Context: an optimization exercise on an open-source flow, tuned for small area, a short achievable clock period and few clock cycles per item. The choices shown serve that exercise and are no tape-out recipe. At most, simulation tests tie the RTL to the original design; equivalence was not proved. Not every run is shown, and edits may drop behaviour that the tests do not exercise. Function not checked in runs 4 to 7: the RTL went through the layout flow alone.

Fig. 1: run 1, the whole layout, all layers
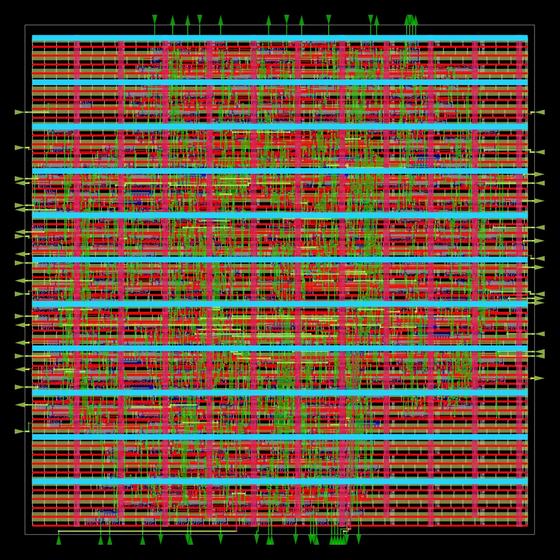
Fig. 2: run 1, metal 2
Scale: 4 px per um.
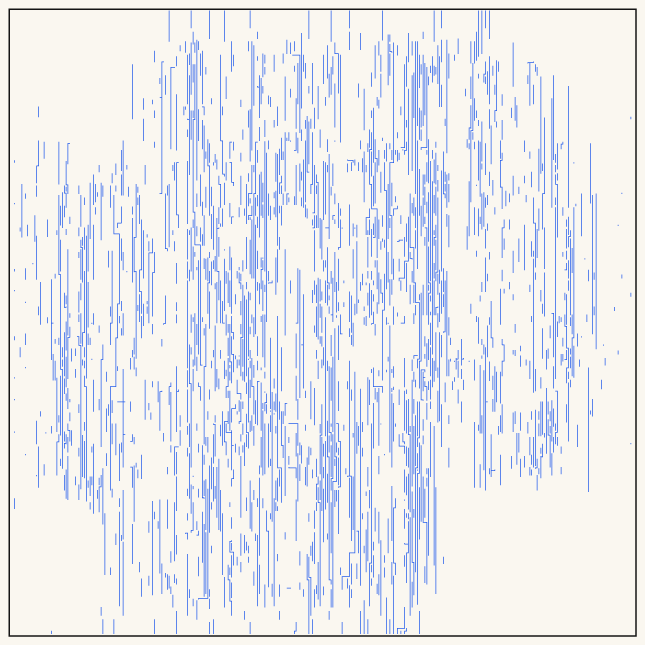
Fig. 3: run 1, the metal 1 layer
Scale: 3 px per um. Supply wires on this layer in grey.
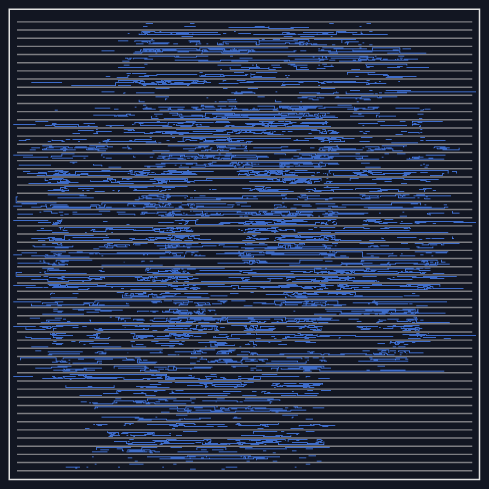
Fig. 4: run 1, metal 3
Scale: 3 px per um.
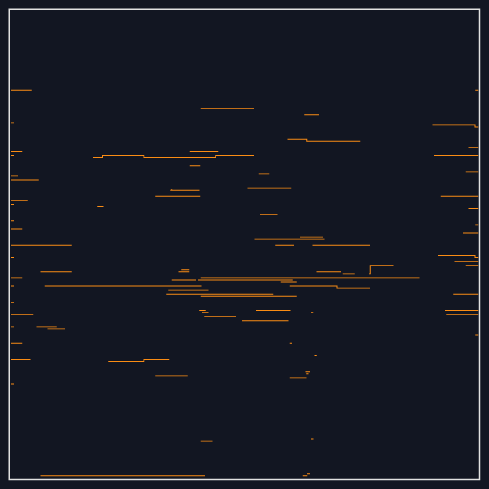
## design.v

```verilog
module div 
	#(
		parameter W=32,
					 CBIT=6		 
	 )
	(
		input wire clk, reset, str_trg,
		input wire [W-1:0] dvsr, dvnd,
		output reg ready, done_trg,
		output wire [W-1:0] quo,rmd
	);
	localparam [1:0]
		idle = 2'b00,
		op = 2'b01,
		last = 2'b10,
		done = 2'b11;
	reg [1:0] state_reg, state_next;
	reg [W-1:0] rh_reg, rh_next, rl_reg, rl_next, rh_tmp, d_reg, d_next;
	reg [CBIT-1:0] n_reg, n_next;
	reg q_bit, start;
	always @ (posedge clk, posedge reset)
		if (reset)
		begin
			state_reg<=idle;
			rh_reg<=0;
			rl_reg<=0;
			d_reg<=0;
			n_reg<=0;
		end
		else
		begin
			state_reg<=state_next;
			rh_reg<=rh_next;
			rl_reg<=rl_next;
			d_reg<=d_next;
			n_reg<=n_next;
		end
		always @*
		begin
			start = str_trg;
			state_next = state_reg;
			ready = 1'b0;
			done_trg = 1'b0;
			rh_next = rh_reg;
			rl_next = rl_reg;
			d_next = d_reg;
			n_next = n_reg;
			case (state_reg)
				idle:
				begin
					ready = 1'b1;
					if (start)
					begin
						rh_next = 0;
						rl_next = dvnd;   
						d_next = dvsr;    
						n_next = W+1;     
						state_next = op;
					end
				end
				op:
				begin
					rl_next  = {rl_reg[W-2:0], q_bit};
					rh_next = {rh_tmp[W-2:0], rl_reg[W-1]};
					n_next = n_reg-1;
					if (n_next==1)
						state_next = last;
				end
				last:  
				begin
					rl_next = {rl_reg[W-2:0], q_bit};
					rh_next = rh_tmp;
					state_next = done;
				end
				done:
				begin
					done_trg = 1'b1;
					state_next = idle;
				end
				default: state_next = idle;
			endcase
		end
		always @*
			if (rh_reg >= d_reg)
			begin
				rh_tmp = rh_reg - d_reg;
				q_bit=1'b1;
			end
			else
			begin
				rh_tmp = rh_reg;
				q_bit = 1'b0;
			end
		assign quo = rl_reg;
		assign rmd = rh_reg;
endmodule
module div_avalon
	#(
		parameter W     = 32,
				  CBIT  = 6		 
	 )
	(
		input wire clk, reset,
		input wire [2:0] div_address,
		input wire div_chipselect,
		input wire div_write,
		input wire [W-1:0] div_writedata,
		output wire [W-1:0] div_readdata,
		output wire div_irq,
		output wire div_rdy
	);
    localparam [2:0]
        SET_DIVIDEND  = 3'h0,
        SET_DIVISOR   = 3'h1,
        START         = 3'h2,
        GET_QUOTIENT  = 3'h3,
        GET_REMAINDER = 3'h4,
        GET_READY     = 3'h5,
        DONE_TRG      = 3'h6;
	wire div_start, div_ready, set_done_trg, clr_done_trg;
	reg [W-1:0] dvnd_reg, dvsr_reg;
	reg done_trg_reg;
	wire [W-1:0] quo, rmd;
	wire wr_en, wr_dvnd, wr_dvsr;
	div #(.W(32), .CBIT(6)) d1
		 ( .clk(clk), .reset(reset), .str_trg(div_start), .dvsr(dvsr_reg), .dvnd(dvnd_reg),   
		   .ready(div_ready), .done_trg(set_done_trg), .quo(quo), .rmd(rmd));         
	always @ (posedge clk, posedge reset)
	begin
		if (reset)
		begin
			dvnd_reg <= 0;
			dvsr_reg <= 0;
			done_trg_reg <= 0;
		end
		else
		begin
			if (wr_dvnd)
				dvnd_reg <= div_writedata;
			if (wr_dvsr)
				dvsr_reg <= div_writedata;
			if (set_done_trg)
				done_trg_reg <= 1'b1;
			else if (clr_done_trg)
				done_trg_reg <= 1'b0;
		end
	end
	assign wr_en = div_write & div_chipselect;
	assign wr_dvnd = (div_address == SET_DIVIDEND) & wr_en;
	assign wr_dvsr = (div_address == SET_DIVISOR) & wr_en;
	assign div_start = (div_address == START) & wr_en;
	assign clr_done_trg = (div_address == DONE_TRG) & wr_en;
	assign div_readdata = (div_address == GET_QUOTIENT) ? quo :
								 (div_address == GET_REMAINDER) ? rmd :
								 (div_address == GET_READY) ? {31'b0, div_ready} : {31'b0, done_trg_reg};
	assign div_rdy = div_ready;
	assign div_irq = done_trg_reg;
endmodule
```

## run.sh

```bash
#!/bin/bash
# synth_recipe.tcl (not shown) runs the flow's synth.tcl, then flattens the netlist and writes it again
# the make line also repeats each setting of config.mk as NAME=value (left out here)
make -C /OpenROAD-flow-scripts/flow DESIGN_CONFIG=/design/flow/config.mk WORK_HOME=/design/flow/orfs CLKGATE_MAP_FILE= SYNTH_SCRIPT=/design/flow/synth_recipe.tcl finish
```

## config.mk

```make
export PLATFORM = sky130hd
export DESIGN_NAME = div_avalon
export DESIGN_NICKNAME = div_avalon
export VERILOG_FILES = /design/flow/design.v
export SDC_FILE = /design/flow/constraint.sdc
export NUM_CORES = 4
export LEC_CHECK = 0
export CAP_MARGIN = 20
export CORE_MARGIN = 2
export CORE_UTILIZATION = 40
export SLEW_MARGIN = 20
```

## constraint.sdc

```tcl
create_clock -name core_clock -period 5.0 [get_ports {clk}]
set_input_delay 1.0000 -clock core_clock [delete_from_list [all_inputs] [get_ports {clk}]]
set_output_delay 1.0000 -clock core_clock [all_outputs]
set_load 0.01 [all_outputs]
```

==> results.ini, run 1 <==
[layout]
utilization=0.479
syn2layout_area_growth_pct=17.3
mostFrequentLayoutCells=dfrtp_1 (169), nand2_1 (115), o21ai_0 (98)
final_common_cell=dfrtp_1
finalNetCount=1052
drive_gt1_frac=0.130
antennaDiodeCount=0

[worst_hold_path]
min_path_type=flip-flop to flip-flop

[timing]
slew_headroom=0.387
slew_viol_final=0
clock-skew-final_ns=0.0135
finalCritPeriodShare=0.810
period_minus_slack_ns=4.05
setup_viol=0
tns_ns=0
fmax_ghz=0.247
hold_violations=0
tightest_slew_ns=0.920
rsz0062_at_grt=false

[logic_synthesis]
ys_top_cells_by_area=dfrtp_1 (46%), mux2_2 (8.3%), o21ai_0 (5.3%)
syn_inst=923
yosys.cell_types.count=64
syn_avg_cell_area_um2=10.1
synth_top_area_share=0.456
syn_area_um2=9280
synthFlopType=dfrtp_1
synth-edff-count=0
synth_top_area_cell=dfrtp_1
ys_warn_count=2
synthArstFlopShare=1.00
yosysSeqAreaShare=0.456
ys_seq_elements=169
syn_nets=1001

[job]
drv_cap=0

[die]
core_area_um2=22700
num_rows=55
start_util=0.408
die_y_um=156
die_w_um=156

[setup_path]
crit_fanout=16
critPathCaptureType=output port
worst-r2r-setup-slack_ns=1.14
start_kind=primary input
crit_type=primary input to output port
worstPathArrival_ns=3.05

[clock_network]
clk_latency_ns=0.44
cts-root-buf=clkbuf_16
cts_tree=yes
holdBufCountCts=0
postCtsSetupRepairBufs=0
htree_levels=4
cts_sinks=169
cts_buffers=17
cts_resized=0
clkTransAtPathRegs_ns=0.07
cts.path.max_buffers=2

[detailed_routing]
postRouteAntennaNets=0
wl_per_cell_um=17.8
wirelength_mm=22.7
drt_first_pass_iters=4
first_iter_violations=413
drcViolationCount=0

[grt]
grt-ovfl-total=0
antenna_found_initial=0
grt_pass1_wl_mm=36.9
grt_max_degree=170
grtUsageTotal=0.193
grt_pass1_vias=6754

[place]
dpl.hpwl_mm=15.4
port_buffers=72
place_area_um2=10300
finalWeightedCongestion=0.897

[run_status]
status=complete, no violations

Testbench counts for the RTL of run 1, summed over its fixed seeds: cycles 81,920, items 2,048.
Back to the opening pictures, Fig. 1:
post-route cell area: 10,900 um2
Finished Layout Cells: 1,272
I/O Pins: 73
die footprint: 24,400 um2

Back to the opening pictures, Fig. 2:
longest straight run = 49.1 um
nets with wire on the layer = 867
main direction = vertical
share of all routed wire = 45%
wire length on this layer = 10,200 um
GR Util met2: 0.303
routed vias: 7,063

Back to the opening pictures, Fig. 3:
longest straight run = 46.9 um
wire length on this layer = 11,300 um

Back to the opening pictures, Fig. 4:
longest straight run = 72.7 um
wire length on this layer = 874 um

-- run 1: logic make-up after synthesis --
family | share of synthesized area
AO/OA/AOI/OAI | 0.186
AND/OR/NAND/NOR | 0.0997
flip-flops | 0.456
multiplexers | 0.132
buffers and inverters | 0.0455
adder cells (fa/ha/maj) | 0.0534
XOR/XNOR | 0.0274
-- run 1: Yosys cell counts (5+ instances only) --
library cell / instances
a21oi_1: 30
buf_1: 6
a221o_1: 6
o211ai_1: 5
o221ai_1: 13
and3_1: 8
clkbuf_1: 43
a31oi_1: 7
o21ai_0: 98
nand2b_1: 7
a22o_1: 33
mux2i_1: 44
nor2_1: 23
nand3_1: 11
xor2_1: 13
xnor2_1: 16
nor3_1: 7
mux2_2: 68
ha_1: 38
a22oi_1: 11
o31a_1: 5
dfrtp_1: 169
o21ai_1: 9
nand2_1: 115
inv_1: 51
buf_2: 6
a21o_1: 16
nand4_1: 8
-- run 1: layer usage --
layer  vias to the layer above  wire length [um]  GRT usage
li1                       3428                 -          -
met3                        20               874     0.0388
met2                       128             10200      0.303
met4                         0               287     0.0485
met5                         -                 0          0
met1                      3487             11300      0.274
-- run 1: worst max-delay path, cell delays in order --
cell and delay [ns]:
clkdlybuf4s50_1 0.65, inv_1 0.13, nor3_2 0.23, buf_4 0.30
a22o_1 0.19, clkdlybuf4s50_1 0.55
-- run 1: area by class of cell --
class,instances,area [um2]
Clock buffer,19,443
Clock inverter,13,144
Fill cell,2128,11800
Inverter,51,195
Multi-Input combinational cell,646,4660
Sequential cell,169,4230
Tap cell,285,357
Timing Repair Buffer,89,861
-- run 1: final timing paths --
path                                      from  depth (start not counted)          endpoint
worst max-delay path            div_address[2]                          6  div_readdata[11]
worst min-delay path               dvsr_reg[4]                          2       d1.d_reg[4]
worst max register to register    d1.rh_reg[0]                         13      d1.rh_reg[7]
worst min register to register     dvsr_reg[4]                          2       d1.d_reg[4]
max in group asynchronous                reset                          3      dvnd_reg[26]
min in group asynchronous                reset                          3      d1.rl_reg[6]
-- run 1: metrics by stage --
step                worst slack, ns  hold slack (ns)  instances
detailed placement            0.993            0.467       1240
finish                        0.950            0.474       1272
global placement               1.00            0.458       1240
CTS                           0.961            0.475       1272
global route                  0.867            0.510       1272
floorplan                      1.85            0.446        923
==> run 2: changes to the inputs <==
==> design.v (replaced) <==
module div
	#(
		parameter W=32
	 )
	(
		input wire clk, reset, str_trg,
		input wire [W-1:0] dvsr, dvnd,
		output wire ready,
		output reg done_trg,
		output wire [W-1:0] quo, rmd
	);
	function [5:0] clz32;
		input [31:0] x;
		integer i;
		begin
			clz32 = 6'd32;
			for (i = 0; i < 32; i = i + 1)
				if (x[i]) clz32 = 6'd31 - i[5:0];
		end
	endfunction
	reg        busy_reg;
	reg [4:0]  n_reg;
	reg [W-1:0] r_reg, q_reg, d_reg;
	wire [5:0] ca = clz32(dvnd);
	wire [5:0] cd = clz32(dvsr);
	wire       dz = (dvsr == 0);
	wire [5:0] p  = cd - ca;
	wire       imm = dz | (ca > cd);
	wire [W:0] diff = {1'b0, r_reg} - {1'b0, d_reg};
	wire       ge = ~diff[W];
	wire       last = (n_reg == 0);
	always @(posedge clk, posedge reset)
		if (reset)
			busy_reg <= 1'b0;
		else if (str_trg)
			busy_reg <= ~imm;
		else if (last)
			busy_reg <= 1'b0;
	always @(posedge clk)
	begin
		if (str_trg)
		begin
			n_reg <= p[4:0];
			d_reg <= dvsr << p[4:0];
		end
		else
		begin
			n_reg <= n_reg - 1'b1;
			d_reg <= d_reg >> 1;
		end
		if (str_trg)
			r_reg <= dvnd;
		else if (busy_reg & ge)
			r_reg <= diff[W-1:0];
		if (str_trg)
			q_reg <= {W{dz}};
		else if (busy_reg)
			q_reg <= {q_reg[W-2:0], ge};
	end
	always @*
		done_trg = str_trg ? imm : (busy_reg & last);
	assign ready = ~busy_reg;
	assign quo = q_reg;
	assign rmd = r_reg;
endmodule
module div_avalon
	#(
		parameter W     = 32,
				  CBIT  = 6
	 )
	(
		input wire clk, reset,
		input wire [2:0] div_address,
		input wire div_chipselect,
		input wire div_write,
		input wire [W-1:0] div_writedata,
		output wire [W-1:0] div_readdata,
		output wire div_irq,
		output wire div_rdy
	);
	wire div_start, div_ready, set_done_trg, clr_done_trg;
	reg [W-1:0] dvnd_reg, dvsr_reg;
	reg done_trg_reg;
	wire [W-1:0] quo, rmd;
	wire wr_en, wr_dvnd, wr_dvsr;
	div #(.W(32)) d1
		 ( .clk(clk), .reset(reset), .str_trg(div_start), .dvsr(dvsr_reg), .dvnd(dvnd_reg),
		   .ready(div_ready), .done_trg(set_done_trg), .quo(quo), .rmd(rmd));
	always @(posedge clk)
	begin
		if (wr_dvnd)
			dvnd_reg <= div_writedata;
		if (wr_dvsr)
			dvsr_reg <= div_writedata;
	end
	always @(posedge clk, posedge reset)
		if (reset)
			done_trg_reg <= 1'b0;
		else if (set_done_trg)
			done_trg_reg <= 1'b1;
		else if (clr_done_trg)
			done_trg_reg <= 1'b0;
	assign wr_en = div_write & div_chipselect;
	assign wr_dvnd = (div_address == 3'h0) & wr_en;
	assign wr_dvsr = (div_address == 3'h1) & wr_en;
	assign div_start = (div_address == 3'h2) & wr_en & div_ready;
	assign clr_done_trg = (div_address == 3'h6) & wr_en;
	assign div_readdata = (div_address == 3'h3) ? quo :
						  (div_address == 3'h4) ? rmd :
						  {31'b0, (div_address == 3'h5) ? div_ready : done_trg_reg};
	assign div_rdy = div_ready;
	assign div_irq = done_trg_reg;
endmodule
--- a/config.mk
+++ b/config.mk
@@ -9,3 +9,4 @@
 export CORE_MARGIN = 2
 export CORE_UTILIZATION = 40
+export SETUP_SLACK_MARGIN = 2.2
 export SLEW_MARGIN = 20
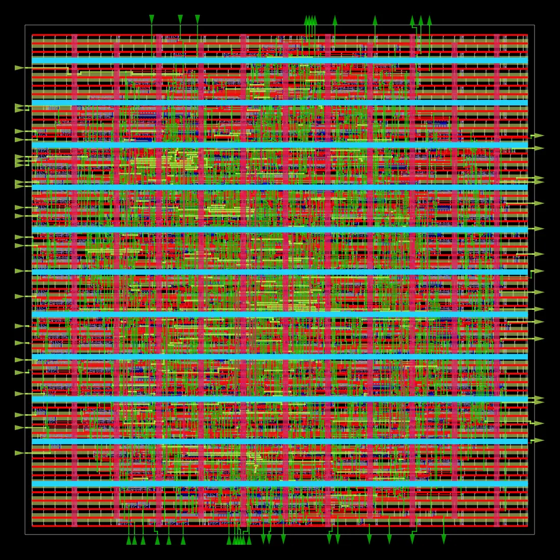
Fig. 5. The whole layout, all layers (run 2).
post-route cell area: 14,200 um2
Die Height: 164 um
final WL: 33.1 mm

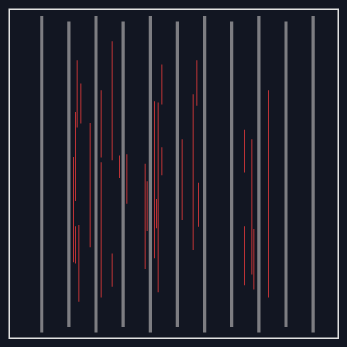
Fig. 6. The metal 4 layer (run 2).
Scale: 2 px per um. Supply wires on this layer in grey.
share of all routed wire = 3.6%
nets with wire on the layer = 26

==> run 2 against run 1 <==
Against the previous run:
- still clean
- worst setup slack worse by 0.35 ns
- via count up 28%
- synthesized cell count up 8.1%
- synthesized area up 10%
- largest cell class unchanged
==> results.ini, run 2 <==
[place]
finalWeightedCongestion=0.918

[timing]
whs_ns=0.469
finalCritPeriodShare=0.880
rsz0062_at_grt=true
slew_headroom=0.472
setup_viol=0
hold_violations=0
slew_viol_final=0
fmax_ghz=0.227

[setup_path]
crit_fanout=6
critPathCaptureType=flip-flop
cp_num_buf_inv=3
cpLargestDelayFamily=compound AO/OA/AOI/OAI gates
reg2regPathDepth=20
crit_chain=nor2b_4 > o21bai_1 > a21oi_1 > o21ai_1 > a21oi_2 > or3_1 > a21oi_2 > o211a_1 > o32ai_2 > ha_2 > inv_2 > fa_2 > buf_12 > buf_12 > mux2_4 > a22o_4 > mux2i_4 > a21oi_1 > a211oi_1 > a21oi_1
crit_top_cell=a21oi_1
cp_slowest_cell=fa_2
crit_type=flip-flop to flip-flop
cp.depth=20
worstPathArrival_ns=4.71

[logic_synthesis]
synthArstFlopShare=0.0120
ys_top_cells_by_area=edfxtp_1 (38%), dfxtp_1 (7.3%), ha_1 (5.4%)
yosysSeqAreaShare=0.454
syn_avg_cell_area_um2=10.2
synthFlopType=edfxtp_1
ys_seq_elements=167
syn_area_um2=10200
yosys.cell_types.count=68
synth_common_cells=edfxtp_1 (128), nand2_1 (90), nor2_1 (79)
synth_top_area_cell=edfxtp_1

[run_status]
status=complete, no violations

[clock_network]
holdBufCountCts=0
cts.path.max_buffers=2
clkTransAtPathRegs_ns=0.07

[grt]
grt-ovfl-total=0
antenna_found_initial=0
grtUsageTotal=0.235

[die]
core_area_um2=25100
ioPinCount=73
start_util=0.406
die-area_um2=26800
die_w_um=164
num_rows=58

[detailed_routing]
first_iter_violations=773
postRouteAntennaNets=0
drt_first_pass_iters=6
wl_per_cell_um=21.5

[layout]
fin_cells=1542
final_common_cell=edfxtp_1
utilization=0.566
antennaDiodeCount=0
mostFrequentLayoutCells=edfxtp_1 (128), buf_4 (85), nand2_1 (83)
syn2layout_area_growth_pct=39.4
drive_gt1_frac=0.312

[worst_hold_path]
min_path_type=flip-flop to flip-flop
min_path_cells=2

Testbench counts for the RTL of run 2, summed over its fixed seeds: cycles 24,255, items 2,048.
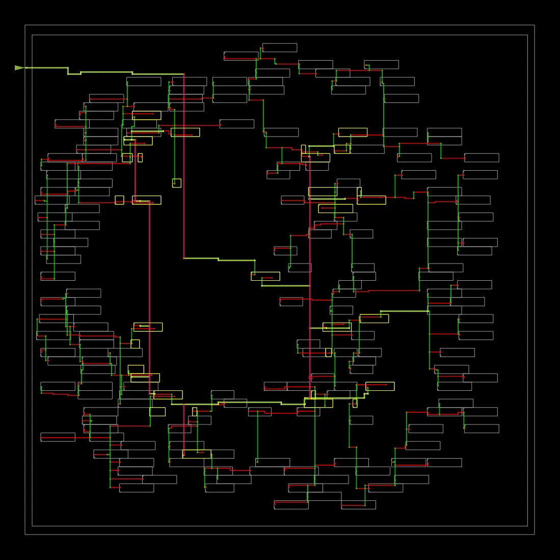
Fig. 7. The clock network (run 2).
CTS Sinks: 167
Clk Latency, worst-skew pair: 0.44 ns
TritonCTS buffer count: 17
Clock Buffer Count: 24

## run 2: cell count changes in the layout (fill, tap and decap cells not counted), moves of 31 or more
cell / change
a21oi_1: +31
buf_2: +32
buf_4: +69
buf_6: +33
clkdlybuf4s50_1: -35
dfrtp_1: -167
dfxtp_1: +37
edfxtp_1: +128
mux2_2: -66
nand2_1: -32
nor2_1: +45
o21ai_0: -67
## run 2: repair_timing
action / 4_1_cts / 5_1_grt
gates cloned: 12 / 3
endpoints found under the setup margin: 200 / 153
setup buffers: 69 / 50
pin swaps: 51 / 74
gates resized for setup: 248 / 126
hold endpoints to repair: 0 / 0
## run 2: cell type report
cell class,count,area [um2],area share
multi-input cells,728,6060,0.426
clock inverters,8,73.8,0.00519
repair buffers,224,2330,0.164
inverters,61,230,0.0162
flip-flops and latches,167,4630,0.326
well taps,330,413,0.0290
clock buffers,24,482,0.0339
## run 2: cells by family (layout without fill, tap and decap cells)
kind of cell             Yosys count  after routing  synth area share
AO/OA/AOI/OAI                    329            329             0.220
buffers and inverters            107            317            0.0410
flip-flops                       167            167             0.454
adder cells (fa/ha/maj)           46             46            0.0579
AND/OR/NAND/NOR                  257            259             0.118
XOR/XNOR                          33             35            0.0283
multiplexers                      59             59            0.0805
## run 2: per-stage QoR
step	setup WS (ns)	area [um2]
2_1_floorplan	1.25	10400
3_3_place_gp	0.202	11500
3_5_place_dp	0.117	11500
4_1_cts	0.770	13200
5_1_grt	0.399	14200
6_report	0.601	14200
## run 2: tightest hold or removal path, cell delays in order (launching register included)
cell and delay, ns:
dfxtp_1 0.32, nand2_1 0.06, o31ai_1 0.05
## run 2: path summary, 6_finish.rpt
kind / start / to / slack [ns]
worst min register to register: d1.d_reg[5] / d1.d_reg[4] / 0.47
worst min-delay path: d1.d_reg[5] / d1.d_reg[4] / 0.47
worst max register to register: dvnd_reg[0] / d1.d_reg[30] / 0.60
worst max-delay path: dvnd_reg[0] / d1.d_reg[30] / 0.60
min in group asynchronous: reset / done_trg_reg / 0.72
max in group asynchronous: reset / d1.busy_reg / 4.17
## run 2: per-layer routing
metal	share of wire	track usage	routed length [um]
met1	0.44	0.323	14400
met2	0.47	0.373	15600
met3	0.058	0.0366	1910
met4	0.036	0.0949	1190
met5	0	0	0
==> run 3: changes to the inputs <==
--- a/config.mk
+++ b/config.mk
@@ -9,4 +9,3 @@
 export CORE_MARGIN = 2
 export CORE_UTILIZATION = 40
-export SETUP_SLACK_MARGIN = 2.2
 export SLEW_MARGIN = 20
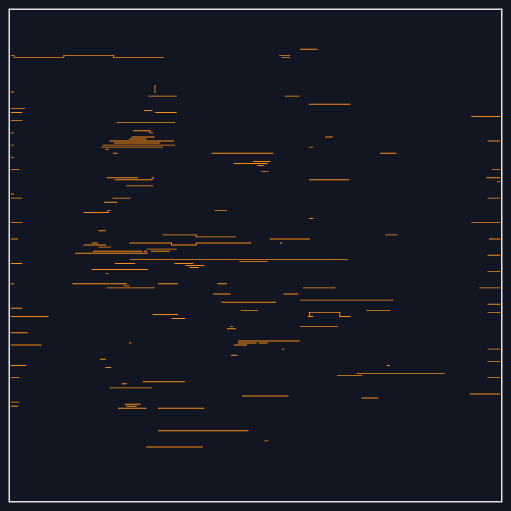
Fig. 8. Metal 3 (run 3).
Scale: 3 px per um.
longest straight run = 72.2 um
share of all routed wire = 4.3%
nets with wire on the layer = 110
routed vias: 7,941
final WL: 27.0 mm

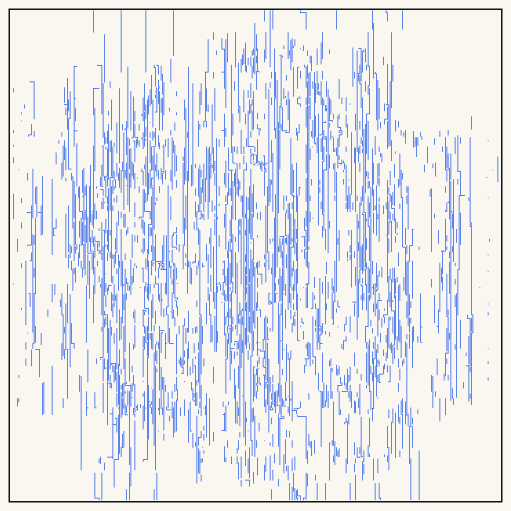
Fig. 9. Metal 2 (run 3).
Scale: 3 px per um.
main direction = vertical
nets with wire on the layer = 940
wire length on this layer = 11,700 um
share of all routed wire = 43%

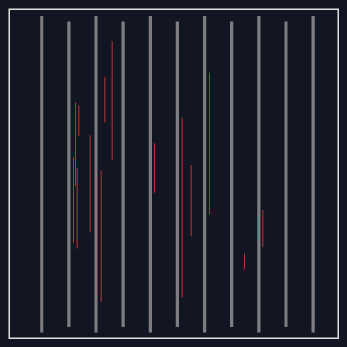
Fig. 10. The metal 4 layer (run 3).
Scale: 2 px per um. Supply wires on this layer in grey.
share of all routed wire = 2.2%
longest straight run = 89.8 um
nets with wire on the layer = 12

==> run 3 against run 2 <==
Against the previous run:
- still clean on timing, DRC and antenna
- count of clock-buffer cells in the layout is 7 lower
- critical path depth is 4 lower
- core utilization is 8.9 points lower
- sequential share of layout area up 6.1 points
- register-to-register slack got worse by 0.24 ns
- maximum frequency down 5.2%
- sequential cell count is the same
- synthesized area unchanged
- die area unchanged
- critical path type unchanged
- critical endpoint is now d1.d_reg[28]
==> results.ini, run 3 <==
[clock_network]
htree_levels=4
cts.path.max_buffers=2
cts_resized=0

[timing]
rsz0062_at_grt=false
slew_headroom=0.318
tightest_slew_ns=1.02
tns_ns=0
period_minus_slack_ns=4.64
hold_violations=0
slew_viol_final=0

[layout]
antennaDiodeCount=0
mostFrequentLayoutCells=edfxtp_1 (128), nand2_1 (90), a21oi_1 (76)
final_common_cell=edfxtp_1
finalNetCount=1151

[setup_path]
start_kind=flip-flop
critPathCaptureType=flip-flop
worst-r2r-setup-slack_ns=0.36

[job]
drv_cap=0

[worst_hold_path]
hold_end=d1.d_reg[4]
min_path_type=flip-flop to flip-flop

[die]
ioPinCount=73
die_y_um=164
num_rows=58

[detailed_routing]
drt_first_pass_iters=5
wl_per_cell_um=19.2
postRouteAntennaNets=0

[logic_synthesis]
syn_inst=998
yosys.cell_types.count=68
synth-edff-count=128
ys_seq_elements=167
syn_avg_cell_area_um2=10.2
synth_top_area_share=0.377

[run_status]
status=complete, no violations

[grt]
grt-ovfl-total=0
grt_pass1_vias=7606
antenna_found_initial=0

[place]
port_buffers=72
dpl.hpwl_mm=20.6
place_area_um2=11400

-- run 3: changes by cell type in the layout (fill, tap and decap cells not counted), moves of 15 or more --
cell             previous run  this run
a21oi_1                    61        76
clkdlybuf4s50_1            37        72
mux2i_1                    17        37
buf_6                      33         0
buf_12                     19         0
o21ai_0                    31        55
buf_2                      32         0
o21ai_1                    21         5
buf_4                      85        23
-- run 3: metrics by stage --
step           hold slack [ns]  std cells
3_3_place_gp             0.449       1377
4_1_cts                  0.467       1409
6_report                 0.466       1409
2_1_floorplan            0.425        998
5_1_grt                  0.489       1409
3_5_place_dp             0.453       1377
-- run 3: worst max path at each step --
| stage | cells past startpoint | endpoint | slack, ns | start |
|---|---|---|---|---|
| 6_report | 16 | d1.d_reg[28] | 0.36 | dvsr_reg[5] |
| 5_1_grt | 16 | d1.d_reg[28] | 0.02 | dvsr_reg[1] |
| 4_1_cts | 18 | d1.d_reg[18] | 0.34 | dvnd_reg[1] |
| 3_5_place_dp | 18 | d1.d_reg[18] | 0.36 | dvnd_reg[1] |
| 3_3_place_gp | 18 | d1.d_reg[18] | 0.43 | dvnd_reg[1] |
| 2_1_floorplan | 2 | dvsr_reg[0] | 0.08 | div_write |
-- run 3: layout make-up --
cell class	instances	area, um2	share of cell area
inverter	61	229	0.0191
clock inverter	15	190	0.0159
timing repair buffer	95	893	0.0745
clock buffer	17	425	0.0355
tap	330	413	0.0344
sequential	167	4630	0.387
multi-input combinational	724	5200	0.434
-- run 3: layer usage --
layer	track usage	wire, um
met2	0.313	11700
met1	0.311	13500
met4	0.0658	580
met5	0	0
met3	0.0338	1160
-- run 3: kinds of logic after synthesis --
kind of cell,synth area share
AO/OA/AOI/OAI,0.220
XOR/XNOR,0.0283
adder cells (fa/ha/maj),0.0579
buffers and inverters,0.0410
flip-flops,0.454
multiplexers,0.0805
AND/OR/NAND/NOR,0.118
-- run 3: worst min-delay path, cell delays in order (launching register included) --
cell     delay (ns)
dfxtp_1        0.33
nand2_1        0.05
o31ai_1        0.05
Fig. 11: run 3, the clock network
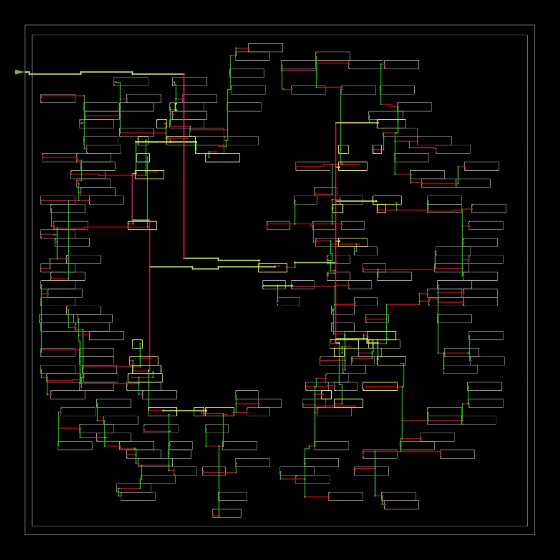

==> run 4: changes to the inputs <==
--- a/design.v
+++ b/design.v
@@ -6,23 +6,13 @@
 		input wire clk, reset, str_trg,
 		input wire [W-1:0] dvsr, dvnd,
+		input wire [5:0] cd, ca,
 		output wire ready,
 		output reg done_trg,
 		output wire [W-1:0] quo, rmd
 	);
-	function [5:0] clz32;
-		input [31:0] x;
-		integer i;
-		begin
-			clz32 = 6'd32;
-			for (i = 0; i < 32; i = i + 1)
-				if (x[i]) clz32 = 6'd31 - i[5:0];
-		end
-	endfunction
 	reg        busy_reg;
 	reg [4:0]  n_reg;
 	reg [W-1:0] r_reg, q_reg, d_reg;
-	wire [5:0] ca = clz32(dvnd);
-	wire [5:0] cd = clz32(dvsr);
-	wire       dz = (dvsr == 0);
+	wire       dz = cd[5];
 	wire [5:0] p  = cd - ca;
 	wire       imm = dz | (ca > cd);
@@ -81,16 +71,32 @@
 	wire div_start, div_ready, set_done_trg, clr_done_trg;
 	reg [W-1:0] dvnd_reg, dvsr_reg;
+	reg [5:0] ca_reg, cd_reg;
 	reg done_trg_reg;
 	wire [W-1:0] quo, rmd;
 	wire wr_en, wr_dvnd, wr_dvsr;
+	reg [5:0] wclz;
+	integer i;
+	always @*
+	begin
+		wclz = 6'd32;
+		for (i = 0; i < W; i = i + 1)
+			if (div_writedata[i]) wclz = 6'd31 - i[5:0];
+	end
 	div #(.W(32)) d1
 		 ( .clk(clk), .reset(reset), .str_trg(div_start), .dvsr(dvsr_reg), .dvnd(dvnd_reg),
+		   .cd(cd_reg), .ca(ca_reg),
 		   .ready(div_ready), .done_trg(set_done_trg), .quo(quo), .rmd(rmd));
 	always @(posedge clk)
 	begin
 		if (wr_dvnd)
+		begin
 			dvnd_reg <= div_writedata;
+			ca_reg <= wclz;
+		end
 		if (wr_dvsr)
+		begin
 			dvsr_reg <= div_writedata;
+			cd_reg <= wclz;
+		end
 	end
 	always @(posedge clk, posedge reset)
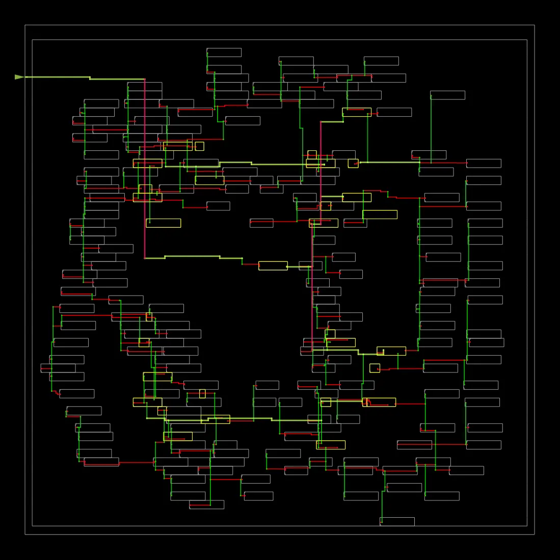
Fig. 12. The clock network (run 4).
Clock Buffer Count: 18

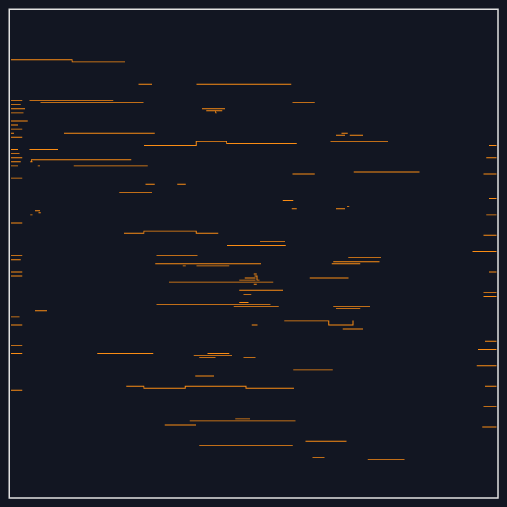
Fig. 13. Metal 3 (run 4).
Scale: 3 px per um.
wire length on this layer = 1,110 um
share of all routed wire = 4.5%

==> run 4 against run 3 <==
Against the previous run:
- still clean on timing, DRC and antenna
- maximum frequency increased by 15%
- hold slack gained 0.0017 ns
- global-route usage fell by 1.8 points
- register-to-register slack better by 0.75 ns
- first-iteration DRC count shrank 25%
- die area is 1.5% lower
- worst setup slack improved by 0.62 ns
- wire length shrank 8.4%
- via count fell by 5.5%
- clock skew rose by 0.0074 ns
- critical endpoint is now div_readdata[20]
==> results.ini, run 4 <==
[die]
die-area_um2=26400
core_area_um2=24500
start_util=0.411
die_w_um=162
num_rows=57
die_y_um=162
ioPinCount=73

[detailed_routing]
wl_met3_mm=1.11
wl_met1_mm=12.2
maxUsedRoutingLayer=met4
drt_first_pass_iters=5
num_vias=7502
wl_per_cell_um=18.0
wirelength_mm=24.7
met2_length_mm=11.2
first_iter_violations=513
postRouteAntennaNets=0
vias_per_cell=5.46
drcViolationCount=0

[layout]
drive_gt1_frac=0.0799
antennaDiodeCount=0
mostFrequentLayoutCells=edfxtp_1 (140), nand2_1 (86), a21oi_1 (82)
syn2layout_area_growth_pct=17.4
n_fill_cell=2304
utilization=0.482
final_common_cell=edfxtp_1
finalNetCount=1123

[clock_network]
clk_latency_ns=0.43
clkTransAtPathRegs_ns=0.06
cts_sinks=179
cts_resized=0
holdBufCountCts=0
cts-root-buf=clkbuf_16
cts_buffers=17
cts_tree=yes
cts.path.max_buffers=2
htree_levels=4
postCtsSetupRepairBufs=0

[logic_synthesis]
synth_top_area_share=0.419
ys_seq_elements=179
yosysSeqAreaShare=0.497
synth_top_area_cell=edfxtp_1
synth-edff-count=140
syn_avg_cell_area_um2=10.3
synth_common_cells=edfxtp_1 (140), nand2_1 (86), nor2_1 (85)
syn_area_um2=10000
synthFlopType=edfxtp_1
syn_inst=974
ys_top_cells_by_area=edfxtp_1 (42%), dfxtp_1 (7.4%), ha_1 (5.5%)
syn_nets=1059
ys_warn_count=2
yosys.cell_types.count=62
yosysMostFrequentCell=edfxtp_1
synthArstFlopShare=0.0112

[worst_hold_path]
min_path_type=flip-flop to flip-flop

[setup_path]
start_kind=primary input
worstPathArrival_ns=3.02
crit_type=primary input to output port
crit_fanout=31
critPathCaptureType=output port
crit_required_ns=4.00

[grt]
grt_max_degree=67
grt_pass1_wl_mm=39.2
grt-ovfl-total=0
grtUsageTotal=0.192
grt_pass1_vias=7284
antenna_found_initial=0

[timing]
tns_ns=0
setup_viol=0
clock-skew-final_ns=0.0138
tightest_slew_ns=0.891
rsz0062_at_grt=false
slew_headroom=0.406
finalCritPeriodShare=0.804
fmax_ghz=0.249
slew_viol_final=0
hold_violations=0
period_minus_slack_ns=4.02

[job]
drv_cap=0

[run_status]
status=complete, no violations

[place]
port_buffers=72
finalWeightedCongestion=0.887
dpl.hpwl_mm=18.3

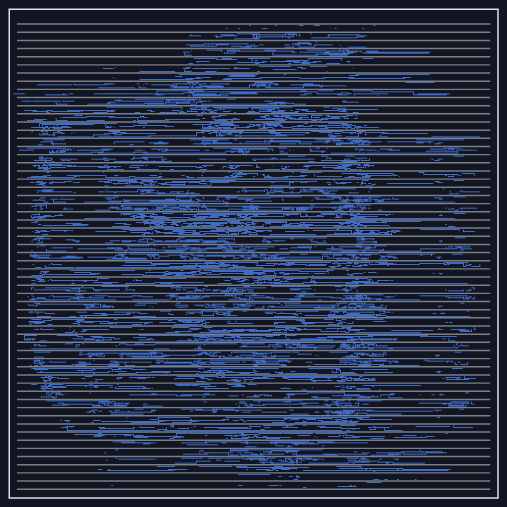
Fig. 14. The metal 1 layer (run 4).
Scale: 3 px per um. Supply wires on this layer in grey.
main direction = horizontal
wire length on this layer = 12,200 um
longest straight run = 59.1 um

[run 4: final timing paths]
path / from / end / slack (ns) / cells after the start
hold / removal: d1.d_reg[6] / d1.d_reg[5] / 0.47 / 2
hold reg to reg: d1.d_reg[6] / d1.d_reg[5] / 0.47 / 2
setup reg to reg: d1.r_reg[0] / d1.r_reg[31] / 1.11 / 13
max in group asynchronous: reset / d1.busy_reg / 4.17 / 2
setup / recovery: div_address[2] / div_readdata[20] / 0.98 / 6
min in group asynchronous: reset / done_trg_reg / 0.72 / 2
[run 4: through the flow]
step           instance area, um2  hold slack (ns)  instances  setup WS (ns)
2_1_floorplan               10100            0.424        974          0.648
3_3_place_gp                11200            0.448       1343           1.01
3_5_place_dp                11200            0.460       1343          0.975
4_1_cts                     11800            0.470       1375          0.975
5_1_grt                     11800            0.498       1375          0.808
6_report                    11800            0.468       1375          0.981
[run 4: area by class of cell]
class,instances,area [um2],area share
Clock buffer,18,429,0.0364
Clock inverter,14,156,0.0133
Inverter,61,229,0.0194
Multi-Input combinational cell,689,4720,0.401
Sequential cell,179,4990,0.423
Tap cell,324,405,0.0344
Timing Repair Buffer,90,856,0.0726
[run 4: logic make-up after synthesis]
family | Yosys count | synth area share
XOR/XNOR | 35 | 0.0305
flip-flops | 179 | 0.497
adder cells (fa/ha/maj) | 46 | 0.0588
buffers and inverters | 106 | 0.0429
AND/OR/NAND/NOR | 242 | 0.109
multiplexers | 54 | 0.0577
AO/OA/AOI/OAI | 312 | 0.204
[run 4: critical path, stage by stage]
cell and delay [ns]:
clkdlybuf4s50_1 0.68, nand2b_1 0.14, nor2_2 0.09, buf_4 0.32, a22o_1 0.22, clkdlybuf4s50_1 0.53
[run 4: routing by layer]
metal  up-vias  global-route usage
met2       180               0.299
li1       3723                   -
met4         0              0.0447
met1      3578               0.284
met3        21              0.0272
met5         -                   0
==> run 5: changes to the inputs <==
--- a/config.mk
+++ b/config.mk
@@ -9,3 +9,4 @@
 export CORE_MARGIN = 2
 export CORE_UTILIZATION = 40
+export SETUP_SLACK_MARGIN = 1.8
 export SLEW_MARGIN = 20
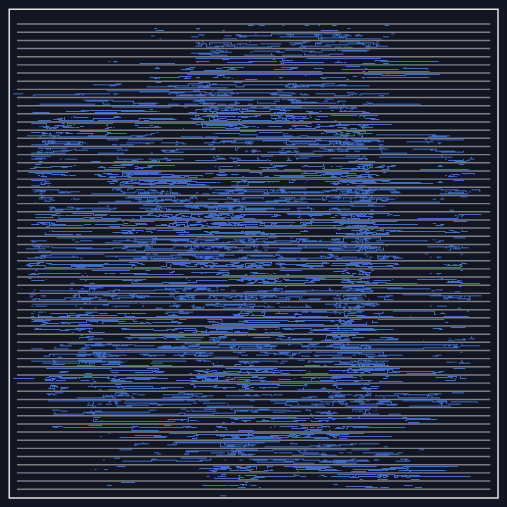
Fig. 15. The metal 1 layer (run 5).
Scale: 3 px per um. Supply wires on this layer in grey.
share of all routed wire = 47%
nets with wire on the layer = 1,076
main direction = horizontal
longest straight run = 52.0 um
final WL: 27.1 mm
routed vias: 7,775
met1 usage: 0.292

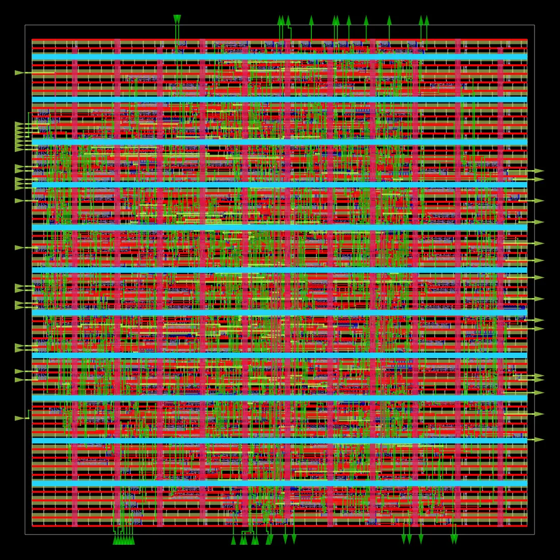
Fig. 16. The whole layout, all layers (run 5).
post-route cell area: 12,100 um2
Die Span X: 162 um
number of cell rows: 57
Final Core Density: 0.496

==> run 5 against run 4 <==
Against the previous run:
- still clean
- critical path depth did not move
- die area is the same
- synthesized cell count did not move
- worst setup slack gained 0.74 ns
- sequential share of layout area decreased by 1.2 points
==> results.ini, run 5 <==
[grt]
grt_pass1_wl_mm=40.8
grtUsageTotal=0.202
antenna_found_initial=0
grt-ovfl-total=0

[die]
core_area_um2=24500
start_util=0.411
ioPinCount=73

[timing]
finalCritPeriodShare=0.656
hold_violations=0
tns_ns=0
clock-skew-final_ns=0.0127
slew_viol_final=0
slew_headroom=0.551
period_minus_slack_ns=3.28
rsz0062_at_grt=true
fmax_ghz=0.305

[clock_network]
cts-root-buf=clkbuf_16
clk_latency_ns=0.43
holdBufCountCts=0
cts_tree=yes
cts_buffers=17
clkTransAtPathRegs_ns=0.06

[setup_path]
r2r_end=d1.r_reg[23]
crit_path_end=div_readdata[0]
start_kind=flip-flop
crit_start=d1.busy_reg
worst-r2r-setup-slack_ns=1.81
crit_required_ns=4.00
reg2regPathDepth=14
critPathCaptureType=output port
r2r_start=d1.r_reg[0]
crit_fanout=5

[logic_synthesis]
ys_seq_elements=179
yosys.cell_types.count=62
synth_top_area_cell=edfxtp_1
yosysSeqAreaShare=0.497
synth_common_cells=edfxtp_1 (140), nand2_1 (86), nor2_1 (85)
syn_area_um2=10000
synthArstFlopShare=0.0112
ys_warn_count=2
syn_avg_cell_area_um2=10.3
synth_top_area_share=0.419
yosysMostFrequentCell=edfxtp_1
synthFlopType=edfxtp_1
synth-edff-count=140
syn_nets=1059

[worst_hold_path]
min_path_type=flip-flop to flip-flop
min_path_cells=2
hp-start=d1.d_reg[7]

[layout]
finalNetCount=1145
syn2layout_area_growth_pct=20.8
mostFrequentLayoutCells=edfxtp_1 (140), nand2_1 (85), nor2_1 (81)
antennaDiodeCount=0
drive_gt1_frac=0.130
final_common_cell=edfxtp_1

[detailed_routing]
postRouteAntennaNets=0
first_iter_violations=523
drt_first_pass_iters=5
drcViolationCount=0

[place]
dpl.hpwl_mm=18.4
finalWeightedCongestion=0.885

[run_status]
status=complete, no violations

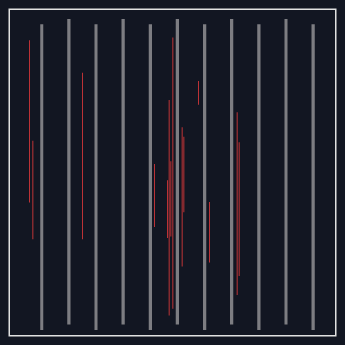
Fig. 17. The metal 4 layer (run 5).
Scale: 2 px per um. Supply wires on this layer in grey.
share of all routed wire = 3.2%
nets with wire on the layer = 12
longest straight run = 135 um

## run 5: per-stage QoR
stage	util	instance area, um2	instances	setup slack [ns]	hold WS [ns]
finish	0.496	12100	1397	1.72	0.464
detailed placement	0.458	11200	1343	0.955	0.451
global placement	0.458	11200	1343	1.00	0.451
global route	0.496	12100	1397	1.66	0.473
CTS	0.489	12000	1388	1.75	0.465
floorplan	-	10100	974	1.79	0.424
## run 5: kinds of logic (layout without fill, tap and decap cells)
logic type      Yosys count  count (layout)  share of synthesized area
compound gates          312             312                      0.204
simple gates            242             243                      0.109
flops                   179             179                      0.497
buf+inv                 106             203                     0.0429
mux                      54              54                     0.0577
fa+ha+maj                46              46                     0.0588
xor+xnor                 35              36                     0.0305
## run 5: critical path: stages, from the launching register on
cell	delay, ns
dfrtp_1	0.50
inv_1	0.33
mux2i_1	0.12
o21ai_0	0.20
nand2_1	0.07
o21ai_0	0.07
clkdlybuf4s50_1	0.56
## run 5: final cells by class
class                           count  area [um2]
Timing Repair Buffer              110        1090
Sequential cell                   179        4990
Tap cell                          324         405
Inverter                           61         229
Fill cell                        2267       12300
Clock buffer                       20         447
Multi-Input combinational cell    691        4840
Clock inverter                     12         130
## run 5: how the worst min path moves through the flow
| stage | endpoint | slack (ns) |
|---|---|---|
| finish | d1.d_reg[6] | 0.46 |
| global placement | d1.d_reg[7] | 0.45 |
| detailed placement | d1.d_reg[6] | 0.45 |
| floorplan | d1.d_reg[4] | 0.42 |
| CTS | d1.d_reg[6] | 0.47 |
| global route | d1.d_reg[6] | 0.47 |
## run 5: metal layers
layer	vias to the layer above	share of wire	wire length, um	global-route usage
li1	3776	-	-	-
met1	3781	0.47	12800	0.292
met2	183	0.45	12200	0.312
met3	35	0.047	1260	0.0326
met4	0	0.032	858	0.0660
met5	-	0	0	0
## run 5: repair_timing
| action | in CTS | in global routing |
|---|---|---|
| setup endpoints to repair | 77 | 63 |
| pin swaps | 6 | 10 |
| gates cloned | 3 | 4 |
| setup buffers | 10 | 5 |
| gates resized for setup | 115 | 15 |
==> run 6: changes to the inputs <==
--- a/config.mk
+++ b/config.mk
@@ -9,4 +9,4 @@
 export CORE_MARGIN = 2
 export CORE_UTILIZATION = 40
-export SETUP_SLACK_MARGIN = 1.8
+export SETUP_SLACK_MARGIN = 2.3
 export SLEW_MARGIN = 20
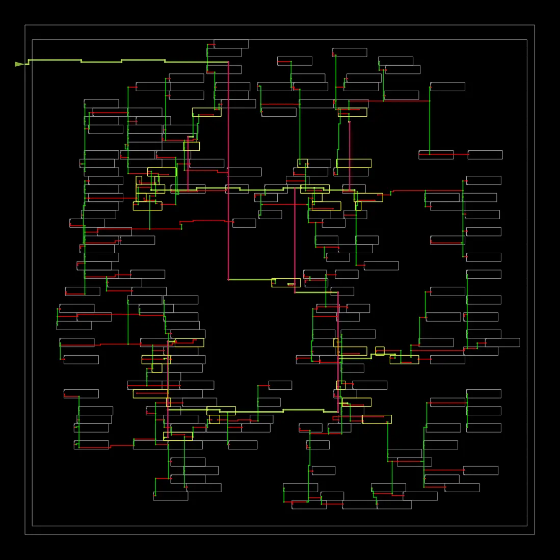
Fig. 18. The clock network (run 6).
CTS Sinks: 179
Clock Buffer Count: 21
clock skew: 0.0130 ns

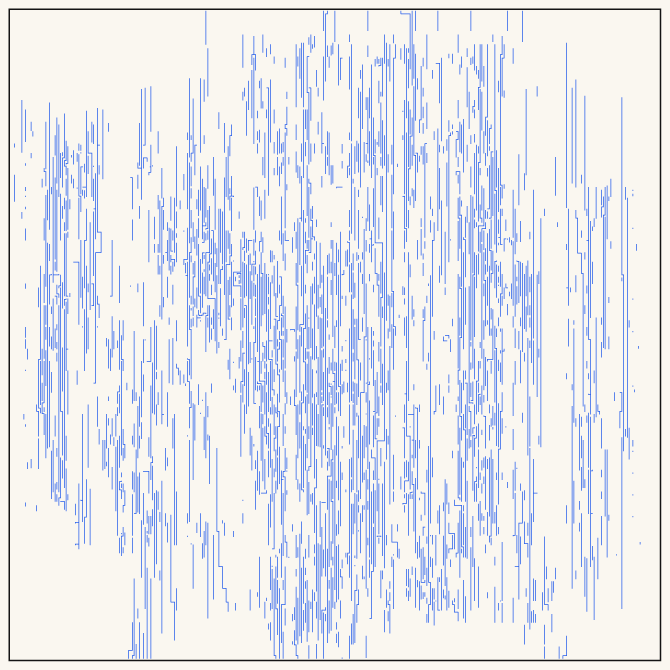
Fig. 19. Metal 2 (run 6).
Scale: 4 px per um.
nets with wire on the layer = 1,045
share of all routed wire = 46%
longest straight run = 69.4 um
main direction = vertical
wire length on this layer = 13,500 um

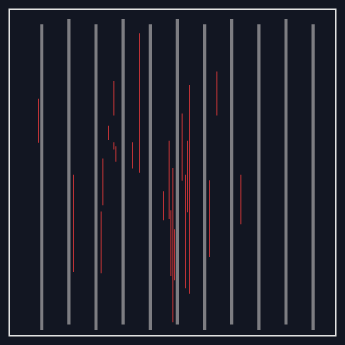
Fig. 20. The metal 4 layer (run 6).
Scale: 2 px per um. Supply wires on this layer in grey.
nets with wire on the layer = 17
wire length on this layer = 742 um
main direction = vertical
final WL: 29.3 mm
routed vias: 8,178

==> run 6 against run 5 <==
Against the previous run:
- non-clock buffer count is 63 higher
- global-route usage is 1.4 points higher
- critical path type is now flip-flop to flip-flop
- critical endpoint is now d1.r_reg[12]
==> results.ini, run 6 <==
[run_status]
status=complete, no violations

[place]
place_area_um2=11300
finalWeightedCongestion=0.890

[timing]
setup_slack_ns=1.73
slew_headroom=0.532
finalCritPeriodShare=0.653
tightest_slew_ns=0.699
period_minus_slack_ns=3.27

[detailed_routing]
drcViolationCount=0
first_iter_violations=759
vias_per_cell=5.60

[die]
die_w_um=162
die-area_um2=26400
die_y_um=162
start_util=0.411
core_area_um2=24500

[clock_network]
cts-root-buf=clkbuf_16
cts_buffers=17
htree_levels=4
holdBufCountCts=0

[job]
drv_cap=0

[grt]
grt_pass1_wl_mm=43.5
grt_pass1_vias=7798

[logic_synthesis]
ys_seq_elements=179
ys_top_cells_by_area=edfxtp_1 (42%), dfxtp_1 (7.4%), ha_1 (5.5%)
yosysMostFrequentCell=edfxtp_1
syn_inst=974
synthFlopType=edfxtp_1
ys_warn_count=2
syn_nets=1059
synth-edff-count=140

[worst_hold_path]
hp-start=d1.d_reg[5]
min_path_type=flip-flop to flip-flop

[layout]
antennaDiodeCount=0
finalNetCount=1209
drive_gt1_frac=0.271
mostFrequentLayoutCells=edfxtp_1 (140), nand2_1 (82), nor2_1 (75)

[setup_path]
crit_start=d1.r_reg[0]
crit_fanout=8
critPathCaptureType=flip-flop
crit_type=flip-flop to flip-flop
crit_required_ns=5.15
worstPathArrival_ns=3.41

-- run 6: worst max-delay path, stage by stage (launching register included) --
cell and delay [ns]:
edfxtp_1 0.35, inv_1 0.05, ha_2 0.17, fa_2 0.35, nor2b_2 0.14, o31a_1 0.19, o2111ai_2 0.17, o211ai_1 0.40
a21oi_2 0.14, o21ai_2 0.17, o311ai_2 0.12, o2bb2ai_4 0.19, a21boi_4 0.21, buf_6 0.16, clkbuf_16 0.17
-- run 6: cells by family after synthesis --
kind of cell,Yosys count,synth area share
simple gates,242,0.109
flops,179,0.497
mux,54,0.0577
fa+ha+maj,46,0.0588
xor+xnor,35,0.0305
buf+inv,106,0.0429
compound gates,312,0.204
-- run 6: worst paths after layout --
kind	end	slack (ns)	cells past startpoint
setup / recovery	d1.r_reg[12]	1.73	14
hold / removal	d1.d_reg[4]	0.46	2
setup reg to reg	d1.r_reg[12]	1.73	14
hold reg to reg	d1.d_reg[4]	0.46	2
max in group asynchronous	done_trg_reg	4.13	2
min in group asynchronous	d1.busy_reg	0.76	2
-- run 6: area by class of cell --
cell class / instances / area [um2]
clock buffers: 21 / 450
well taps: 324 / 405
flip-flops and latches: 179 / 4990
inverters: 61 / 231
fillers: 2109 / 11000
clock inverters: 11 / 129
multi-input cells: 692 / 5470
repair buffers: 173 / 1790
-- run 6: layer usage --
layer	global-route usage	vias to the layer above	part of all wire
met5	0	-	0
met4	0.0607	0	0.025
met3	0.0339	52	0.054
met2	0.346	261	0.46
met1	0.307	3959	0.46
li1	-	3906	-
-- run 6: repair_timing --
action / in CTS / in global routing
endpoints found under the setup margin: 162 / 112
pin swaps: 48 / 49
setup buffers: 43 / 28
cloned: 9 / 5
gates resized for setup: 248 / 109
-- run 6: stage by stage --
step / util / std cells / hold slack (ns)
finish: 0.551 / 1461 / 0.459
detailed placement: 0.460 / 1344 / 0.450
global placement: 0.460 / 1344 / 0.445
global route: 0.551 / 1461 / 0.476
floorplan: - / 974 / 0.424
CTS: 0.519 / 1428 / 0.458
==> run 7: changes to the inputs <==
--- a/config.mk
+++ b/config.mk
@@ -9,4 +9,4 @@
 export CORE_MARGIN = 2
 export CORE_UTILIZATION = 40
-export SETUP_SLACK_MARGIN = 2.3
+export SETUP_SLACK_MARGIN = 2.6
 export SLEW_MARGIN = 20
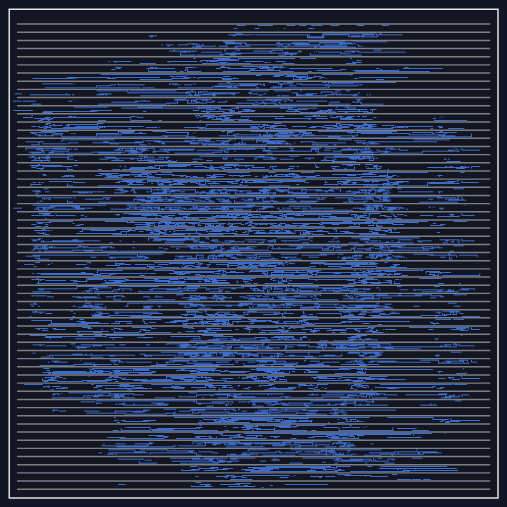
Fig. 21. The metal 1 layer (run 7).
Scale: 3 px per um. Supply wires on this layer in grey.
main direction = horizontal
longest straight run = 56.1 um
wire length on this layer = 14,300 um
nets with wire on the layer = 1,196
share of all routed wire = 44%

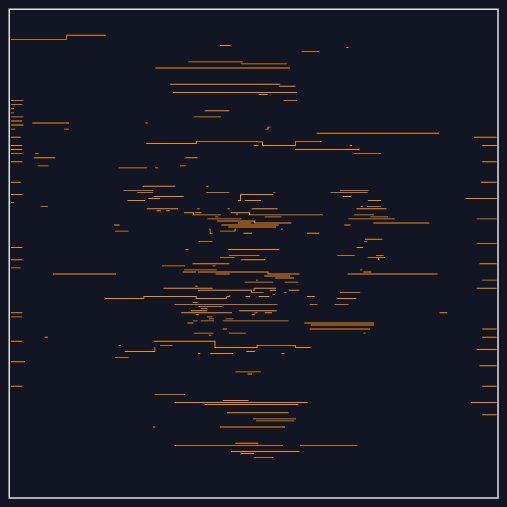
Fig. 22. Metal 3 (run 7).
Scale: 3 px per um.
share of all routed wire = 5.5%
wire length on this layer = 1,790 um
main direction = horizontal
nets with wire on the layer = 153
longest straight run = 44.6 um

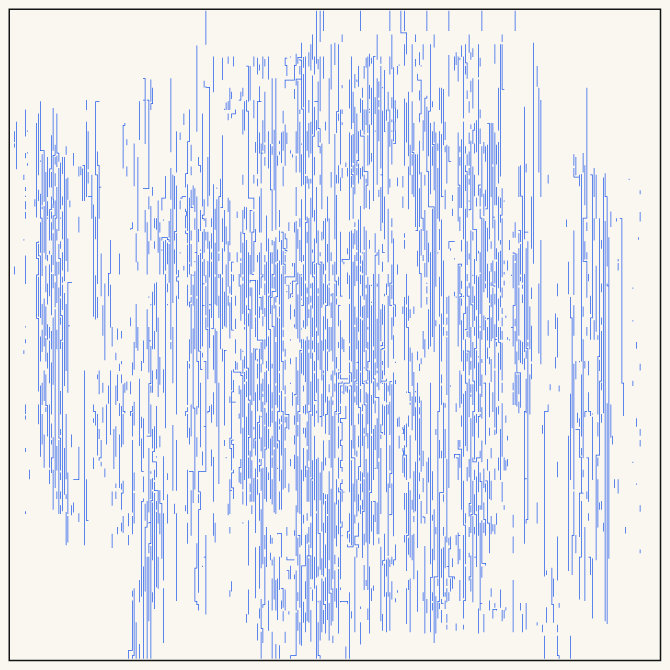
Fig. 23. Metal 2 (run 7).
Scale: 4 px per um.
nets with wire on the layer = 1,117
main direction = vertical
longest straight run = 100 um
wire length on this layer = 15,600 um

==> run 7 against run 6 <==
Against the previous run:
- wire length up 12%
- sequential cell count did not move
- hold slack gained 0.0084 ns
- critical path type unchanged
==> results.ini, run 7 <==
[clock_network]
cts_tree=yes
cts.path.max_buffers=2
holdBufCountCts=0
cts_buffers=17
clkTransAtPathRegs_ns=0.07
htree_levels=4
clk_latency_ns=0.44
cts-root-buf=clkbuf_16

[die]
num_rows=57
ioPinCount=73
start_util=0.411
die_y_um=162
die-area_um2=26400
die_w_um=162
core_area_um2=24500

[grt]
grt_pass1_wl_mm=47.5
grt-ovfl-total=0
grt_pass1_vias=8408
grt_max_degree=43

[timing]
rsz0062_at_grt=true
slew_headroom=0.618
slew_viol_final=0
tns_ns=0
finalCritPeriodShare=0.630
whs_ns=0.468
fmax_ghz=0.318
tightest_slew_ns=0.567
clock-skew-final_ns=0.0172
setup_viol=0

[detailed_routing]
wl_per_cell_um=21.5
first_iter_violations=985
drcViolationCount=0
num_vias=8687
vias_per_cell=5.70
wirelength_mm=32.8
drt_first_pass_iters=5
postRouteAntennaNets=0

[worst_hold_path]
hp-start=d1.d_reg[28]
hold_end=d1.d_reg[27]
min_path_type=flip-flop to flip-flop
min_path_cells=2

[place]
port_buffers=72
dpl.hpwl_mm=18.5
place_area_um2=11300
finalWeightedCongestion=0.891

[setup_path]
crit_required_ns=5.19
reg2regPathDepth=15
worstPathArrival_ns=3.34
critPathCaptureType=flip-flop
worst-r2r-setup-slack_ns=1.85
r2r_end=d1.r_reg[31]
crit_fanout=16
crit_type=flip-flop to flip-flop

[logic_synthesis]
synth-edff-count=140
yosysSeqAreaShare=0.497
yosys.cell_types.count=62
syn_inst=974
synth_top_area_share=0.419
synth_top_area_cell=edfxtp_1
syn_avg_cell_area_um2=10.3
synthFlopType=edfxtp_1
syn_nets=1059
synthArstFlopShare=0.0112
ys_top_cells_by_area=edfxtp_1 (42%), dfxtp_1 (7.4%), ha_1 (5.5%)
syn_area_um2=10000
ys_warn_count=2
ys_seq_elements=179
synth_common_cells=edfxtp_1 (140), nand2_1 (86), nor2_1 (85)

[layout]
drive_gt1_frac=0.385
n_fill_cell=1891
antennaDiodeCount=0
stdcell_area_um2=14800
finalNetCount=1272
final_common_cell=edfxtp_1
syn2layout_area_growth_pct=47.4

[job]
drv_cap=0

[run_status]
status=complete, no violations

[run 7: cell counts after synthesis]
No cell type changed its count.
[run 7: logic make-up after synthesis]
family | share of synthesized area
AOI/OAI and AO/OA | 0.204
DFF | 0.497
and+or+nand+nor | 0.109
adders and majority gates | 0.0588
muxes | 0.0577
buffers and inverters | 0.0429
xor gates and xnor gates | 0.0305
[run 7: worst max-delay path, stage by stage (launching register included)]
cell	delay, ns
edfxtp_1	0.38
inv_1	0.07
ha_2	0.17
fa_2	0.23
nor2b_4	0.05
o31a_1	0.31
o2111ai_2	0.26
o211ai_1	0.13
buf_4	0.18
a21oi_4	0.16
o21ai_4	0.08
o311ai_4	0.26
o2bb2ai_4	0.20
a21boi_4	0.10
buf_4	0.15
buf_12	0.14
[run 7: layer usage]
metal | share of wire | vias to the layer above | GRT usage
met5 | 0 | - | 0
met4 | 0.035 | 0 | 0.0901
met3 | 0.055 | 77 | 0.0334
met2 | 0.47 | 347 | 0.383
met1 | 0.44 | 4225 | 0.325
li1 | - | 4038 | -
[run 7: per-stage QoR]
stage | std cells | worst slack, ns
final | 1524 | 1.85
after global routing | 1524 | 1.71
after CTS | 1481 | 1.86
after detailed placement | 1340 | 0.906
after global placement | 1340 | 0.957
after floorplan | 974 | 1.79
[run 7: how the worst max path moves through the flow]
| stage | startpoint | to | depth (start not counted) |
|---|---|---|---|
| final | d1.r_reg[0] | d1.r_reg[31] | 15 |
| after global routing | d1.r_reg[0] | d1.r_reg[31] | 15 |
| after CTS | d1.r_reg[0] | d1.r_reg[12] | 15 |
| after detailed placement | div_address[2] | div_readdata[26] | 6 |
| after global placement | div_address[1] | div_readdata[28] | 6 |
| after floorplan | d1.r_reg[0] | d1.r_reg[0] | 12 |
[run 7: what timing repair did]
| item | CTS | global route |
|---|---|---|
| resized for setup | 429 | 140 |
| endpoints found under the setup margin | 246 | 157 |
| pin swaps | 80 | 97 |
| cloned | 13 | 0 |
| setup buffers | 96 | 43 |
[run 7: area by class of cell]
class	instances	area, um2	share of cell area
Multi-Input combinational cell	693	6130	0.414
Inverter	61	249	0.0168
Tap cell	324	405	0.0274
Timing Repair inverter	2	28.8	0.00194
Sequential cell	179	5000	0.338
Timing Repair Buffer	233	2420	0.163
Clock buffer	17	425	0.0287
Clock inverter	15	148	0.00997
Fig. 24: run 7, the clock network
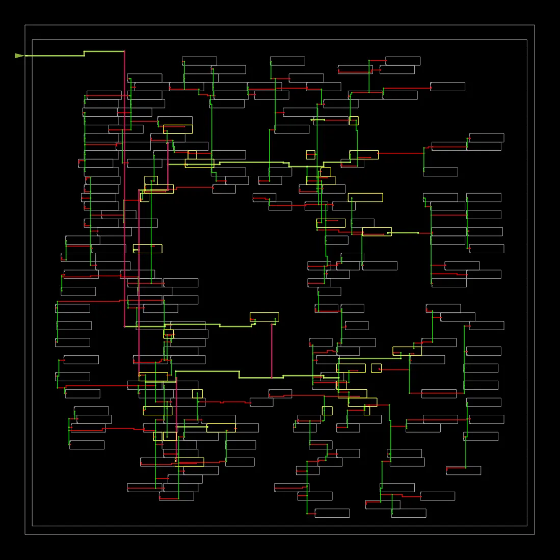

==> run 8: changes to the inputs <==
--- a/design.v
+++ b/design.v
@@ -17,6 +17,26 @@
 	wire [5:0] p  = cd - ca;
 	wire       imm = dz | (ca > cd);
-	wire [W:0] diff = {1'b0, r_reg} - {1'b0, d_reg};
-	wire       ge = ~diff[W];
+	reg [W-1:0] G, P, Gn, Pn;
+	integer i, s;
+	always @*
+	begin
+		G = r_reg & ~d_reg;
+		P = r_reg ^ ~d_reg;
+		G[0] = G[0] | P[0];
+		P[0] = 1'b0;
+		for (s = 1; s < W; s = s * 2)
+		begin
+			Gn = G; Pn = P;
+			for (i = 0; i < W; i = i + 1)
+				if (i & s)
+				begin
+					Gn[i] = G[i] | (P[i] & G[(i & ~(s-1)) - 1]);
+					Pn[i] = P[i] & P[(i & ~(s-1)) - 1];
+				end
+			G = Gn; P = Pn;
+		end
+	end
+	wire [W-1:0] diff = r_reg ^ ~d_reg ^ {G[W-2:0], 1'b1};
+	wire       ge = G[W-1];
 	wire       last = (n_reg == 0);
 	always @(posedge clk, posedge reset)
@@ -42,5 +62,5 @@
 			r_reg <= dvnd;
 		else if (busy_reg & ge)
-			r_reg <= diff[W-1:0];
+			r_reg <= diff;
 		if (str_trg)
 			q_reg <= {W{dz}};
--- a/config.mk
+++ b/config.mk
@@ -9,4 +9,4 @@
 export CORE_MARGIN = 2
 export CORE_UTILIZATION = 40
-export SETUP_SLACK_MARGIN = 2.6
+export SETUP_SLACK_MARGIN = 1.8
 export SLEW_MARGIN = 20
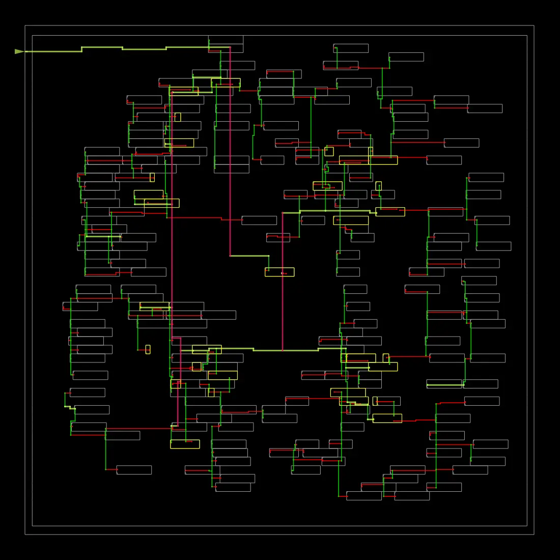
Fig. 25. The clock network (run 8).
Seq cells: 179
Clk Latency, worst-skew pair: 0.43 ns
clock skew: 0.0123 ns

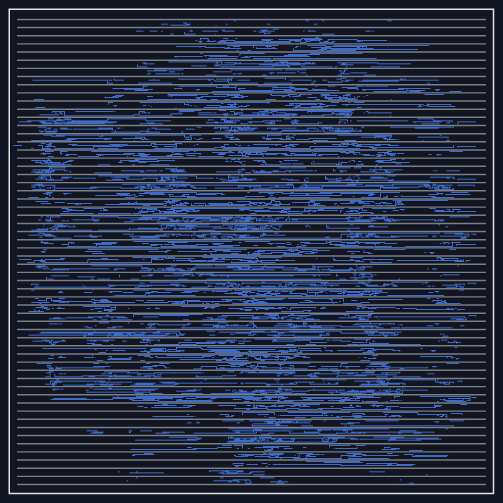
Fig. 26. The metal 1 layer (run 8).
Scale: 3 px per um. Supply wires on this layer in grey.
longest straight run = 53.4 um
nets with wire on the layer = 998
met1 usage: 0.278
final WL: 24.8 mm

==> run 8 against run 7 <==
Against the previous run:
- sequential cell count stayed put
- highest routed layer unchanged
- clock skew decreased by 0.0049 ns
- still clean on timing, DRC and antenna
- sequential share of layout area is 8.0 points higher
- synthesized cell count down 7.6%
- cell count shrank 13%
- via count down 18%
- register-to-register slack worse by 0.17 ns
==> results.ini, run 8 <==
[run_status]
status=complete, no violations

[timing]
slew_headroom=0.545
rsz0062_at_grt=true
tns_ns=0
hold_violations=0
slew_viol_final=0
setup_viol=0
period_minus_slack_ns=3.32

[detailed_routing]
first_iter_violations=534
drcViolationCount=0
drt_first_pass_iters=7
vias_per_cell=5.40

[logic_synthesis]
syn_avg_cell_area_um2=10.9
syn_nets=988
synthArstFlopShare=0.0112
synthFlopType=edfxtp_1
ys_warn_count=2
yosysSeqAreaShare=0.507

[layout]
antennaDiodeCount=0
ff_latch_area_um2=4990
multi_input_area_um2=4630
mostFrequentLayoutCells=edfxtp_1 (140), nand2_1 (72), inv_1 (65)
final_common_cell=edfxtp_1
syn2layout_area_growth_pct=21.6
finalNetCount=1071
stdcell_area_um2=12000

[setup_path]
critPathCaptureType=flip-flop
worstPathArrival_ns=3.51
crit_fanout=6

[die]
ioPinCount=73
start_util=0.406
num_rows=57

[clock_network]
cts_buffers=17
cts_sinks=179

[grt]
grt_max_degree=91

[place]
place_area_um2=11000
port_buffers=72

[worst_hold_path]
min_path_cells=2
min_path_type=flip-flop to flip-flop

Testbench counts for the RTL of run 8, summed over its fixed seeds: cycles 24,255, items 2,048.
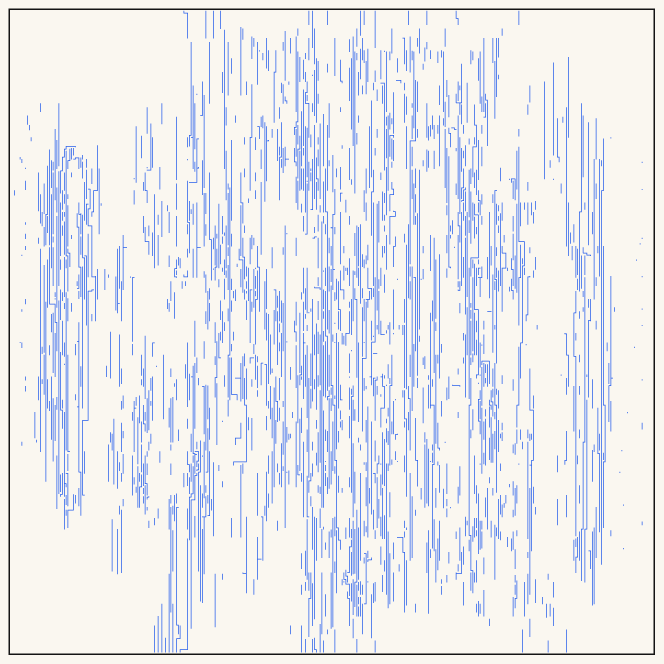
Fig. 27. Metal 2 (run 8).
Scale: 4 px per um.
nets with wire on the layer = 879
share of all routed wire = 45%
longest straight run = 93.5 um
wire length on this layer = 11,100 um
main direction = vertical

## run 8: metrics by stage
stage / worst slack, ns / std cells / hold slack, ns
after floorplan: 1.69 / 900 / 0.425
after global placement: 0.973 / 1264 / 0.441
after detailed placement: 0.928 / 1264 / 0.451
after CTS: 1.69 / 1306 / 0.469
after global routing: 1.54 / 1320 / 0.477
final: 1.68 / 1320 / 0.460
## run 8: kinds of logic after synthesis
logic type	synth area share
compound gates	0.182
simple gates	0.0910
flops	0.507
buf+inv	0.0451
mux	0.0803
fa+ha+maj	0.0668
xor+xnor	0.0276
## run 8: what timing repair did
| item | CTS | global route |
|---|---|---|
| gates cloned | 1 | 3 |
| endpoints found under the setup margin | 70 | 88 |
| gates resized for setup | 64 | 34 |
| pin swaps | 3 | 18 |
| hold endpoints to repair | 0 | 0 |
| buffers inserted | 9 | 11 |
## run 8: cell type report
class / instances / area share
Multi-Input combinational cell: 609 / 0.386
Timing Repair Buffer: 110 / 0.0935
Inverter: 66 / 0.0207
Clock buffer: 21 / 0.0368
Tap cell: 324 / 0.0339
Clock inverter: 11 / 0.0116
Sequential cell: 179 / 0.417
## run 8: final timing paths
check | from | endpoint
worst min register to register | d1.d_reg[7] | d1.d_reg[6]
max in group asynchronous | reset | done_trg_reg
min in group asynchronous | reset | d1.busy_reg
worst min-delay path | d1.d_reg[7] | d1.d_reg[6]
worst max register to register | d1.r_reg[3] | d1.r_reg[8]
worst max-delay path | d1.r_reg[3] | d1.r_reg[8]
## run 8: worst max-delay path: stages (launching register included)
cell       delay [ns]
edfxtp_1         0.43
ha_1             0.36
o21ai_2          0.20
a21oi_4          0.05
o41a_4           0.38
a311o_2          0.47
buf_6            0.14
a21oi_4          0.15
a311oi_2         0.13
nand4_1          0.13
and3b_2          0.23
a21boi_4         0.06
buf_4            0.17
clkbuf_16        0.16
## run 8: routing by layer
layer  global-route usage  part of all wire  vias to the layer above
li1                     -                 -                     3486
met4               0.0617             0.019                        0
met5                    0                 0                        -
met3               0.0287             0.041                       25
met1                0.278              0.49                     3434
met2                0.292              0.45                      178
Fig. 28: run 8, metal 3
Scale: 3 px per um.
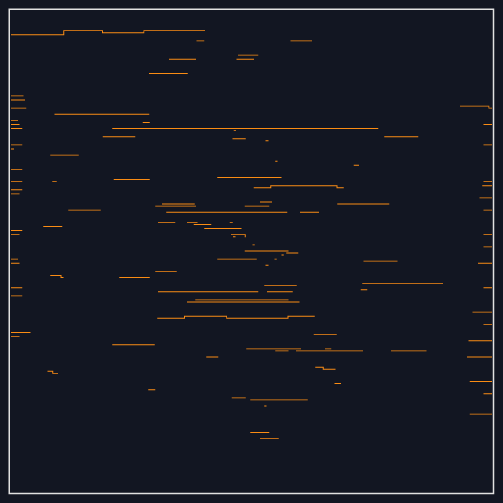

==> run 9: changes to the inputs <==
--- a/config.mk
+++ b/config.mk
@@ -8,5 +8,6 @@
 export CAP_MARGIN = 20
 export CORE_MARGIN = 2
-export CORE_UTILIZATION = 40
+export CORE_UTILIZATION = 60
+export CTS_BUF_LIST = sky130_fd_sc_hd__clkbuf_4 sky130_fd_sc_hd__clkbuf_8
 export SETUP_SLACK_MARGIN = 1.8
 export SLEW_MARGIN = 20
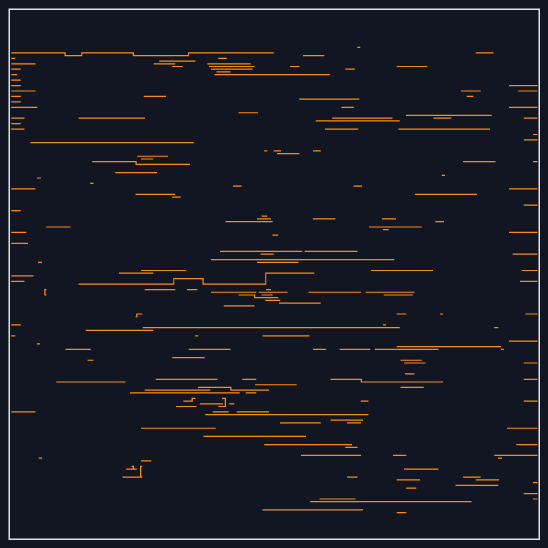
Fig. 29. Metal 3 (run 9).
Scale: 4 px per um.
share of all routed wire = 6.5%
wire length on this layer = 1,590 um
main direction = horizontal
longest straight run = 63.9 um
nets with wire on the layer = 144

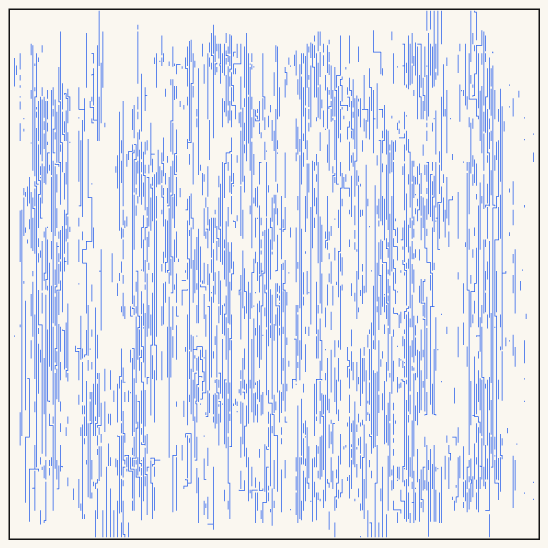
Fig. 30. Metal 2 (run 9).
Scale: 4 px per um.
nets with wire on the layer = 950
wire length on this layer = 11,500 um
longest straight run = 70.2 um
GR Util met2: 0.446
final WL: 24.6 mm
routed vias: 7,471

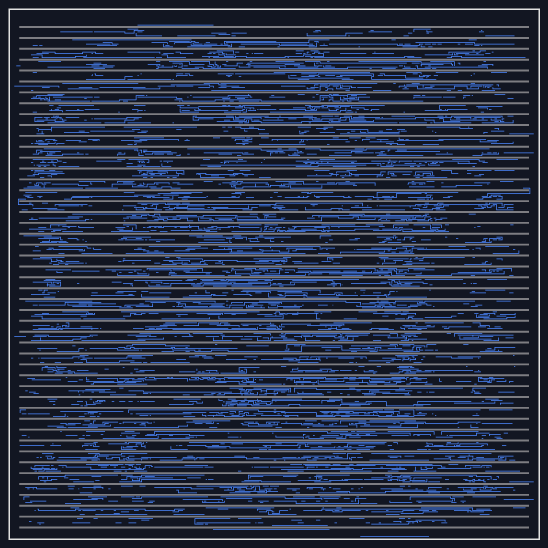
Fig. 31. The metal 1 layer (run 9).
Scale: 4 px per um. Supply wires on this layer in grey.
longest straight run = 49.2 um
share of all routed wire = 44%
nets with wire on the layer = 1,013
met1 usage: 0.390

==> run 9 against run 8 <==
Against the previous run:
- critical path type unchanged
- still clean
- core utilization rose by 24 points
- hold slack improved by 0.012 ns
- synthesized area did not move
- cell area fell by 2.5%
- critical path depth rose by 1
- clock skew rose by 0.0066 ns
==> results.ini, run 9 <==
[run_status]
status=complete, no violations

[logic_synthesis]
yosys.cell_types.count=63
yosysMostFrequentCell=edfxtp_1
ys_top_cells_by_area=edfxtp_1 (43%), dfxtp_1 (7.5%), ha_1 (5.5%)
synth_top_area_cell=edfxtp_1
syn_inst=900
synth_top_family_by_area=compound AO/OA/AOI/OAI gates
syn_area_um2=9850
synth_common_cells=edfxtp_1 (140), nand2_1 (72), inv_1 (66)
synthAdderAreaFrac=0.0668
synthArstFlopShare=0.0112
yosys.area_share.simple=0.0910
syn_nets=988
ys_warn_count=2
muxShareOfSynthArea=0.0803

[layout]
syn2layout_area_growth_pct=18.6
drive_gt1_frac=0.143
stdcell_area_um2=11700
antennaDiodeCount=0
final_common_cell=edfxtp_1
n_fill_cell=1122
finalNetCount=1079
mostFrequentLayoutCells=edfxtp_1 (140), nand2_1 (72), inv_1 (65)

[setup_path]
cpPeakStageDelay_ns=0.35
crit_type=flip-flop to flip-flop
crit_required_ns=5.20
crit_top_cell=a21oi_4
worstPathArrival_ns=3.49
cp_num_buf_inv=3
cp.depth=14
reg2regPathDepth=14
cp_slowest_cell=edfxtp_1
cpLargestDelayFamily=compound AO/OA/AOI/OAI gates

[detailed_routing]
vias_per_cell=6.12
postRouteAntennaNets=0

[grt]
grt_pass1_vias=7065
antenna_found_initial=0
grt_max_degree=65
grtUsageTotal=0.281
grt-ovfl-total=0

[timing]
slew_viol_final=0
finalCritPeriodShare=0.658
tightest_slew_ns=0.665
clock-skew-final_ns=0.0189
period_minus_slack_ns=3.29
setup_viol=0
rsz0062_at_grt=true

[place]
finalWeightedCongestion=0.910
place_area_um2=10900
port_buffers=72

[clock_network]
cts_tree=yes
cts-root-buf=clkbuf_8
clkTransAtPathRegs_ns=0.09
htree_levels=4

[die]
core_area_um2=15900
num_rows=46
start_util=0.618

-- run 9: worst paths after layout --
path	startpoint	endpoint	slack, ns
min in group asynchronous	reset	done_trg_reg	0.69
max	d1.r_reg[0]	d1.r_reg[14]	1.71
min	d1.d_reg[5]	d1.d_reg[4]	0.47
min reg2reg	d1.d_reg[5]	d1.d_reg[4]	0.47
max in group asynchronous	reset	d1.busy_reg	4.19
max reg2reg	d1.r_reg[0]	d1.r_reg[14]	1.71
-- run 9: logic make-up after synthesis --
logic type,count (synthesis)
XOR/XNOR,31
AND/OR/NAND/NOR,196
flip-flops,179
buffers and inverters,112
multiplexers,66
adder cells (fa/ha/maj),49
AO/OA/AOI/OAI,267
-- run 9: metrics by stage --
step | utilization | worst slack (ns) | hold slack (ns) | instances
CTS | 0.721 | 1.65 | 0.473 | 1209
global route | 0.732 | 1.63 | 0.480 | 1220
global placement | 0.681 | 0.925 | 0.456 | 1158
detailed placement | 0.681 | 0.890 | 0.460 | 1158
floorplan | - | 1.69 | 0.425 | 900
finish | 0.732 | 1.71 | 0.472 | 1220
-- run 9: repair_timing --
item,4_1_cts,5_1_grt
setup endpoints to repair,86,63
resized for setup,71,25
hold buffers,0,0
buffers inserted,15,9
gates cloned,4,2
pin swaps,6,7
-- run 9: layout make-up --
| class | count | share of cell area |
|---|---|---|
| sequential | 179 | 0.428 |
| tap | 216 | 0.0231 |
| inverter | 66 | 0.0212 |
| clock inverter | 14 | 0.0111 |
| timing repair buffer | 118 | 0.100 |
| clock buffer | 18 | 0.0207 |
| multi-input combinational | 609 | 0.396 |
-- run 9: worst register-to-register path: cells and delay by family, from the launching register on --
family / cells / cell delay [ns]
adder cells (fa/ha/maj): 2 / 0.51
buffers and inverters: 3 / 0.38
AND/OR/NAND/NOR: 3 / 0.61
flip-flops: 1 / 0.35
AO/OA/AOI/OAI: 6 / 1.17
-- run 9: routing by layer --
metal / track usage / share of wire / wire, um / up-vias
li1: - / - / - / 3501
met1: 0.390 / 0.44 / 10700 / 3606
met2: 0.446 / 0.47 / 11500 / 313
met3: 0.0427 / 0.065 / 1590 / 51
met4: 0.112 / 0.031 / 758 / 0
met5: 0 / 0 / 0 / -
==> run 10: changes to the inputs <==
--- a/config.mk
+++ b/config.mk
@@ -8,6 +8,6 @@
 export CAP_MARGIN = 20
 export CORE_MARGIN = 2
-export CORE_UTILIZATION = 60
+export CORE_UTILIZATION = 70
 export CTS_BUF_LIST = sky130_fd_sc_hd__clkbuf_4 sky130_fd_sc_hd__clkbuf_8
-export SETUP_SLACK_MARGIN = 1.8
+export SETUP_SLACK_MARGIN = 2.0
 export SLEW_MARGIN = 20
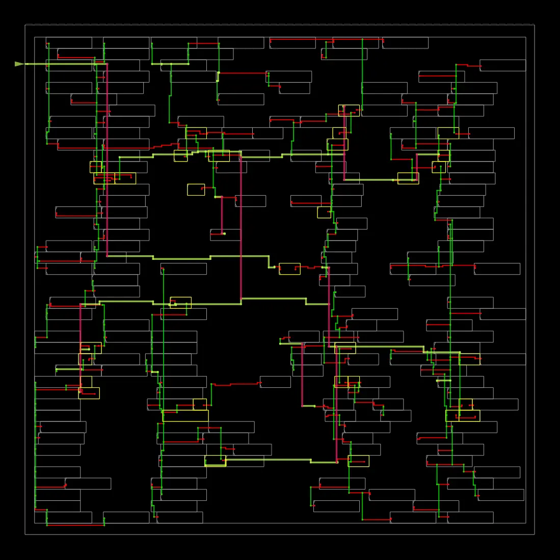
Fig. 32. The clock network (run 10).
Clk Latency, worst-skew pair: 0.50 ns
clock skew: 0.0180 ns
Clock Buffer Count: 17

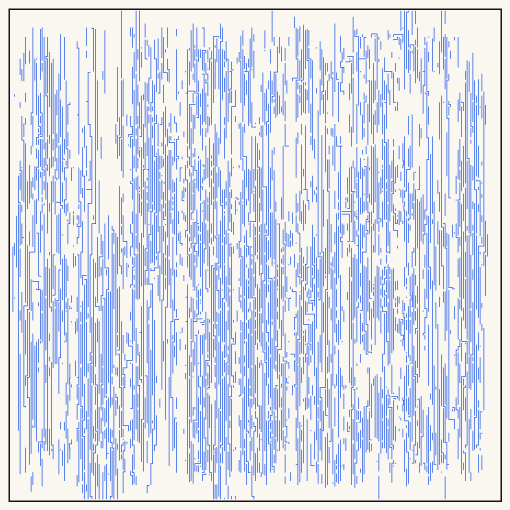
Fig. 33. Metal 2 (run 10).
Scale: 4 px per um.
longest straight run = 56.4 um
wire length on this layer = 14,400 um

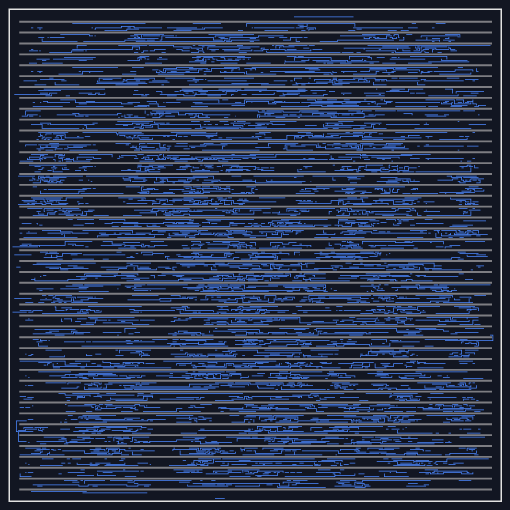
Fig. 34. The metal 1 layer (run 10).
Scale: 4 px per um. Supply wires on this layer in grey.
nets with wire on the layer = 1,032
share of all routed wire = 36%
wire length on this layer = 10,700 um
main direction = horizontal
longest straight run = 46.5 um
met1 usage: 0.483
routed vias: 8,403
final WL: 30.0 mm

==> run 10 against run 9 <==
Against the previous run:
- still clean on timing, DRC and antenna
- cell area is 3.3% higher
- non-clock buffer count is 13 higher
- clock skew is 0.00080 ns lower
- critical path type unchanged
- critical endpoint is now d1.r_reg[28]
==> results.ini, run 10 <==
[setup_path]
crit_top_cell=a21oi_4
crit_fanout=8
start_kind=flip-flop
r2r_start=d1.r_reg[0]
crit_required_ns=5.22
cpPeakStageDelay_ns=0.37
crit_start=d1.r_reg[0]
crit_chain=inv_1 > ha_2 > fa_2 > nand2b_4 > a21oi_4 > o41a_4 > a311o_2 > a21oi_4 > a311oi_2 > nand4_1 > and3b_2 > a21boi_4 > buf_4 > clkbuf_16
worstPathArrival_ns=3.58
cp_slowest_cell=edfxtp_1
crit_type=flip-flop to flip-flop
cpLargestDelayFamily=compound AO/OA/AOI/OAI gates
cp_num_buf_inv=3

[clock_network]
clkTransAtPathRegs_ns=0.11
htree_levels=4
cts-root-buf=clkbuf_8
cts_buffers=17
cts_sinks=179
cts_tree=yes

[timing]
period_minus_slack_ns=3.36
rsz0062_at_grt=true
tightest_slew_ns=0.663
whs_ns=0.456
slew_viol_final=0
hold_violations=0
finalCritPeriodShare=0.672
slew_headroom=0.558
fmax_ghz=0.298
setup_viol=0

[die]
die_y_um=123
die_w_um=123
die-area_um2=15000
num_rows=43
ioPinCount=73

[grt]
met2_usage=0.619
grt-ovfl-total=0
grt.busiest_layer=met2
grtUsageTotal=0.378
grt_pass1_wl_mm=42.0
grt_pass1_vias=7619
grt_max_degree=65
antenna_found_initial=0
grt_use_met3=0.103

[layout]
finalNetCount=1092
antennaDiodeCount=0
multi_input_area_um2=4900
drive_gt1_frac=0.229
final_common_cell=edfxtp_1
ff_latch_area_um2=4990
mostFrequentLayoutCells=edfxtp_1 (140), nand2_1 (70), inv_1 (63)
n_fill_cell=603

[logic_synthesis]
ys_seq_elements=179
ys_warn_count=2
syn_nets=988
yosysMostFrequentCell=edfxtp_1
ys_top_cells_by_area=edfxtp_1 (43%), dfxtp_1 (7.5%), ha_1 (5.5%)
synth_common_cells=edfxtp_1 (140), nand2_1 (72), inv_1 (66)
syn_inst=900
synth_top_area_share=0.427
syn_avg_cell_area_um2=10.9
synthFlopType=edfxtp_1
synthArstFlopShare=0.0112
yosys.cell_types.count=63
syn_area_um2=9850
synth_top_area_cell=edfxtp_1
synth-edff-count=140

[detailed_routing]
wl_per_cell_um=25.1
drt_first_pass_iters=8
postRouteAntennaNets=0
vias_per_cell=7.02
drcViolationCount=0
first_iter_violations=1207

[place]
dpl.hpwl_mm=17.7
port_buffers=72
finalWeightedCongestion=0.924

[job]
drv_cap=0

[run_status]
status=complete, no violations

[worst_hold_path]
min_path_type=flip-flop to flip-flop
hp-start=d1.d_reg[6]

==> run 10: metal layers <==
layer | vias up | share of wire
met2 | 668 | 0.48
met1 | 4010 | 0.36
li1 | 3552 | -
met5 | - | 0
met3 | 173 | 0.11
met4 | 0 | 0.051
==> run 10: cell families after synthesis <==
group	count (synthesis)	share of synthesized area
AO/OA/AOI/OAI	267	0.182
buffers and inverters	112	0.0451
XOR/XNOR	31	0.0276
AND/OR/NAND/NOR	196	0.0910
flip-flops	179	0.507
adder cells (fa/ha/maj)	49	0.0668
multiplexers	66	0.0803
==> run 10: final timing paths <==
check | slack (ns) | cells after the start | endpoint
setup / recovery | 1.64 | 14 | d1.r_reg[28]
hold / removal | 0.46 | 2 | d1.d_reg[5]
setup reg to reg | 1.64 | 14 | d1.r_reg[28]
hold reg to reg | 0.46 | 2 | d1.d_reg[5]
max in group asynchronous | 4.16 | 2 | done_trg_reg
min in group asynchronous | 0.72 | 2 | d1.busy_reg
==> run 10: final cells by class <==
class,count,area share
Tap cell,180,0.0187
Sequential cell,179,0.414
Clock buffer,17,0.0194
Multi-Input combinational cell,609,0.406
Clock inverter,15,0.0124
Timing Repair Buffer,131,0.109
Inverter,66,0.0207
==> run 10: tightest hold or removal path: stages, from the launching register on <==
cell     delay, ns
dfxtp_1       0.32
nand2_1       0.05
o31ai_1       0.05
==> run 10: through the flow <==
| step | cells | util | worst slack (ns) |
|---|---|---|---|
| 3_3_place_gp | 1122 | 0.783 | 0.921 |
| 5_1_grt | 1197 | 0.873 | 1.55 |
| 4_1_cts | 1186 | 0.844 | 1.77 |
| 2_1_floorplan | 900 | - | 1.69 |
| 3_5_place_dp | 1122 | 0.783 | 0.901 |
| 6_report | 1197 | 0.873 | 1.64 |
==> run 10: repair_timing <==
action / 4_1_cts / 5_1_grt
hold buffers: 0 / 0
pin swaps: 16 / 44
setup buffers: 27 / 8
setup endpoints to repair: 107 / 109
gates resized for setup: 217 / 66
cloned: 5 / 3
==> run 11: changes to the inputs <==
==> flow/run.sh (new file) <==
#!/bin/bash
# Standard layout, with the port buffers made from buf_2 cells instead of
# the slow delay-buffer cells buffer_ports picks on its own.
set -euo pipefail
export BUFFER_PORTS_ARGS="-buffer_cell sky130_fd_sc_hd__buf_2"
bash standard.sh > standard.log 2>&1
==> standard.sh (new file) <==
#!/bin/bash
# synth_recipe.tcl (not shown) runs the flow's synth.tcl, then flattens the netlist and writes it again
# the make line also repeats each setting of config.mk as NAME=value (left out here)
make -C /OpenROAD-flow-scripts/flow DESIGN_CONFIG=/design/flow/config.mk WORK_HOME=/design/flow/orfs CLKGATE_MAP_FILE= SYNTH_SCRIPT=/design/flow/synth_recipe.tcl "${@:-finish}"
--- a/config.mk
+++ b/config.mk
@@ -8,6 +8,6 @@
 export CAP_MARGIN = 20
 export CORE_MARGIN = 2
-export CORE_UTILIZATION = 70
+export CORE_UTILIZATION = 60
 export CTS_BUF_LIST = sky130_fd_sc_hd__clkbuf_4 sky130_fd_sc_hd__clkbuf_8
-export SETUP_SLACK_MARGIN = 2.0
+export SETUP_SLACK_MARGIN = 1.8
 export SLEW_MARGIN = 20
removed: run.sh
==> run 11 against run 10 <==
Against the previous run:
- critical path depth increased by 1
- synthesized cell count unchanged
- cell count increased by 1.4%
==> results.ini, run 11 <==
[run_status]
status=complete, no violations

[layout]
finalNetCount=1073
syn2layout_area_growth_pct=15.0
ff_latch_area_um2=4990
drive_gt1_frac=0.201
fin_cells=1214
utilization=0.710
antennaDiodeCount=0
multi_input_area_um2=4640
n_fill_cell=1202

[setup_path]
crit_chain=inv_2 > ha_4 > fa_2 > nand2b_4 > a21oi_4 > o41a_4 > a311o_2 > buf_6 > a21oi_2 > a311oi_2 > nand4_1 > and3b_2 > a21boi_4 > buf_12 > buf_8
cpPeakStageDelay_ns=0.37
cp.depth=15
worstPathArrival_ns=3.48
r2r_end=d1.r_reg[6]
r2r_start=d1.r_reg[0]
cp_num_buf_inv=4
cp_slowest_cell=edfxtp_1
crit_fanout=6
crit_required_ns=5.18
reg2regPathDepth=15
worst-r2r-setup-slack_ns=1.70
start_kind=flip-flop
crit_type=flip-flop to flip-flop

[detailed_routing]
first_iter_violations=793
vias_per_cell=6.17
drcViolationCount=0
drt_first_pass_iters=7
postRouteAntennaNets=0
wl_per_cell_um=20.5

[die]
ioPinCount=73
die_y_um=132
die-area_um2=17500
core_area_um2=15900
num_rows=46
start_util=0.618

[timing]
tns_ns=0
slew_viol_final=0
tightest_slew_ns=0.748
clock-skew-final_ns=0.0127
rsz0062_at_grt=true
period_minus_slack_ns=3.30
whs_ns=0.373
slew_headroom=0.499
finalCritPeriodShare=0.659
setup_viol=0

[clock_network]
htree_levels=4
cts_buffers=17
clkTransAtPathRegs_ns=0.09
cts-root-buf=clkbuf_8
cts_sinks=179
cts.path.max_buffers=2
holdBufCountCts=0
cts_tree=yes

[logic_synthesis]
synth-edff-count=140
syn_avg_cell_area_um2=10.9
syn_inst=900
ys_top_cells_by_area=edfxtp_1 (43%), dfxtp_1 (7.5%), ha_1 (5.5%)
ys_seq_elements=179
yosysSeqAreaShare=0.507
synth_common_cells=edfxtp_1 (140), nand2_1 (72), inv_1 (66)
synth_top_area_share=0.427
synthFlopType=edfxtp_1
yosysMostFrequentCell=edfxtp_1
yosys.cell_types.count=63
synthArstFlopShare=0.0112
syn_area_um2=9850

[grt]
grt_max_degree=65
grt-ovfl-total=0
grt.busiest_layer=met2
grtUsageMet1=0.411
grtUsageTotal=0.283
grt_pass1_vias=7103
antenna_found_initial=0

[place]
dp.cells=1157
dpl.hpwl_mm=17.8
port_buffers=72
finalWeightedCongestion=0.932

[worst_hold_path]
min_path_type=primary input to async pin

[job]
drv_cap=0

## run 11: cell families after synthesis
| family | synth area share |
|---|---|
| flops | 0.507 |
| xor+xnor | 0.0276 |
| fa+ha+maj | 0.0668 |
| mux | 0.0803 |
| buf+inv | 0.0451 |
| simple gates | 0.0910 |
| compound gates | 0.182 |
## run 11: area by class of cell
cell class,instances,area share
Sequential cell,179,0.441
Timing Repair Buffer,111,0.0639
Clock buffer,19,0.0220
Tap cell,216,0.0239
Inverter,66,0.0219
Clock inverter,13,0.0177
Multi-Input combinational cell,610,0.410
## run 11: how the worst max path moves through the flow
stage | startpoint | endpoint | slack [ns]
floorplan | d1.r_reg[0] | d1.r_reg[0] | 1.69
global placement | d1.r_reg[0] | d1.r_reg[0] | 1.29
detailed placement | d1.r_reg[0] | d1.r_reg[1] | 1.20
CTS | d1.r_reg[0] | d1.r_reg[6] | 1.75
global route | d1.r_reg[0] | d1.r_reg[6] | 1.61
finish | d1.r_reg[0] | d1.r_reg[6] | 1.70
## run 11: repair_timing
action                                  CTS  global route
cloned                                    2             0
endpoints found under the setup margin   56            56
endpoints found under the hold margin     0             0
resized for setup                        11            20
buffers inserted                         14             9
pin swaps                                 8             7
## run 11: routing by layer
layer | wire (um) | vias to the layer above | part of all wire
met4 | 363 | 0 | 0.015
li1 | - | 3500 | -
met5 | 0 | - | 0
met3 | 1680 | 26 | 0.068
met2 | 11700 | 277 | 0.47
met1 | 11100 | 3691 | 0.45
## run 11: through the flow
step / cell area, um2 / setup WS, ns
global route: 11300 / 1.61
finish: 11300 / 1.70
CTS: 11200 / 1.75
detailed placement: 10500 / 1.20
global placement: 10500 / 1.29
floorplan: 9920 / 1.69
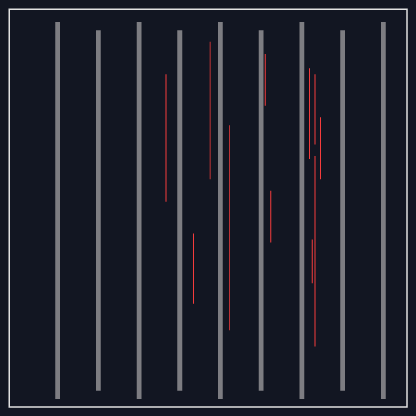
Fig. 35. The metal 4 layer (run 11).
Scale: 3 px per um. Supply wires on this layer in grey.
nets with wire on the layer = 11
wire length on this layer = 364 um
main direction = vertical

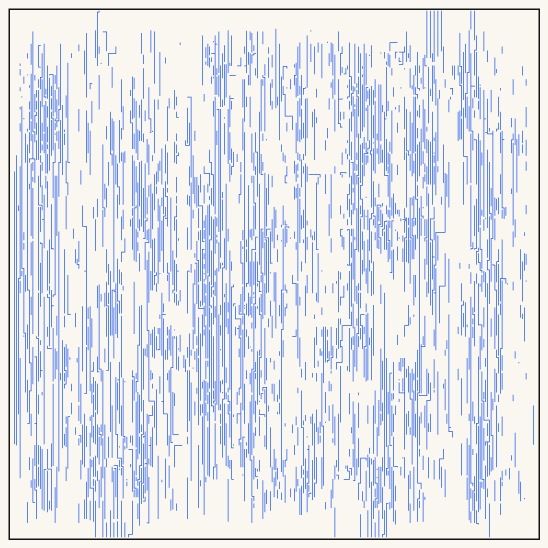
Fig. 36. Metal 2 (run 11).
Scale: 4 px per um.
share of all routed wire = 47%
main direction = vertical
wire length on this layer = 11,700 um
longest straight run = 72.4 um
nets with wire on the layer = 948
GR Util met2: 0.447
final WL: 24.9 mm
routed vias: 7,494

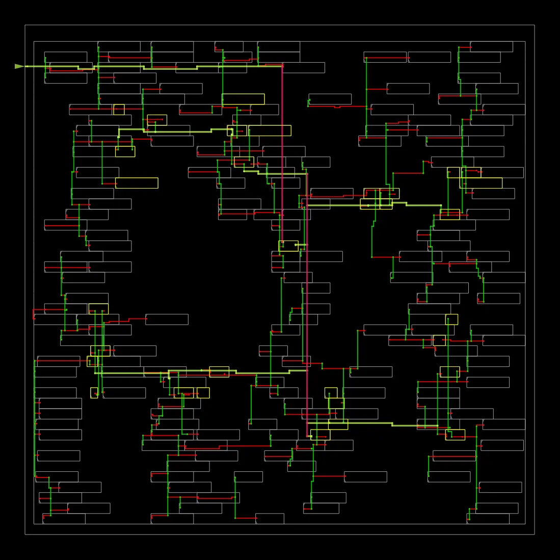
Fig. 37. The clock network (run 11).
Clock Buffer Count: 19
Clk Latency, worst-skew pair: 0.46 ns

==> run 12: changes to the inputs <==
--- a/config.mk
+++ b/config.mk
@@ -10,4 +10,5 @@
 export CORE_UTILIZATION = 60
 export CTS_BUF_LIST = sky130_fd_sc_hd__clkbuf_4 sky130_fd_sc_hd__clkbuf_8
+export GPL_TIMING_DRIVEN = 1
 export SETUP_SLACK_MARGIN = 1.8
 export SLEW_MARGIN = 20
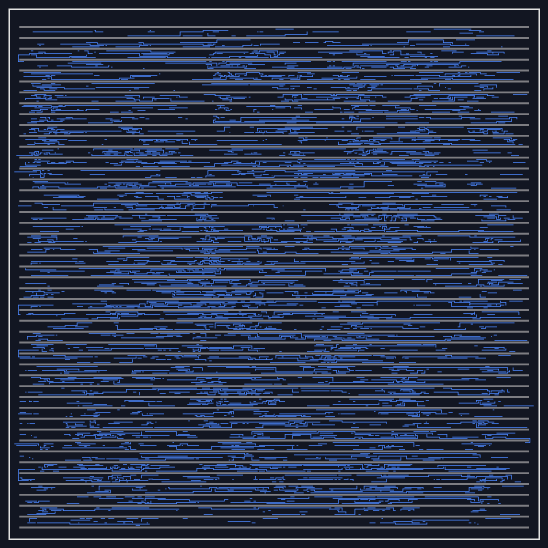
Fig. 38. The metal 1 layer (run 12).
Scale: 4 px per um. Supply wires on this layer in grey.
share of all routed wire = 45%
wire length on this layer = 11,100 um
main direction = horizontal
longest straight run = 44.2 um
met1 usage: 0.411

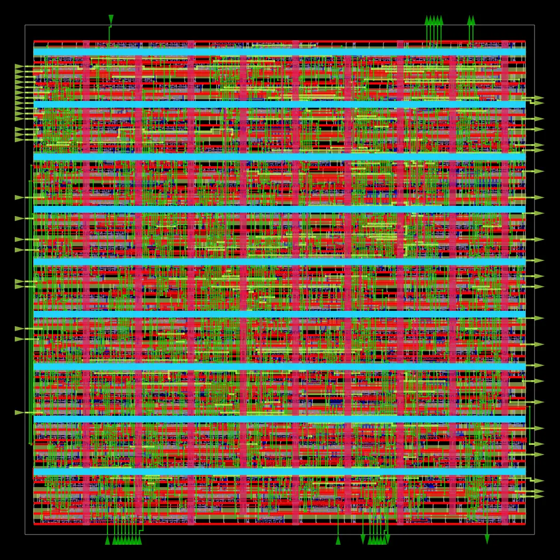
Fig. 39. The whole layout, all layers (run 12).
Die Span X: 132 um
die footprint: 17,500 um2

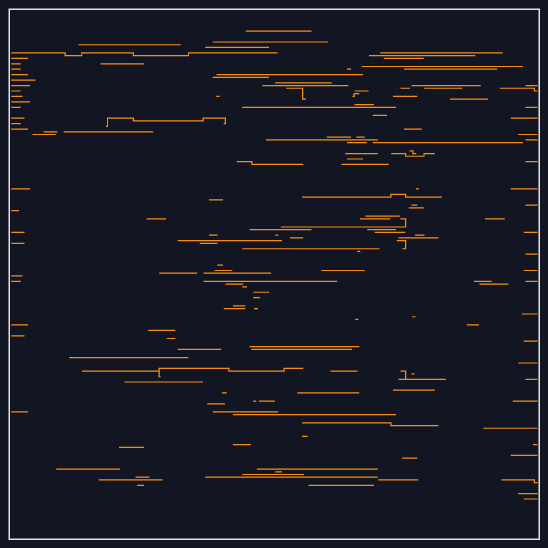
Fig. 40. Metal 3 (run 12).
Scale: 4 px per um.
share of all routed wire = 6.8%
wire length on this layer = 1,680 um
longest straight run = 42.8 um
nets with wire on the layer = 137
main direction = horizontal
M3 GR Usage: 0.0481

==> run 12 against run 11 <==
Against the previous run:
- synthesized area unchanged
- cell area unchanged
- global-route usage unchanged
- register-to-register slack about the same
- count of clock-buffer cells in the layout unchanged
- maximum frequency unchanged
- die area unchanged
- synthesized cell count unchanged
==> results.ini, run 12 <==
[clock_network]
cts_buffers=17
cts.path.max_buffers=2
htree_levels=4
clk_latency_ns=0.46
cts_sinks=179
cts_tree=yes
cts-root-buf=clkbuf_8
clkTransAtPathRegs_ns=0.09

[setup_path]
critPathCaptureType=flip-flop
cp_slowest_cell=edfxtp_1
start_kind=flip-flop
crit_required_ns=5.18
worstPathArrival_ns=3.48
crit_chain=inv_2 > ha_4 > fa_2 > nand2b_4 > a21oi_4 > o41a_4 > a311o_2 > buf_6 > a21oi_2 > a311oi_2 > nand4_1 > and3b_2 > a21boi_4 > buf_12 > buf_8

[grt]
grt-ovfl-total=0
grt_pass1_wl_mm=38.2
grt_pass1_vias=7103
grtUsageTotal=0.283
grt_max_degree=65

[logic_synthesis]
synth_top_area_share=0.427
yosys.cell_types.count=63
syn_avg_cell_area_um2=10.9
synthArstFlopShare=0.0112
synth_top_area_cell=edfxtp_1
syn_area_um2=9850
syn_nets=988

[layout]
final_common_cell=edfxtp_1
utilization=0.710
syn2layout_area_growth_pct=15.0
drive_gt1_frac=0.201
fin_cells=1214
n_fill_cell=1202
multi_input_area_um2=4640
antennaDiodeCount=0

[timing]
whs_ns=0.373
slew_headroom=0.499
fmax_ghz=0.303
setup_viol=0
tns_ns=0
finalCritPeriodShare=0.659

[detailed_routing]
drcViolationCount=0
wirelength_mm=24.9
num_vias=7494
first_iter_violations=793
drt_first_pass_iters=7
vias_per_cell=6.17

[run_status]
status=complete, no violations

[die]
ioPinCount=73

[worst_hold_path]
min_path_type=primary input to async pin

run 12: cell counts in the layout (fill, tap and decap cells not counted):
No cell type changed its count.
run 12: cells by family after synthesis:
logic type                 Yosys count  share of synthesized area
xor gates and xnor gates            31                     0.0276
AOI/OAI and AO/OA                  267                      0.182
muxes                               66                     0.0803
and+or+nand+nor                    196                     0.0910
adders and majority gates           49                     0.0668
DFF                                179                      0.507
buffers and inverters              112                     0.0451
run 12: path summary, 6_finish.rpt:
path	start	end	slack [ns]	cells past startpoint
worst min-delay path	reset	done_trg_reg	0.37	2
worst max register to register	d1.r_reg[0]	d1.r_reg[6]	1.70	15
min in group core_clock	d1.d_reg[6]	d1.d_reg[5]	0.47	2
worst min register to register	d1.d_reg[6]	d1.d_reg[5]	0.47	2
max in group asynchronous	reset	d1.busy_reg	4.52	2
worst max-delay path	d1.r_reg[0]	d1.r_reg[6]	1.70	15
run 12: repair_timing:
action                     CTS  global route
hold buffers                 0             0
pin swaps                    8             7
setup buffers               14             9
gates cloned                 2             0
gates resized for setup     11            20
setup endpoints to repair   56            56
run 12: layer usage:
metal / part of all wire / up-vias / GRT usage
li1: - / 3500 / -
met1: 0.45 / 3691 / 0.411
met2: 0.47 / 277 / 0.447
met3: 0.068 / 26 / 0.0481
met4: 0.015 / 0 / 0.0719
met5: 0 / - / 0
run 12: per-stage QoR:
step | setup slack [ns]
3_3_place_gp | 1.29
4_1_cts | 1.75
6_report | 1.70
2_1_floorplan | 1.69
5_1_grt | 1.61
3_5_place_dp | 1.20
run 12: cell type report:
cell class                 count  share of cell area
multi-input combinational    610               0.410
tap                          216              0.0239
sequential                   179               0.441
inverter                      66              0.0219
clock inverter                13              0.0177
timing repair buffer         111              0.0639
clock buffer                  19              0.0220
run 12: worst max-delay path: cells and delay by family, from the launching register on:
family	cells	cell delay (ns)
compound gates	6	1.13
simple gates	3	0.59
fa+ha+maj	2	0.48
buf+inv	4	0.43
flops	1	0.37
==> run 13: changes to the inputs <==
--- a/config.mk
+++ b/config.mk
@@ -10,5 +10,4 @@
 export CORE_UTILIZATION = 60
 export CTS_BUF_LIST = sky130_fd_sc_hd__clkbuf_4 sky130_fd_sc_hd__clkbuf_8
-export GPL_TIMING_DRIVEN = 1
-export SETUP_SLACK_MARGIN = 1.8
+export SETUP_SLACK_MARGIN = 2.0
 export SLEW_MARGIN = 20
==> run 13 against run 12 <==
Against the previous run:
- still clean
- non-clock buffer count grew 18
- cell count grew 1.5%
- first-iteration DRC count shrank 22%
- maximum frequency grew 3.0%
- synthesized cell count is the same
- critical path depth shrank 1
- sequential cell count is the same
- synthesized area is the same
- register-to-register slack gained 0.09 ns
- die area is the same
- wire length grew 3.8%
- critical path type unchanged
- critical endpoint is now d1.r_reg[1]
- highest routed layer unchanged
==> results.ini, run 13 <==
[run_status]
status=complete, no violations

[setup_path]
crit_path_end=d1.r_reg[1]
crit_required_ns=5.18
crit_start=d1.r_reg[0]
r2r_start=d1.r_reg[0]
critPathCaptureType=flip-flop
cpPeakStageDelay_ns=0.35
worstPathArrival_ns=3.39
crit_fanout=12

[logic_synthesis]
synthFlopType=edfxtp_1
yosys.cell_types.count=63
synthArstFlopShare=0.0112
yosysSeqAreaShare=0.507
synth_top_area_cell=edfxtp_1
ys_warn_count=2
yosysMostFrequentCell=edfxtp_1
ys_top_cells_by_area=edfxtp_1 (43%), dfxtp_1 (7.5%), ha_1 (5.5%)
synth_common_cells=edfxtp_1 (140), nand2_1 (72), inv_1 (66)
synth_top_area_share=0.427
syn_inst=900

[die]
start_util=0.618
core_area_um2=15900
die_y_um=132
ioPinCount=73
num_rows=46

[detailed_routing]
vias_per_cell=6.21
postRouteAntennaNets=0
drcViolationCount=0
first_iter_violations=621
wl_per_cell_um=20.9

[timing]
setup_slack_ns=1.80
whs_ns=0.370
setup_viol=0
slew_viol_final=0
tns_ns=0

[clock_network]
cts_tree=yes
cts.path.max_buffers=2
htree_levels=4

[layout]
antennaDiodeCount=0
syn2layout_area_growth_pct=17.7
fin_cells=1232
multi_input_area_um2=4710
drive_gt1_frac=0.227

[grt]
grt_pass1_wl_mm=39.7
antenna_found_initial=0

[place]
dp.cells=1157
finalWeightedCongestion=0.942
dpl.hpwl_mm=17.9

[worst_hold_path]
min_path_type=primary input to async pin

[run 13: cell type report]
class                      count  share of cell area
sequential                   179               0.431
multi-input combinational    610               0.406
timing repair buffer         129              0.0878
tap                          216              0.0233
clock buffer                  19              0.0215
inverter                      66              0.0214
clock inverter                13             0.00864
[run 13: how the worst min path moves through the flow]
stage / startpoint / end / depth (start not counted)
CTS: reset / d1.busy_reg / 2
global placement: d1.d_reg[6] / d1.d_reg[5] / 2
global route: reset / done_trg_reg / 2
floorplan: d1.d_reg[5] / d1.d_reg[4] / 2
finish: reset / d1.busy_reg / 2
detailed placement: d1.d_reg[7] / d1.d_reg[6] / 2
[run 13: kinds of logic (layout without fill, tap and decap cells)]
group | after synthesis | count (layout) | synth area share
muxes | 66 | 66 | 0.0803
buffers and inverters | 112 | 227 | 0.0451
adders and majority gates | 49 | 49 | 0.0668
DFF | 179 | 179 | 0.507
AOI/OAI and AO/OA | 267 | 268 | 0.182
xor gates and xnor gates | 31 | 31 | 0.0276
and+or+nand+nor | 196 | 196 | 0.0910
[run 13: per-layer routing]
metal | global-route usage | share of wire
met1 | 0.422 | 0.44
met3 | 0.0573 | 0.067
met4 | 0.0924 | 0.026
met2 | 0.457 | 0.47
met5 | 0 | 0
[run 13: worst max-delay path: cells and delay by family, from the launching register on]
kind	cells	cell delay, ns
compound gates	6	1.09
simple gates	3	0.61
fa+ha+maj	2	0.51
flops	1	0.35
buf+inv	3	0.35
[run 13: repair_timing]
item | in CTS | in global routing
setup endpoints to repair | 99 | 98
resized for setup | 37 | 37
pin swaps | 13 | 24
hold endpoints to repair | 0 | 0
cloned | 5 | 2
buffers inserted | 18 | 18
[run 13: stage by stage]
step | utilization
2_1_floorplan | -
3_3_place_gp | 0.659
3_5_place_dp | 0.659
4_1_cts | 0.705
5_1_grt | 0.727
6_report | 0.727
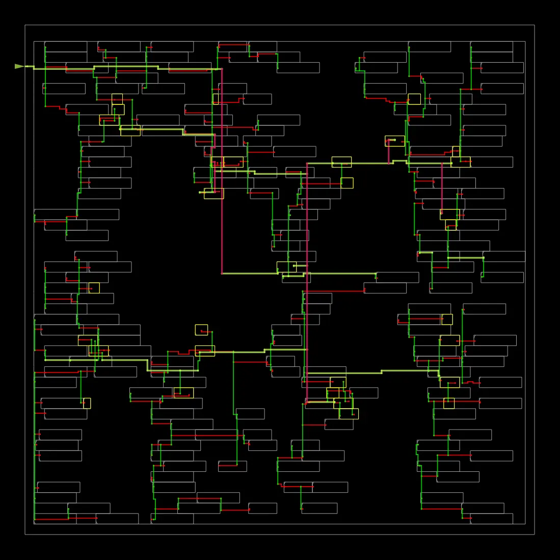
Fig. 41. The clock network (run 13).
Clk Latency, worst-skew pair: 0.47 ns
clock skew: 0.0149 ns

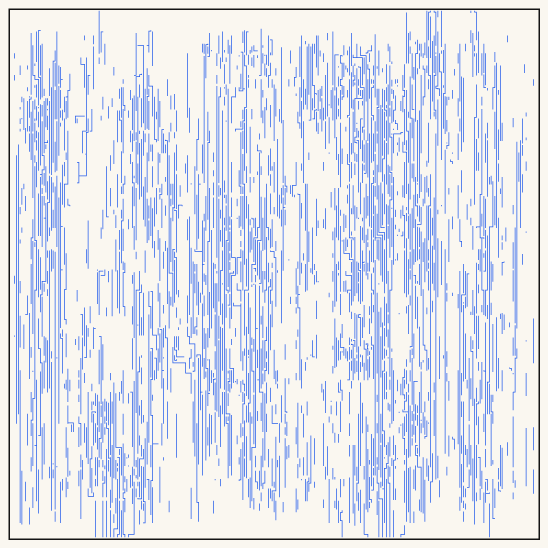
Fig. 42. Metal 2 (run 13).
Scale: 4 px per um.
wire length on this layer = 12,000 um
share of all routed wire = 47%
longest straight run = 86.4 um
main direction = vertical
nets with wire on the layer = 959
GR Util met2: 0.457
routed vias: 7,651

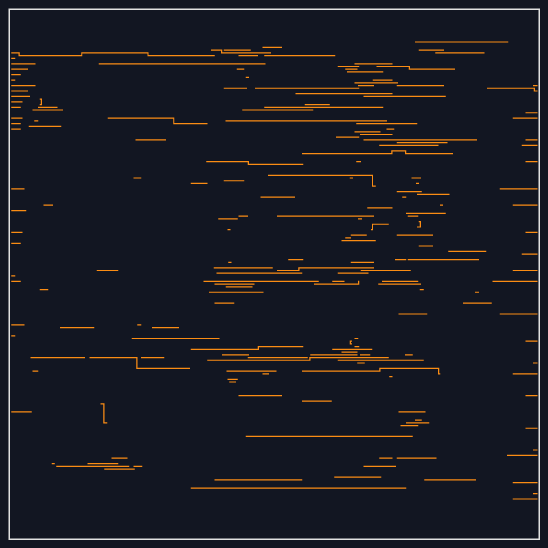
Fig. 43. Metal 3 (run 13).
Scale: 4 px per um.
main direction = horizontal
share of all routed wire = 6.7%
nets with wire on the layer = 155
final WL: 25.8 mm
M3 GR Usage: 0.0573


==> notes/layouts.md <==
Pictures saved along the way, in no particular order.

The metal 1 layer.
image #1
Scale: 3 px per um. Supply wires on this layer in grey.
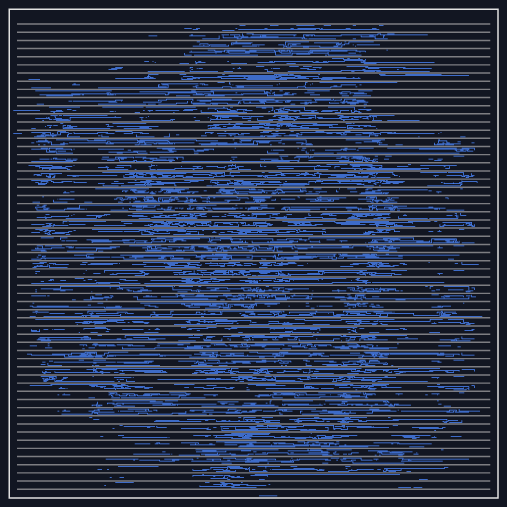
image #2
Scale: 3 px per um. Supply wires on this layer in grey.
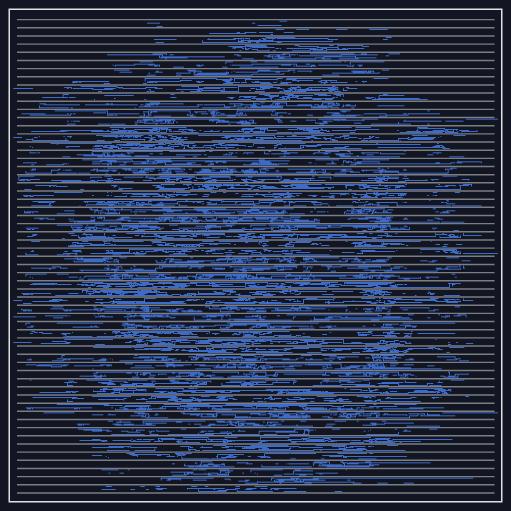
image #3
Scale: 4 px per um. Supply wires on this layer in grey.
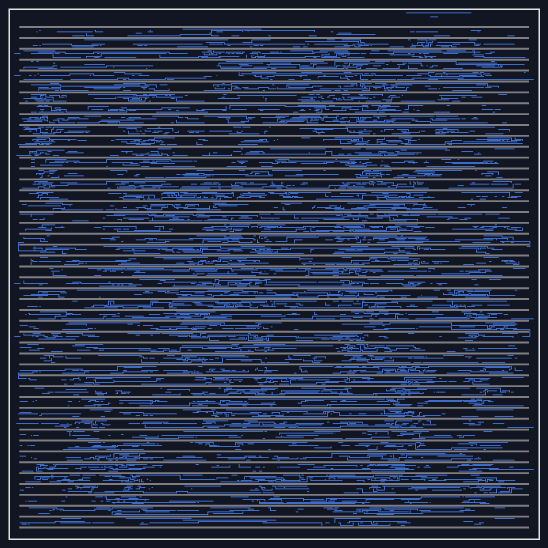
- run 13 = image #3
- run 6 = image #1
- run 2 = image #2


==> notes/layouts.md <==
Pictures saved along the way, in no particular order.

Metal 2.
shot_01.png
Scale: 4 px per um.
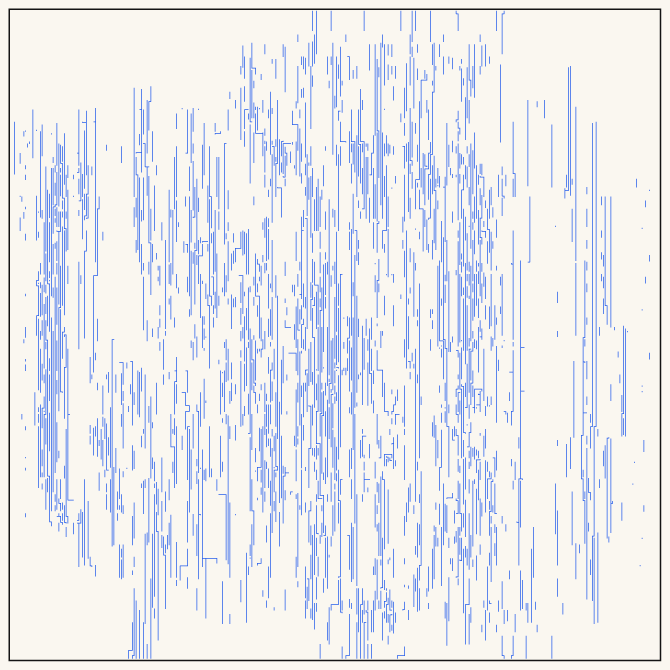
shot_02.png
Scale: 3 px per um.
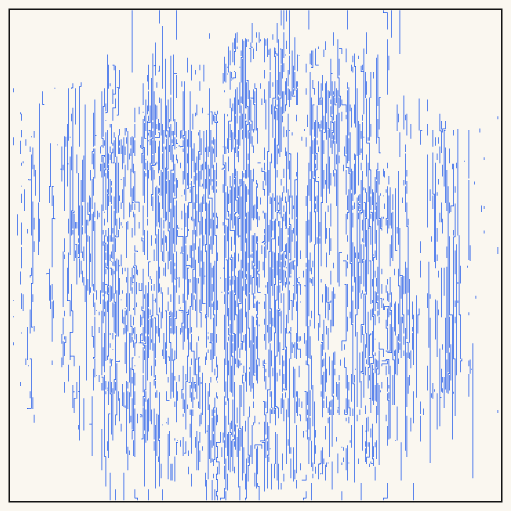
- run 4 = shot_01.png
- run 2 = shot_02.png

Key to shot_02.png:
wire length on this layer = 15,600 um
nets with wire on the layer = 1,126
main direction = vertical
longest straight run = 63.9 um
share of all routed wire = 47%

[what the ideal ports hide]
How much do the figures lean on ideal ports? The routed layouts below were timed once more, with nothing changed but the port constraints. Step 1, drivers: a clkbuf_16 drives clk and a buf_2 each remaining input, both assumed. Step 2 adds t to the input delays and takes it off the output delays; t is the mean of the earliest and latest rising clock arrival at the registers after step 1. Input paths then give back, and output paths get back, about the clock's delay inside the block. a / b / c = ideal ports / drivers / drivers and shift; a / b = the first two.
| run | t (ns) | setup WS [ns] | hold slack, ns | worst slew at a driven data input, ns |
|---|---|---|---|---|
| run 1 | 0.470 | 0.950 / 0.894 / 0.881 | 0.474 / 0.474 / 0.474 | 0.06 |
| run 2 | 0.480 | 0.601 / 0.601 / 0.601 | 0.469 / 0.469 / 0.469 | 0.06 |
| run 3 | 0.471 | 0.360 / 0.360 / 0.360 | 0.466 / 0.466 / 0.466 | 0.04 |
| run 4 | 0.469 | 0.981 / 0.955 / 0.955 | 0.468 / 0.468 / 0.468 | 0.04 |
| run 5 | 0.480 | 1.722 / 1.670 / 1.414 | 0.464 / 0.464 / 0.464 | 0.06 |
| run 6 | 0.479 | 1.734 / 1.734 / 1.734 | 0.459 / 0.459 / 0.459 | 0.07 |
| run 7 | 0.486 | 1.850 / 1.826 / 1.826 | 0.468 / 0.468 / 0.468 | 0.06 |
| run 8 | 0.476 | 1.684 / 1.684 / 1.531 | 0.460 / 0.460 / 0.460 | 0.04 |
| run 9 | 0.516 | 1.709 / 1.709 / 1.374 | 0.472 / 0.472 / 0.472 | 0.04 |
| run 10 | 0.528 | 1.639 / 1.639 / 1.478 | 0.456 / 0.456 / 0.456 | 0.07 |
| run 11 | 0.495 | 1.703 / 1.703 / 1.465 | 0.373 / 0.356 / 0.470 | 0.03 |
| run 12 | 0.495 | 1.703 / 1.703 / 1.465 | 0.373 / 0.356 / 0.470 | 0.03 |
| run 13 | 0.504 | 1.798 / 1.798 / 1.692 | 0.370 / 0.351 / 0.470 | 0.08 |
After both steps setup and hold are still met in every run listed. The setup slack of run 9, which loses most, moves by 0.000 ns with the drivers and by -0.335 ns with both steps.
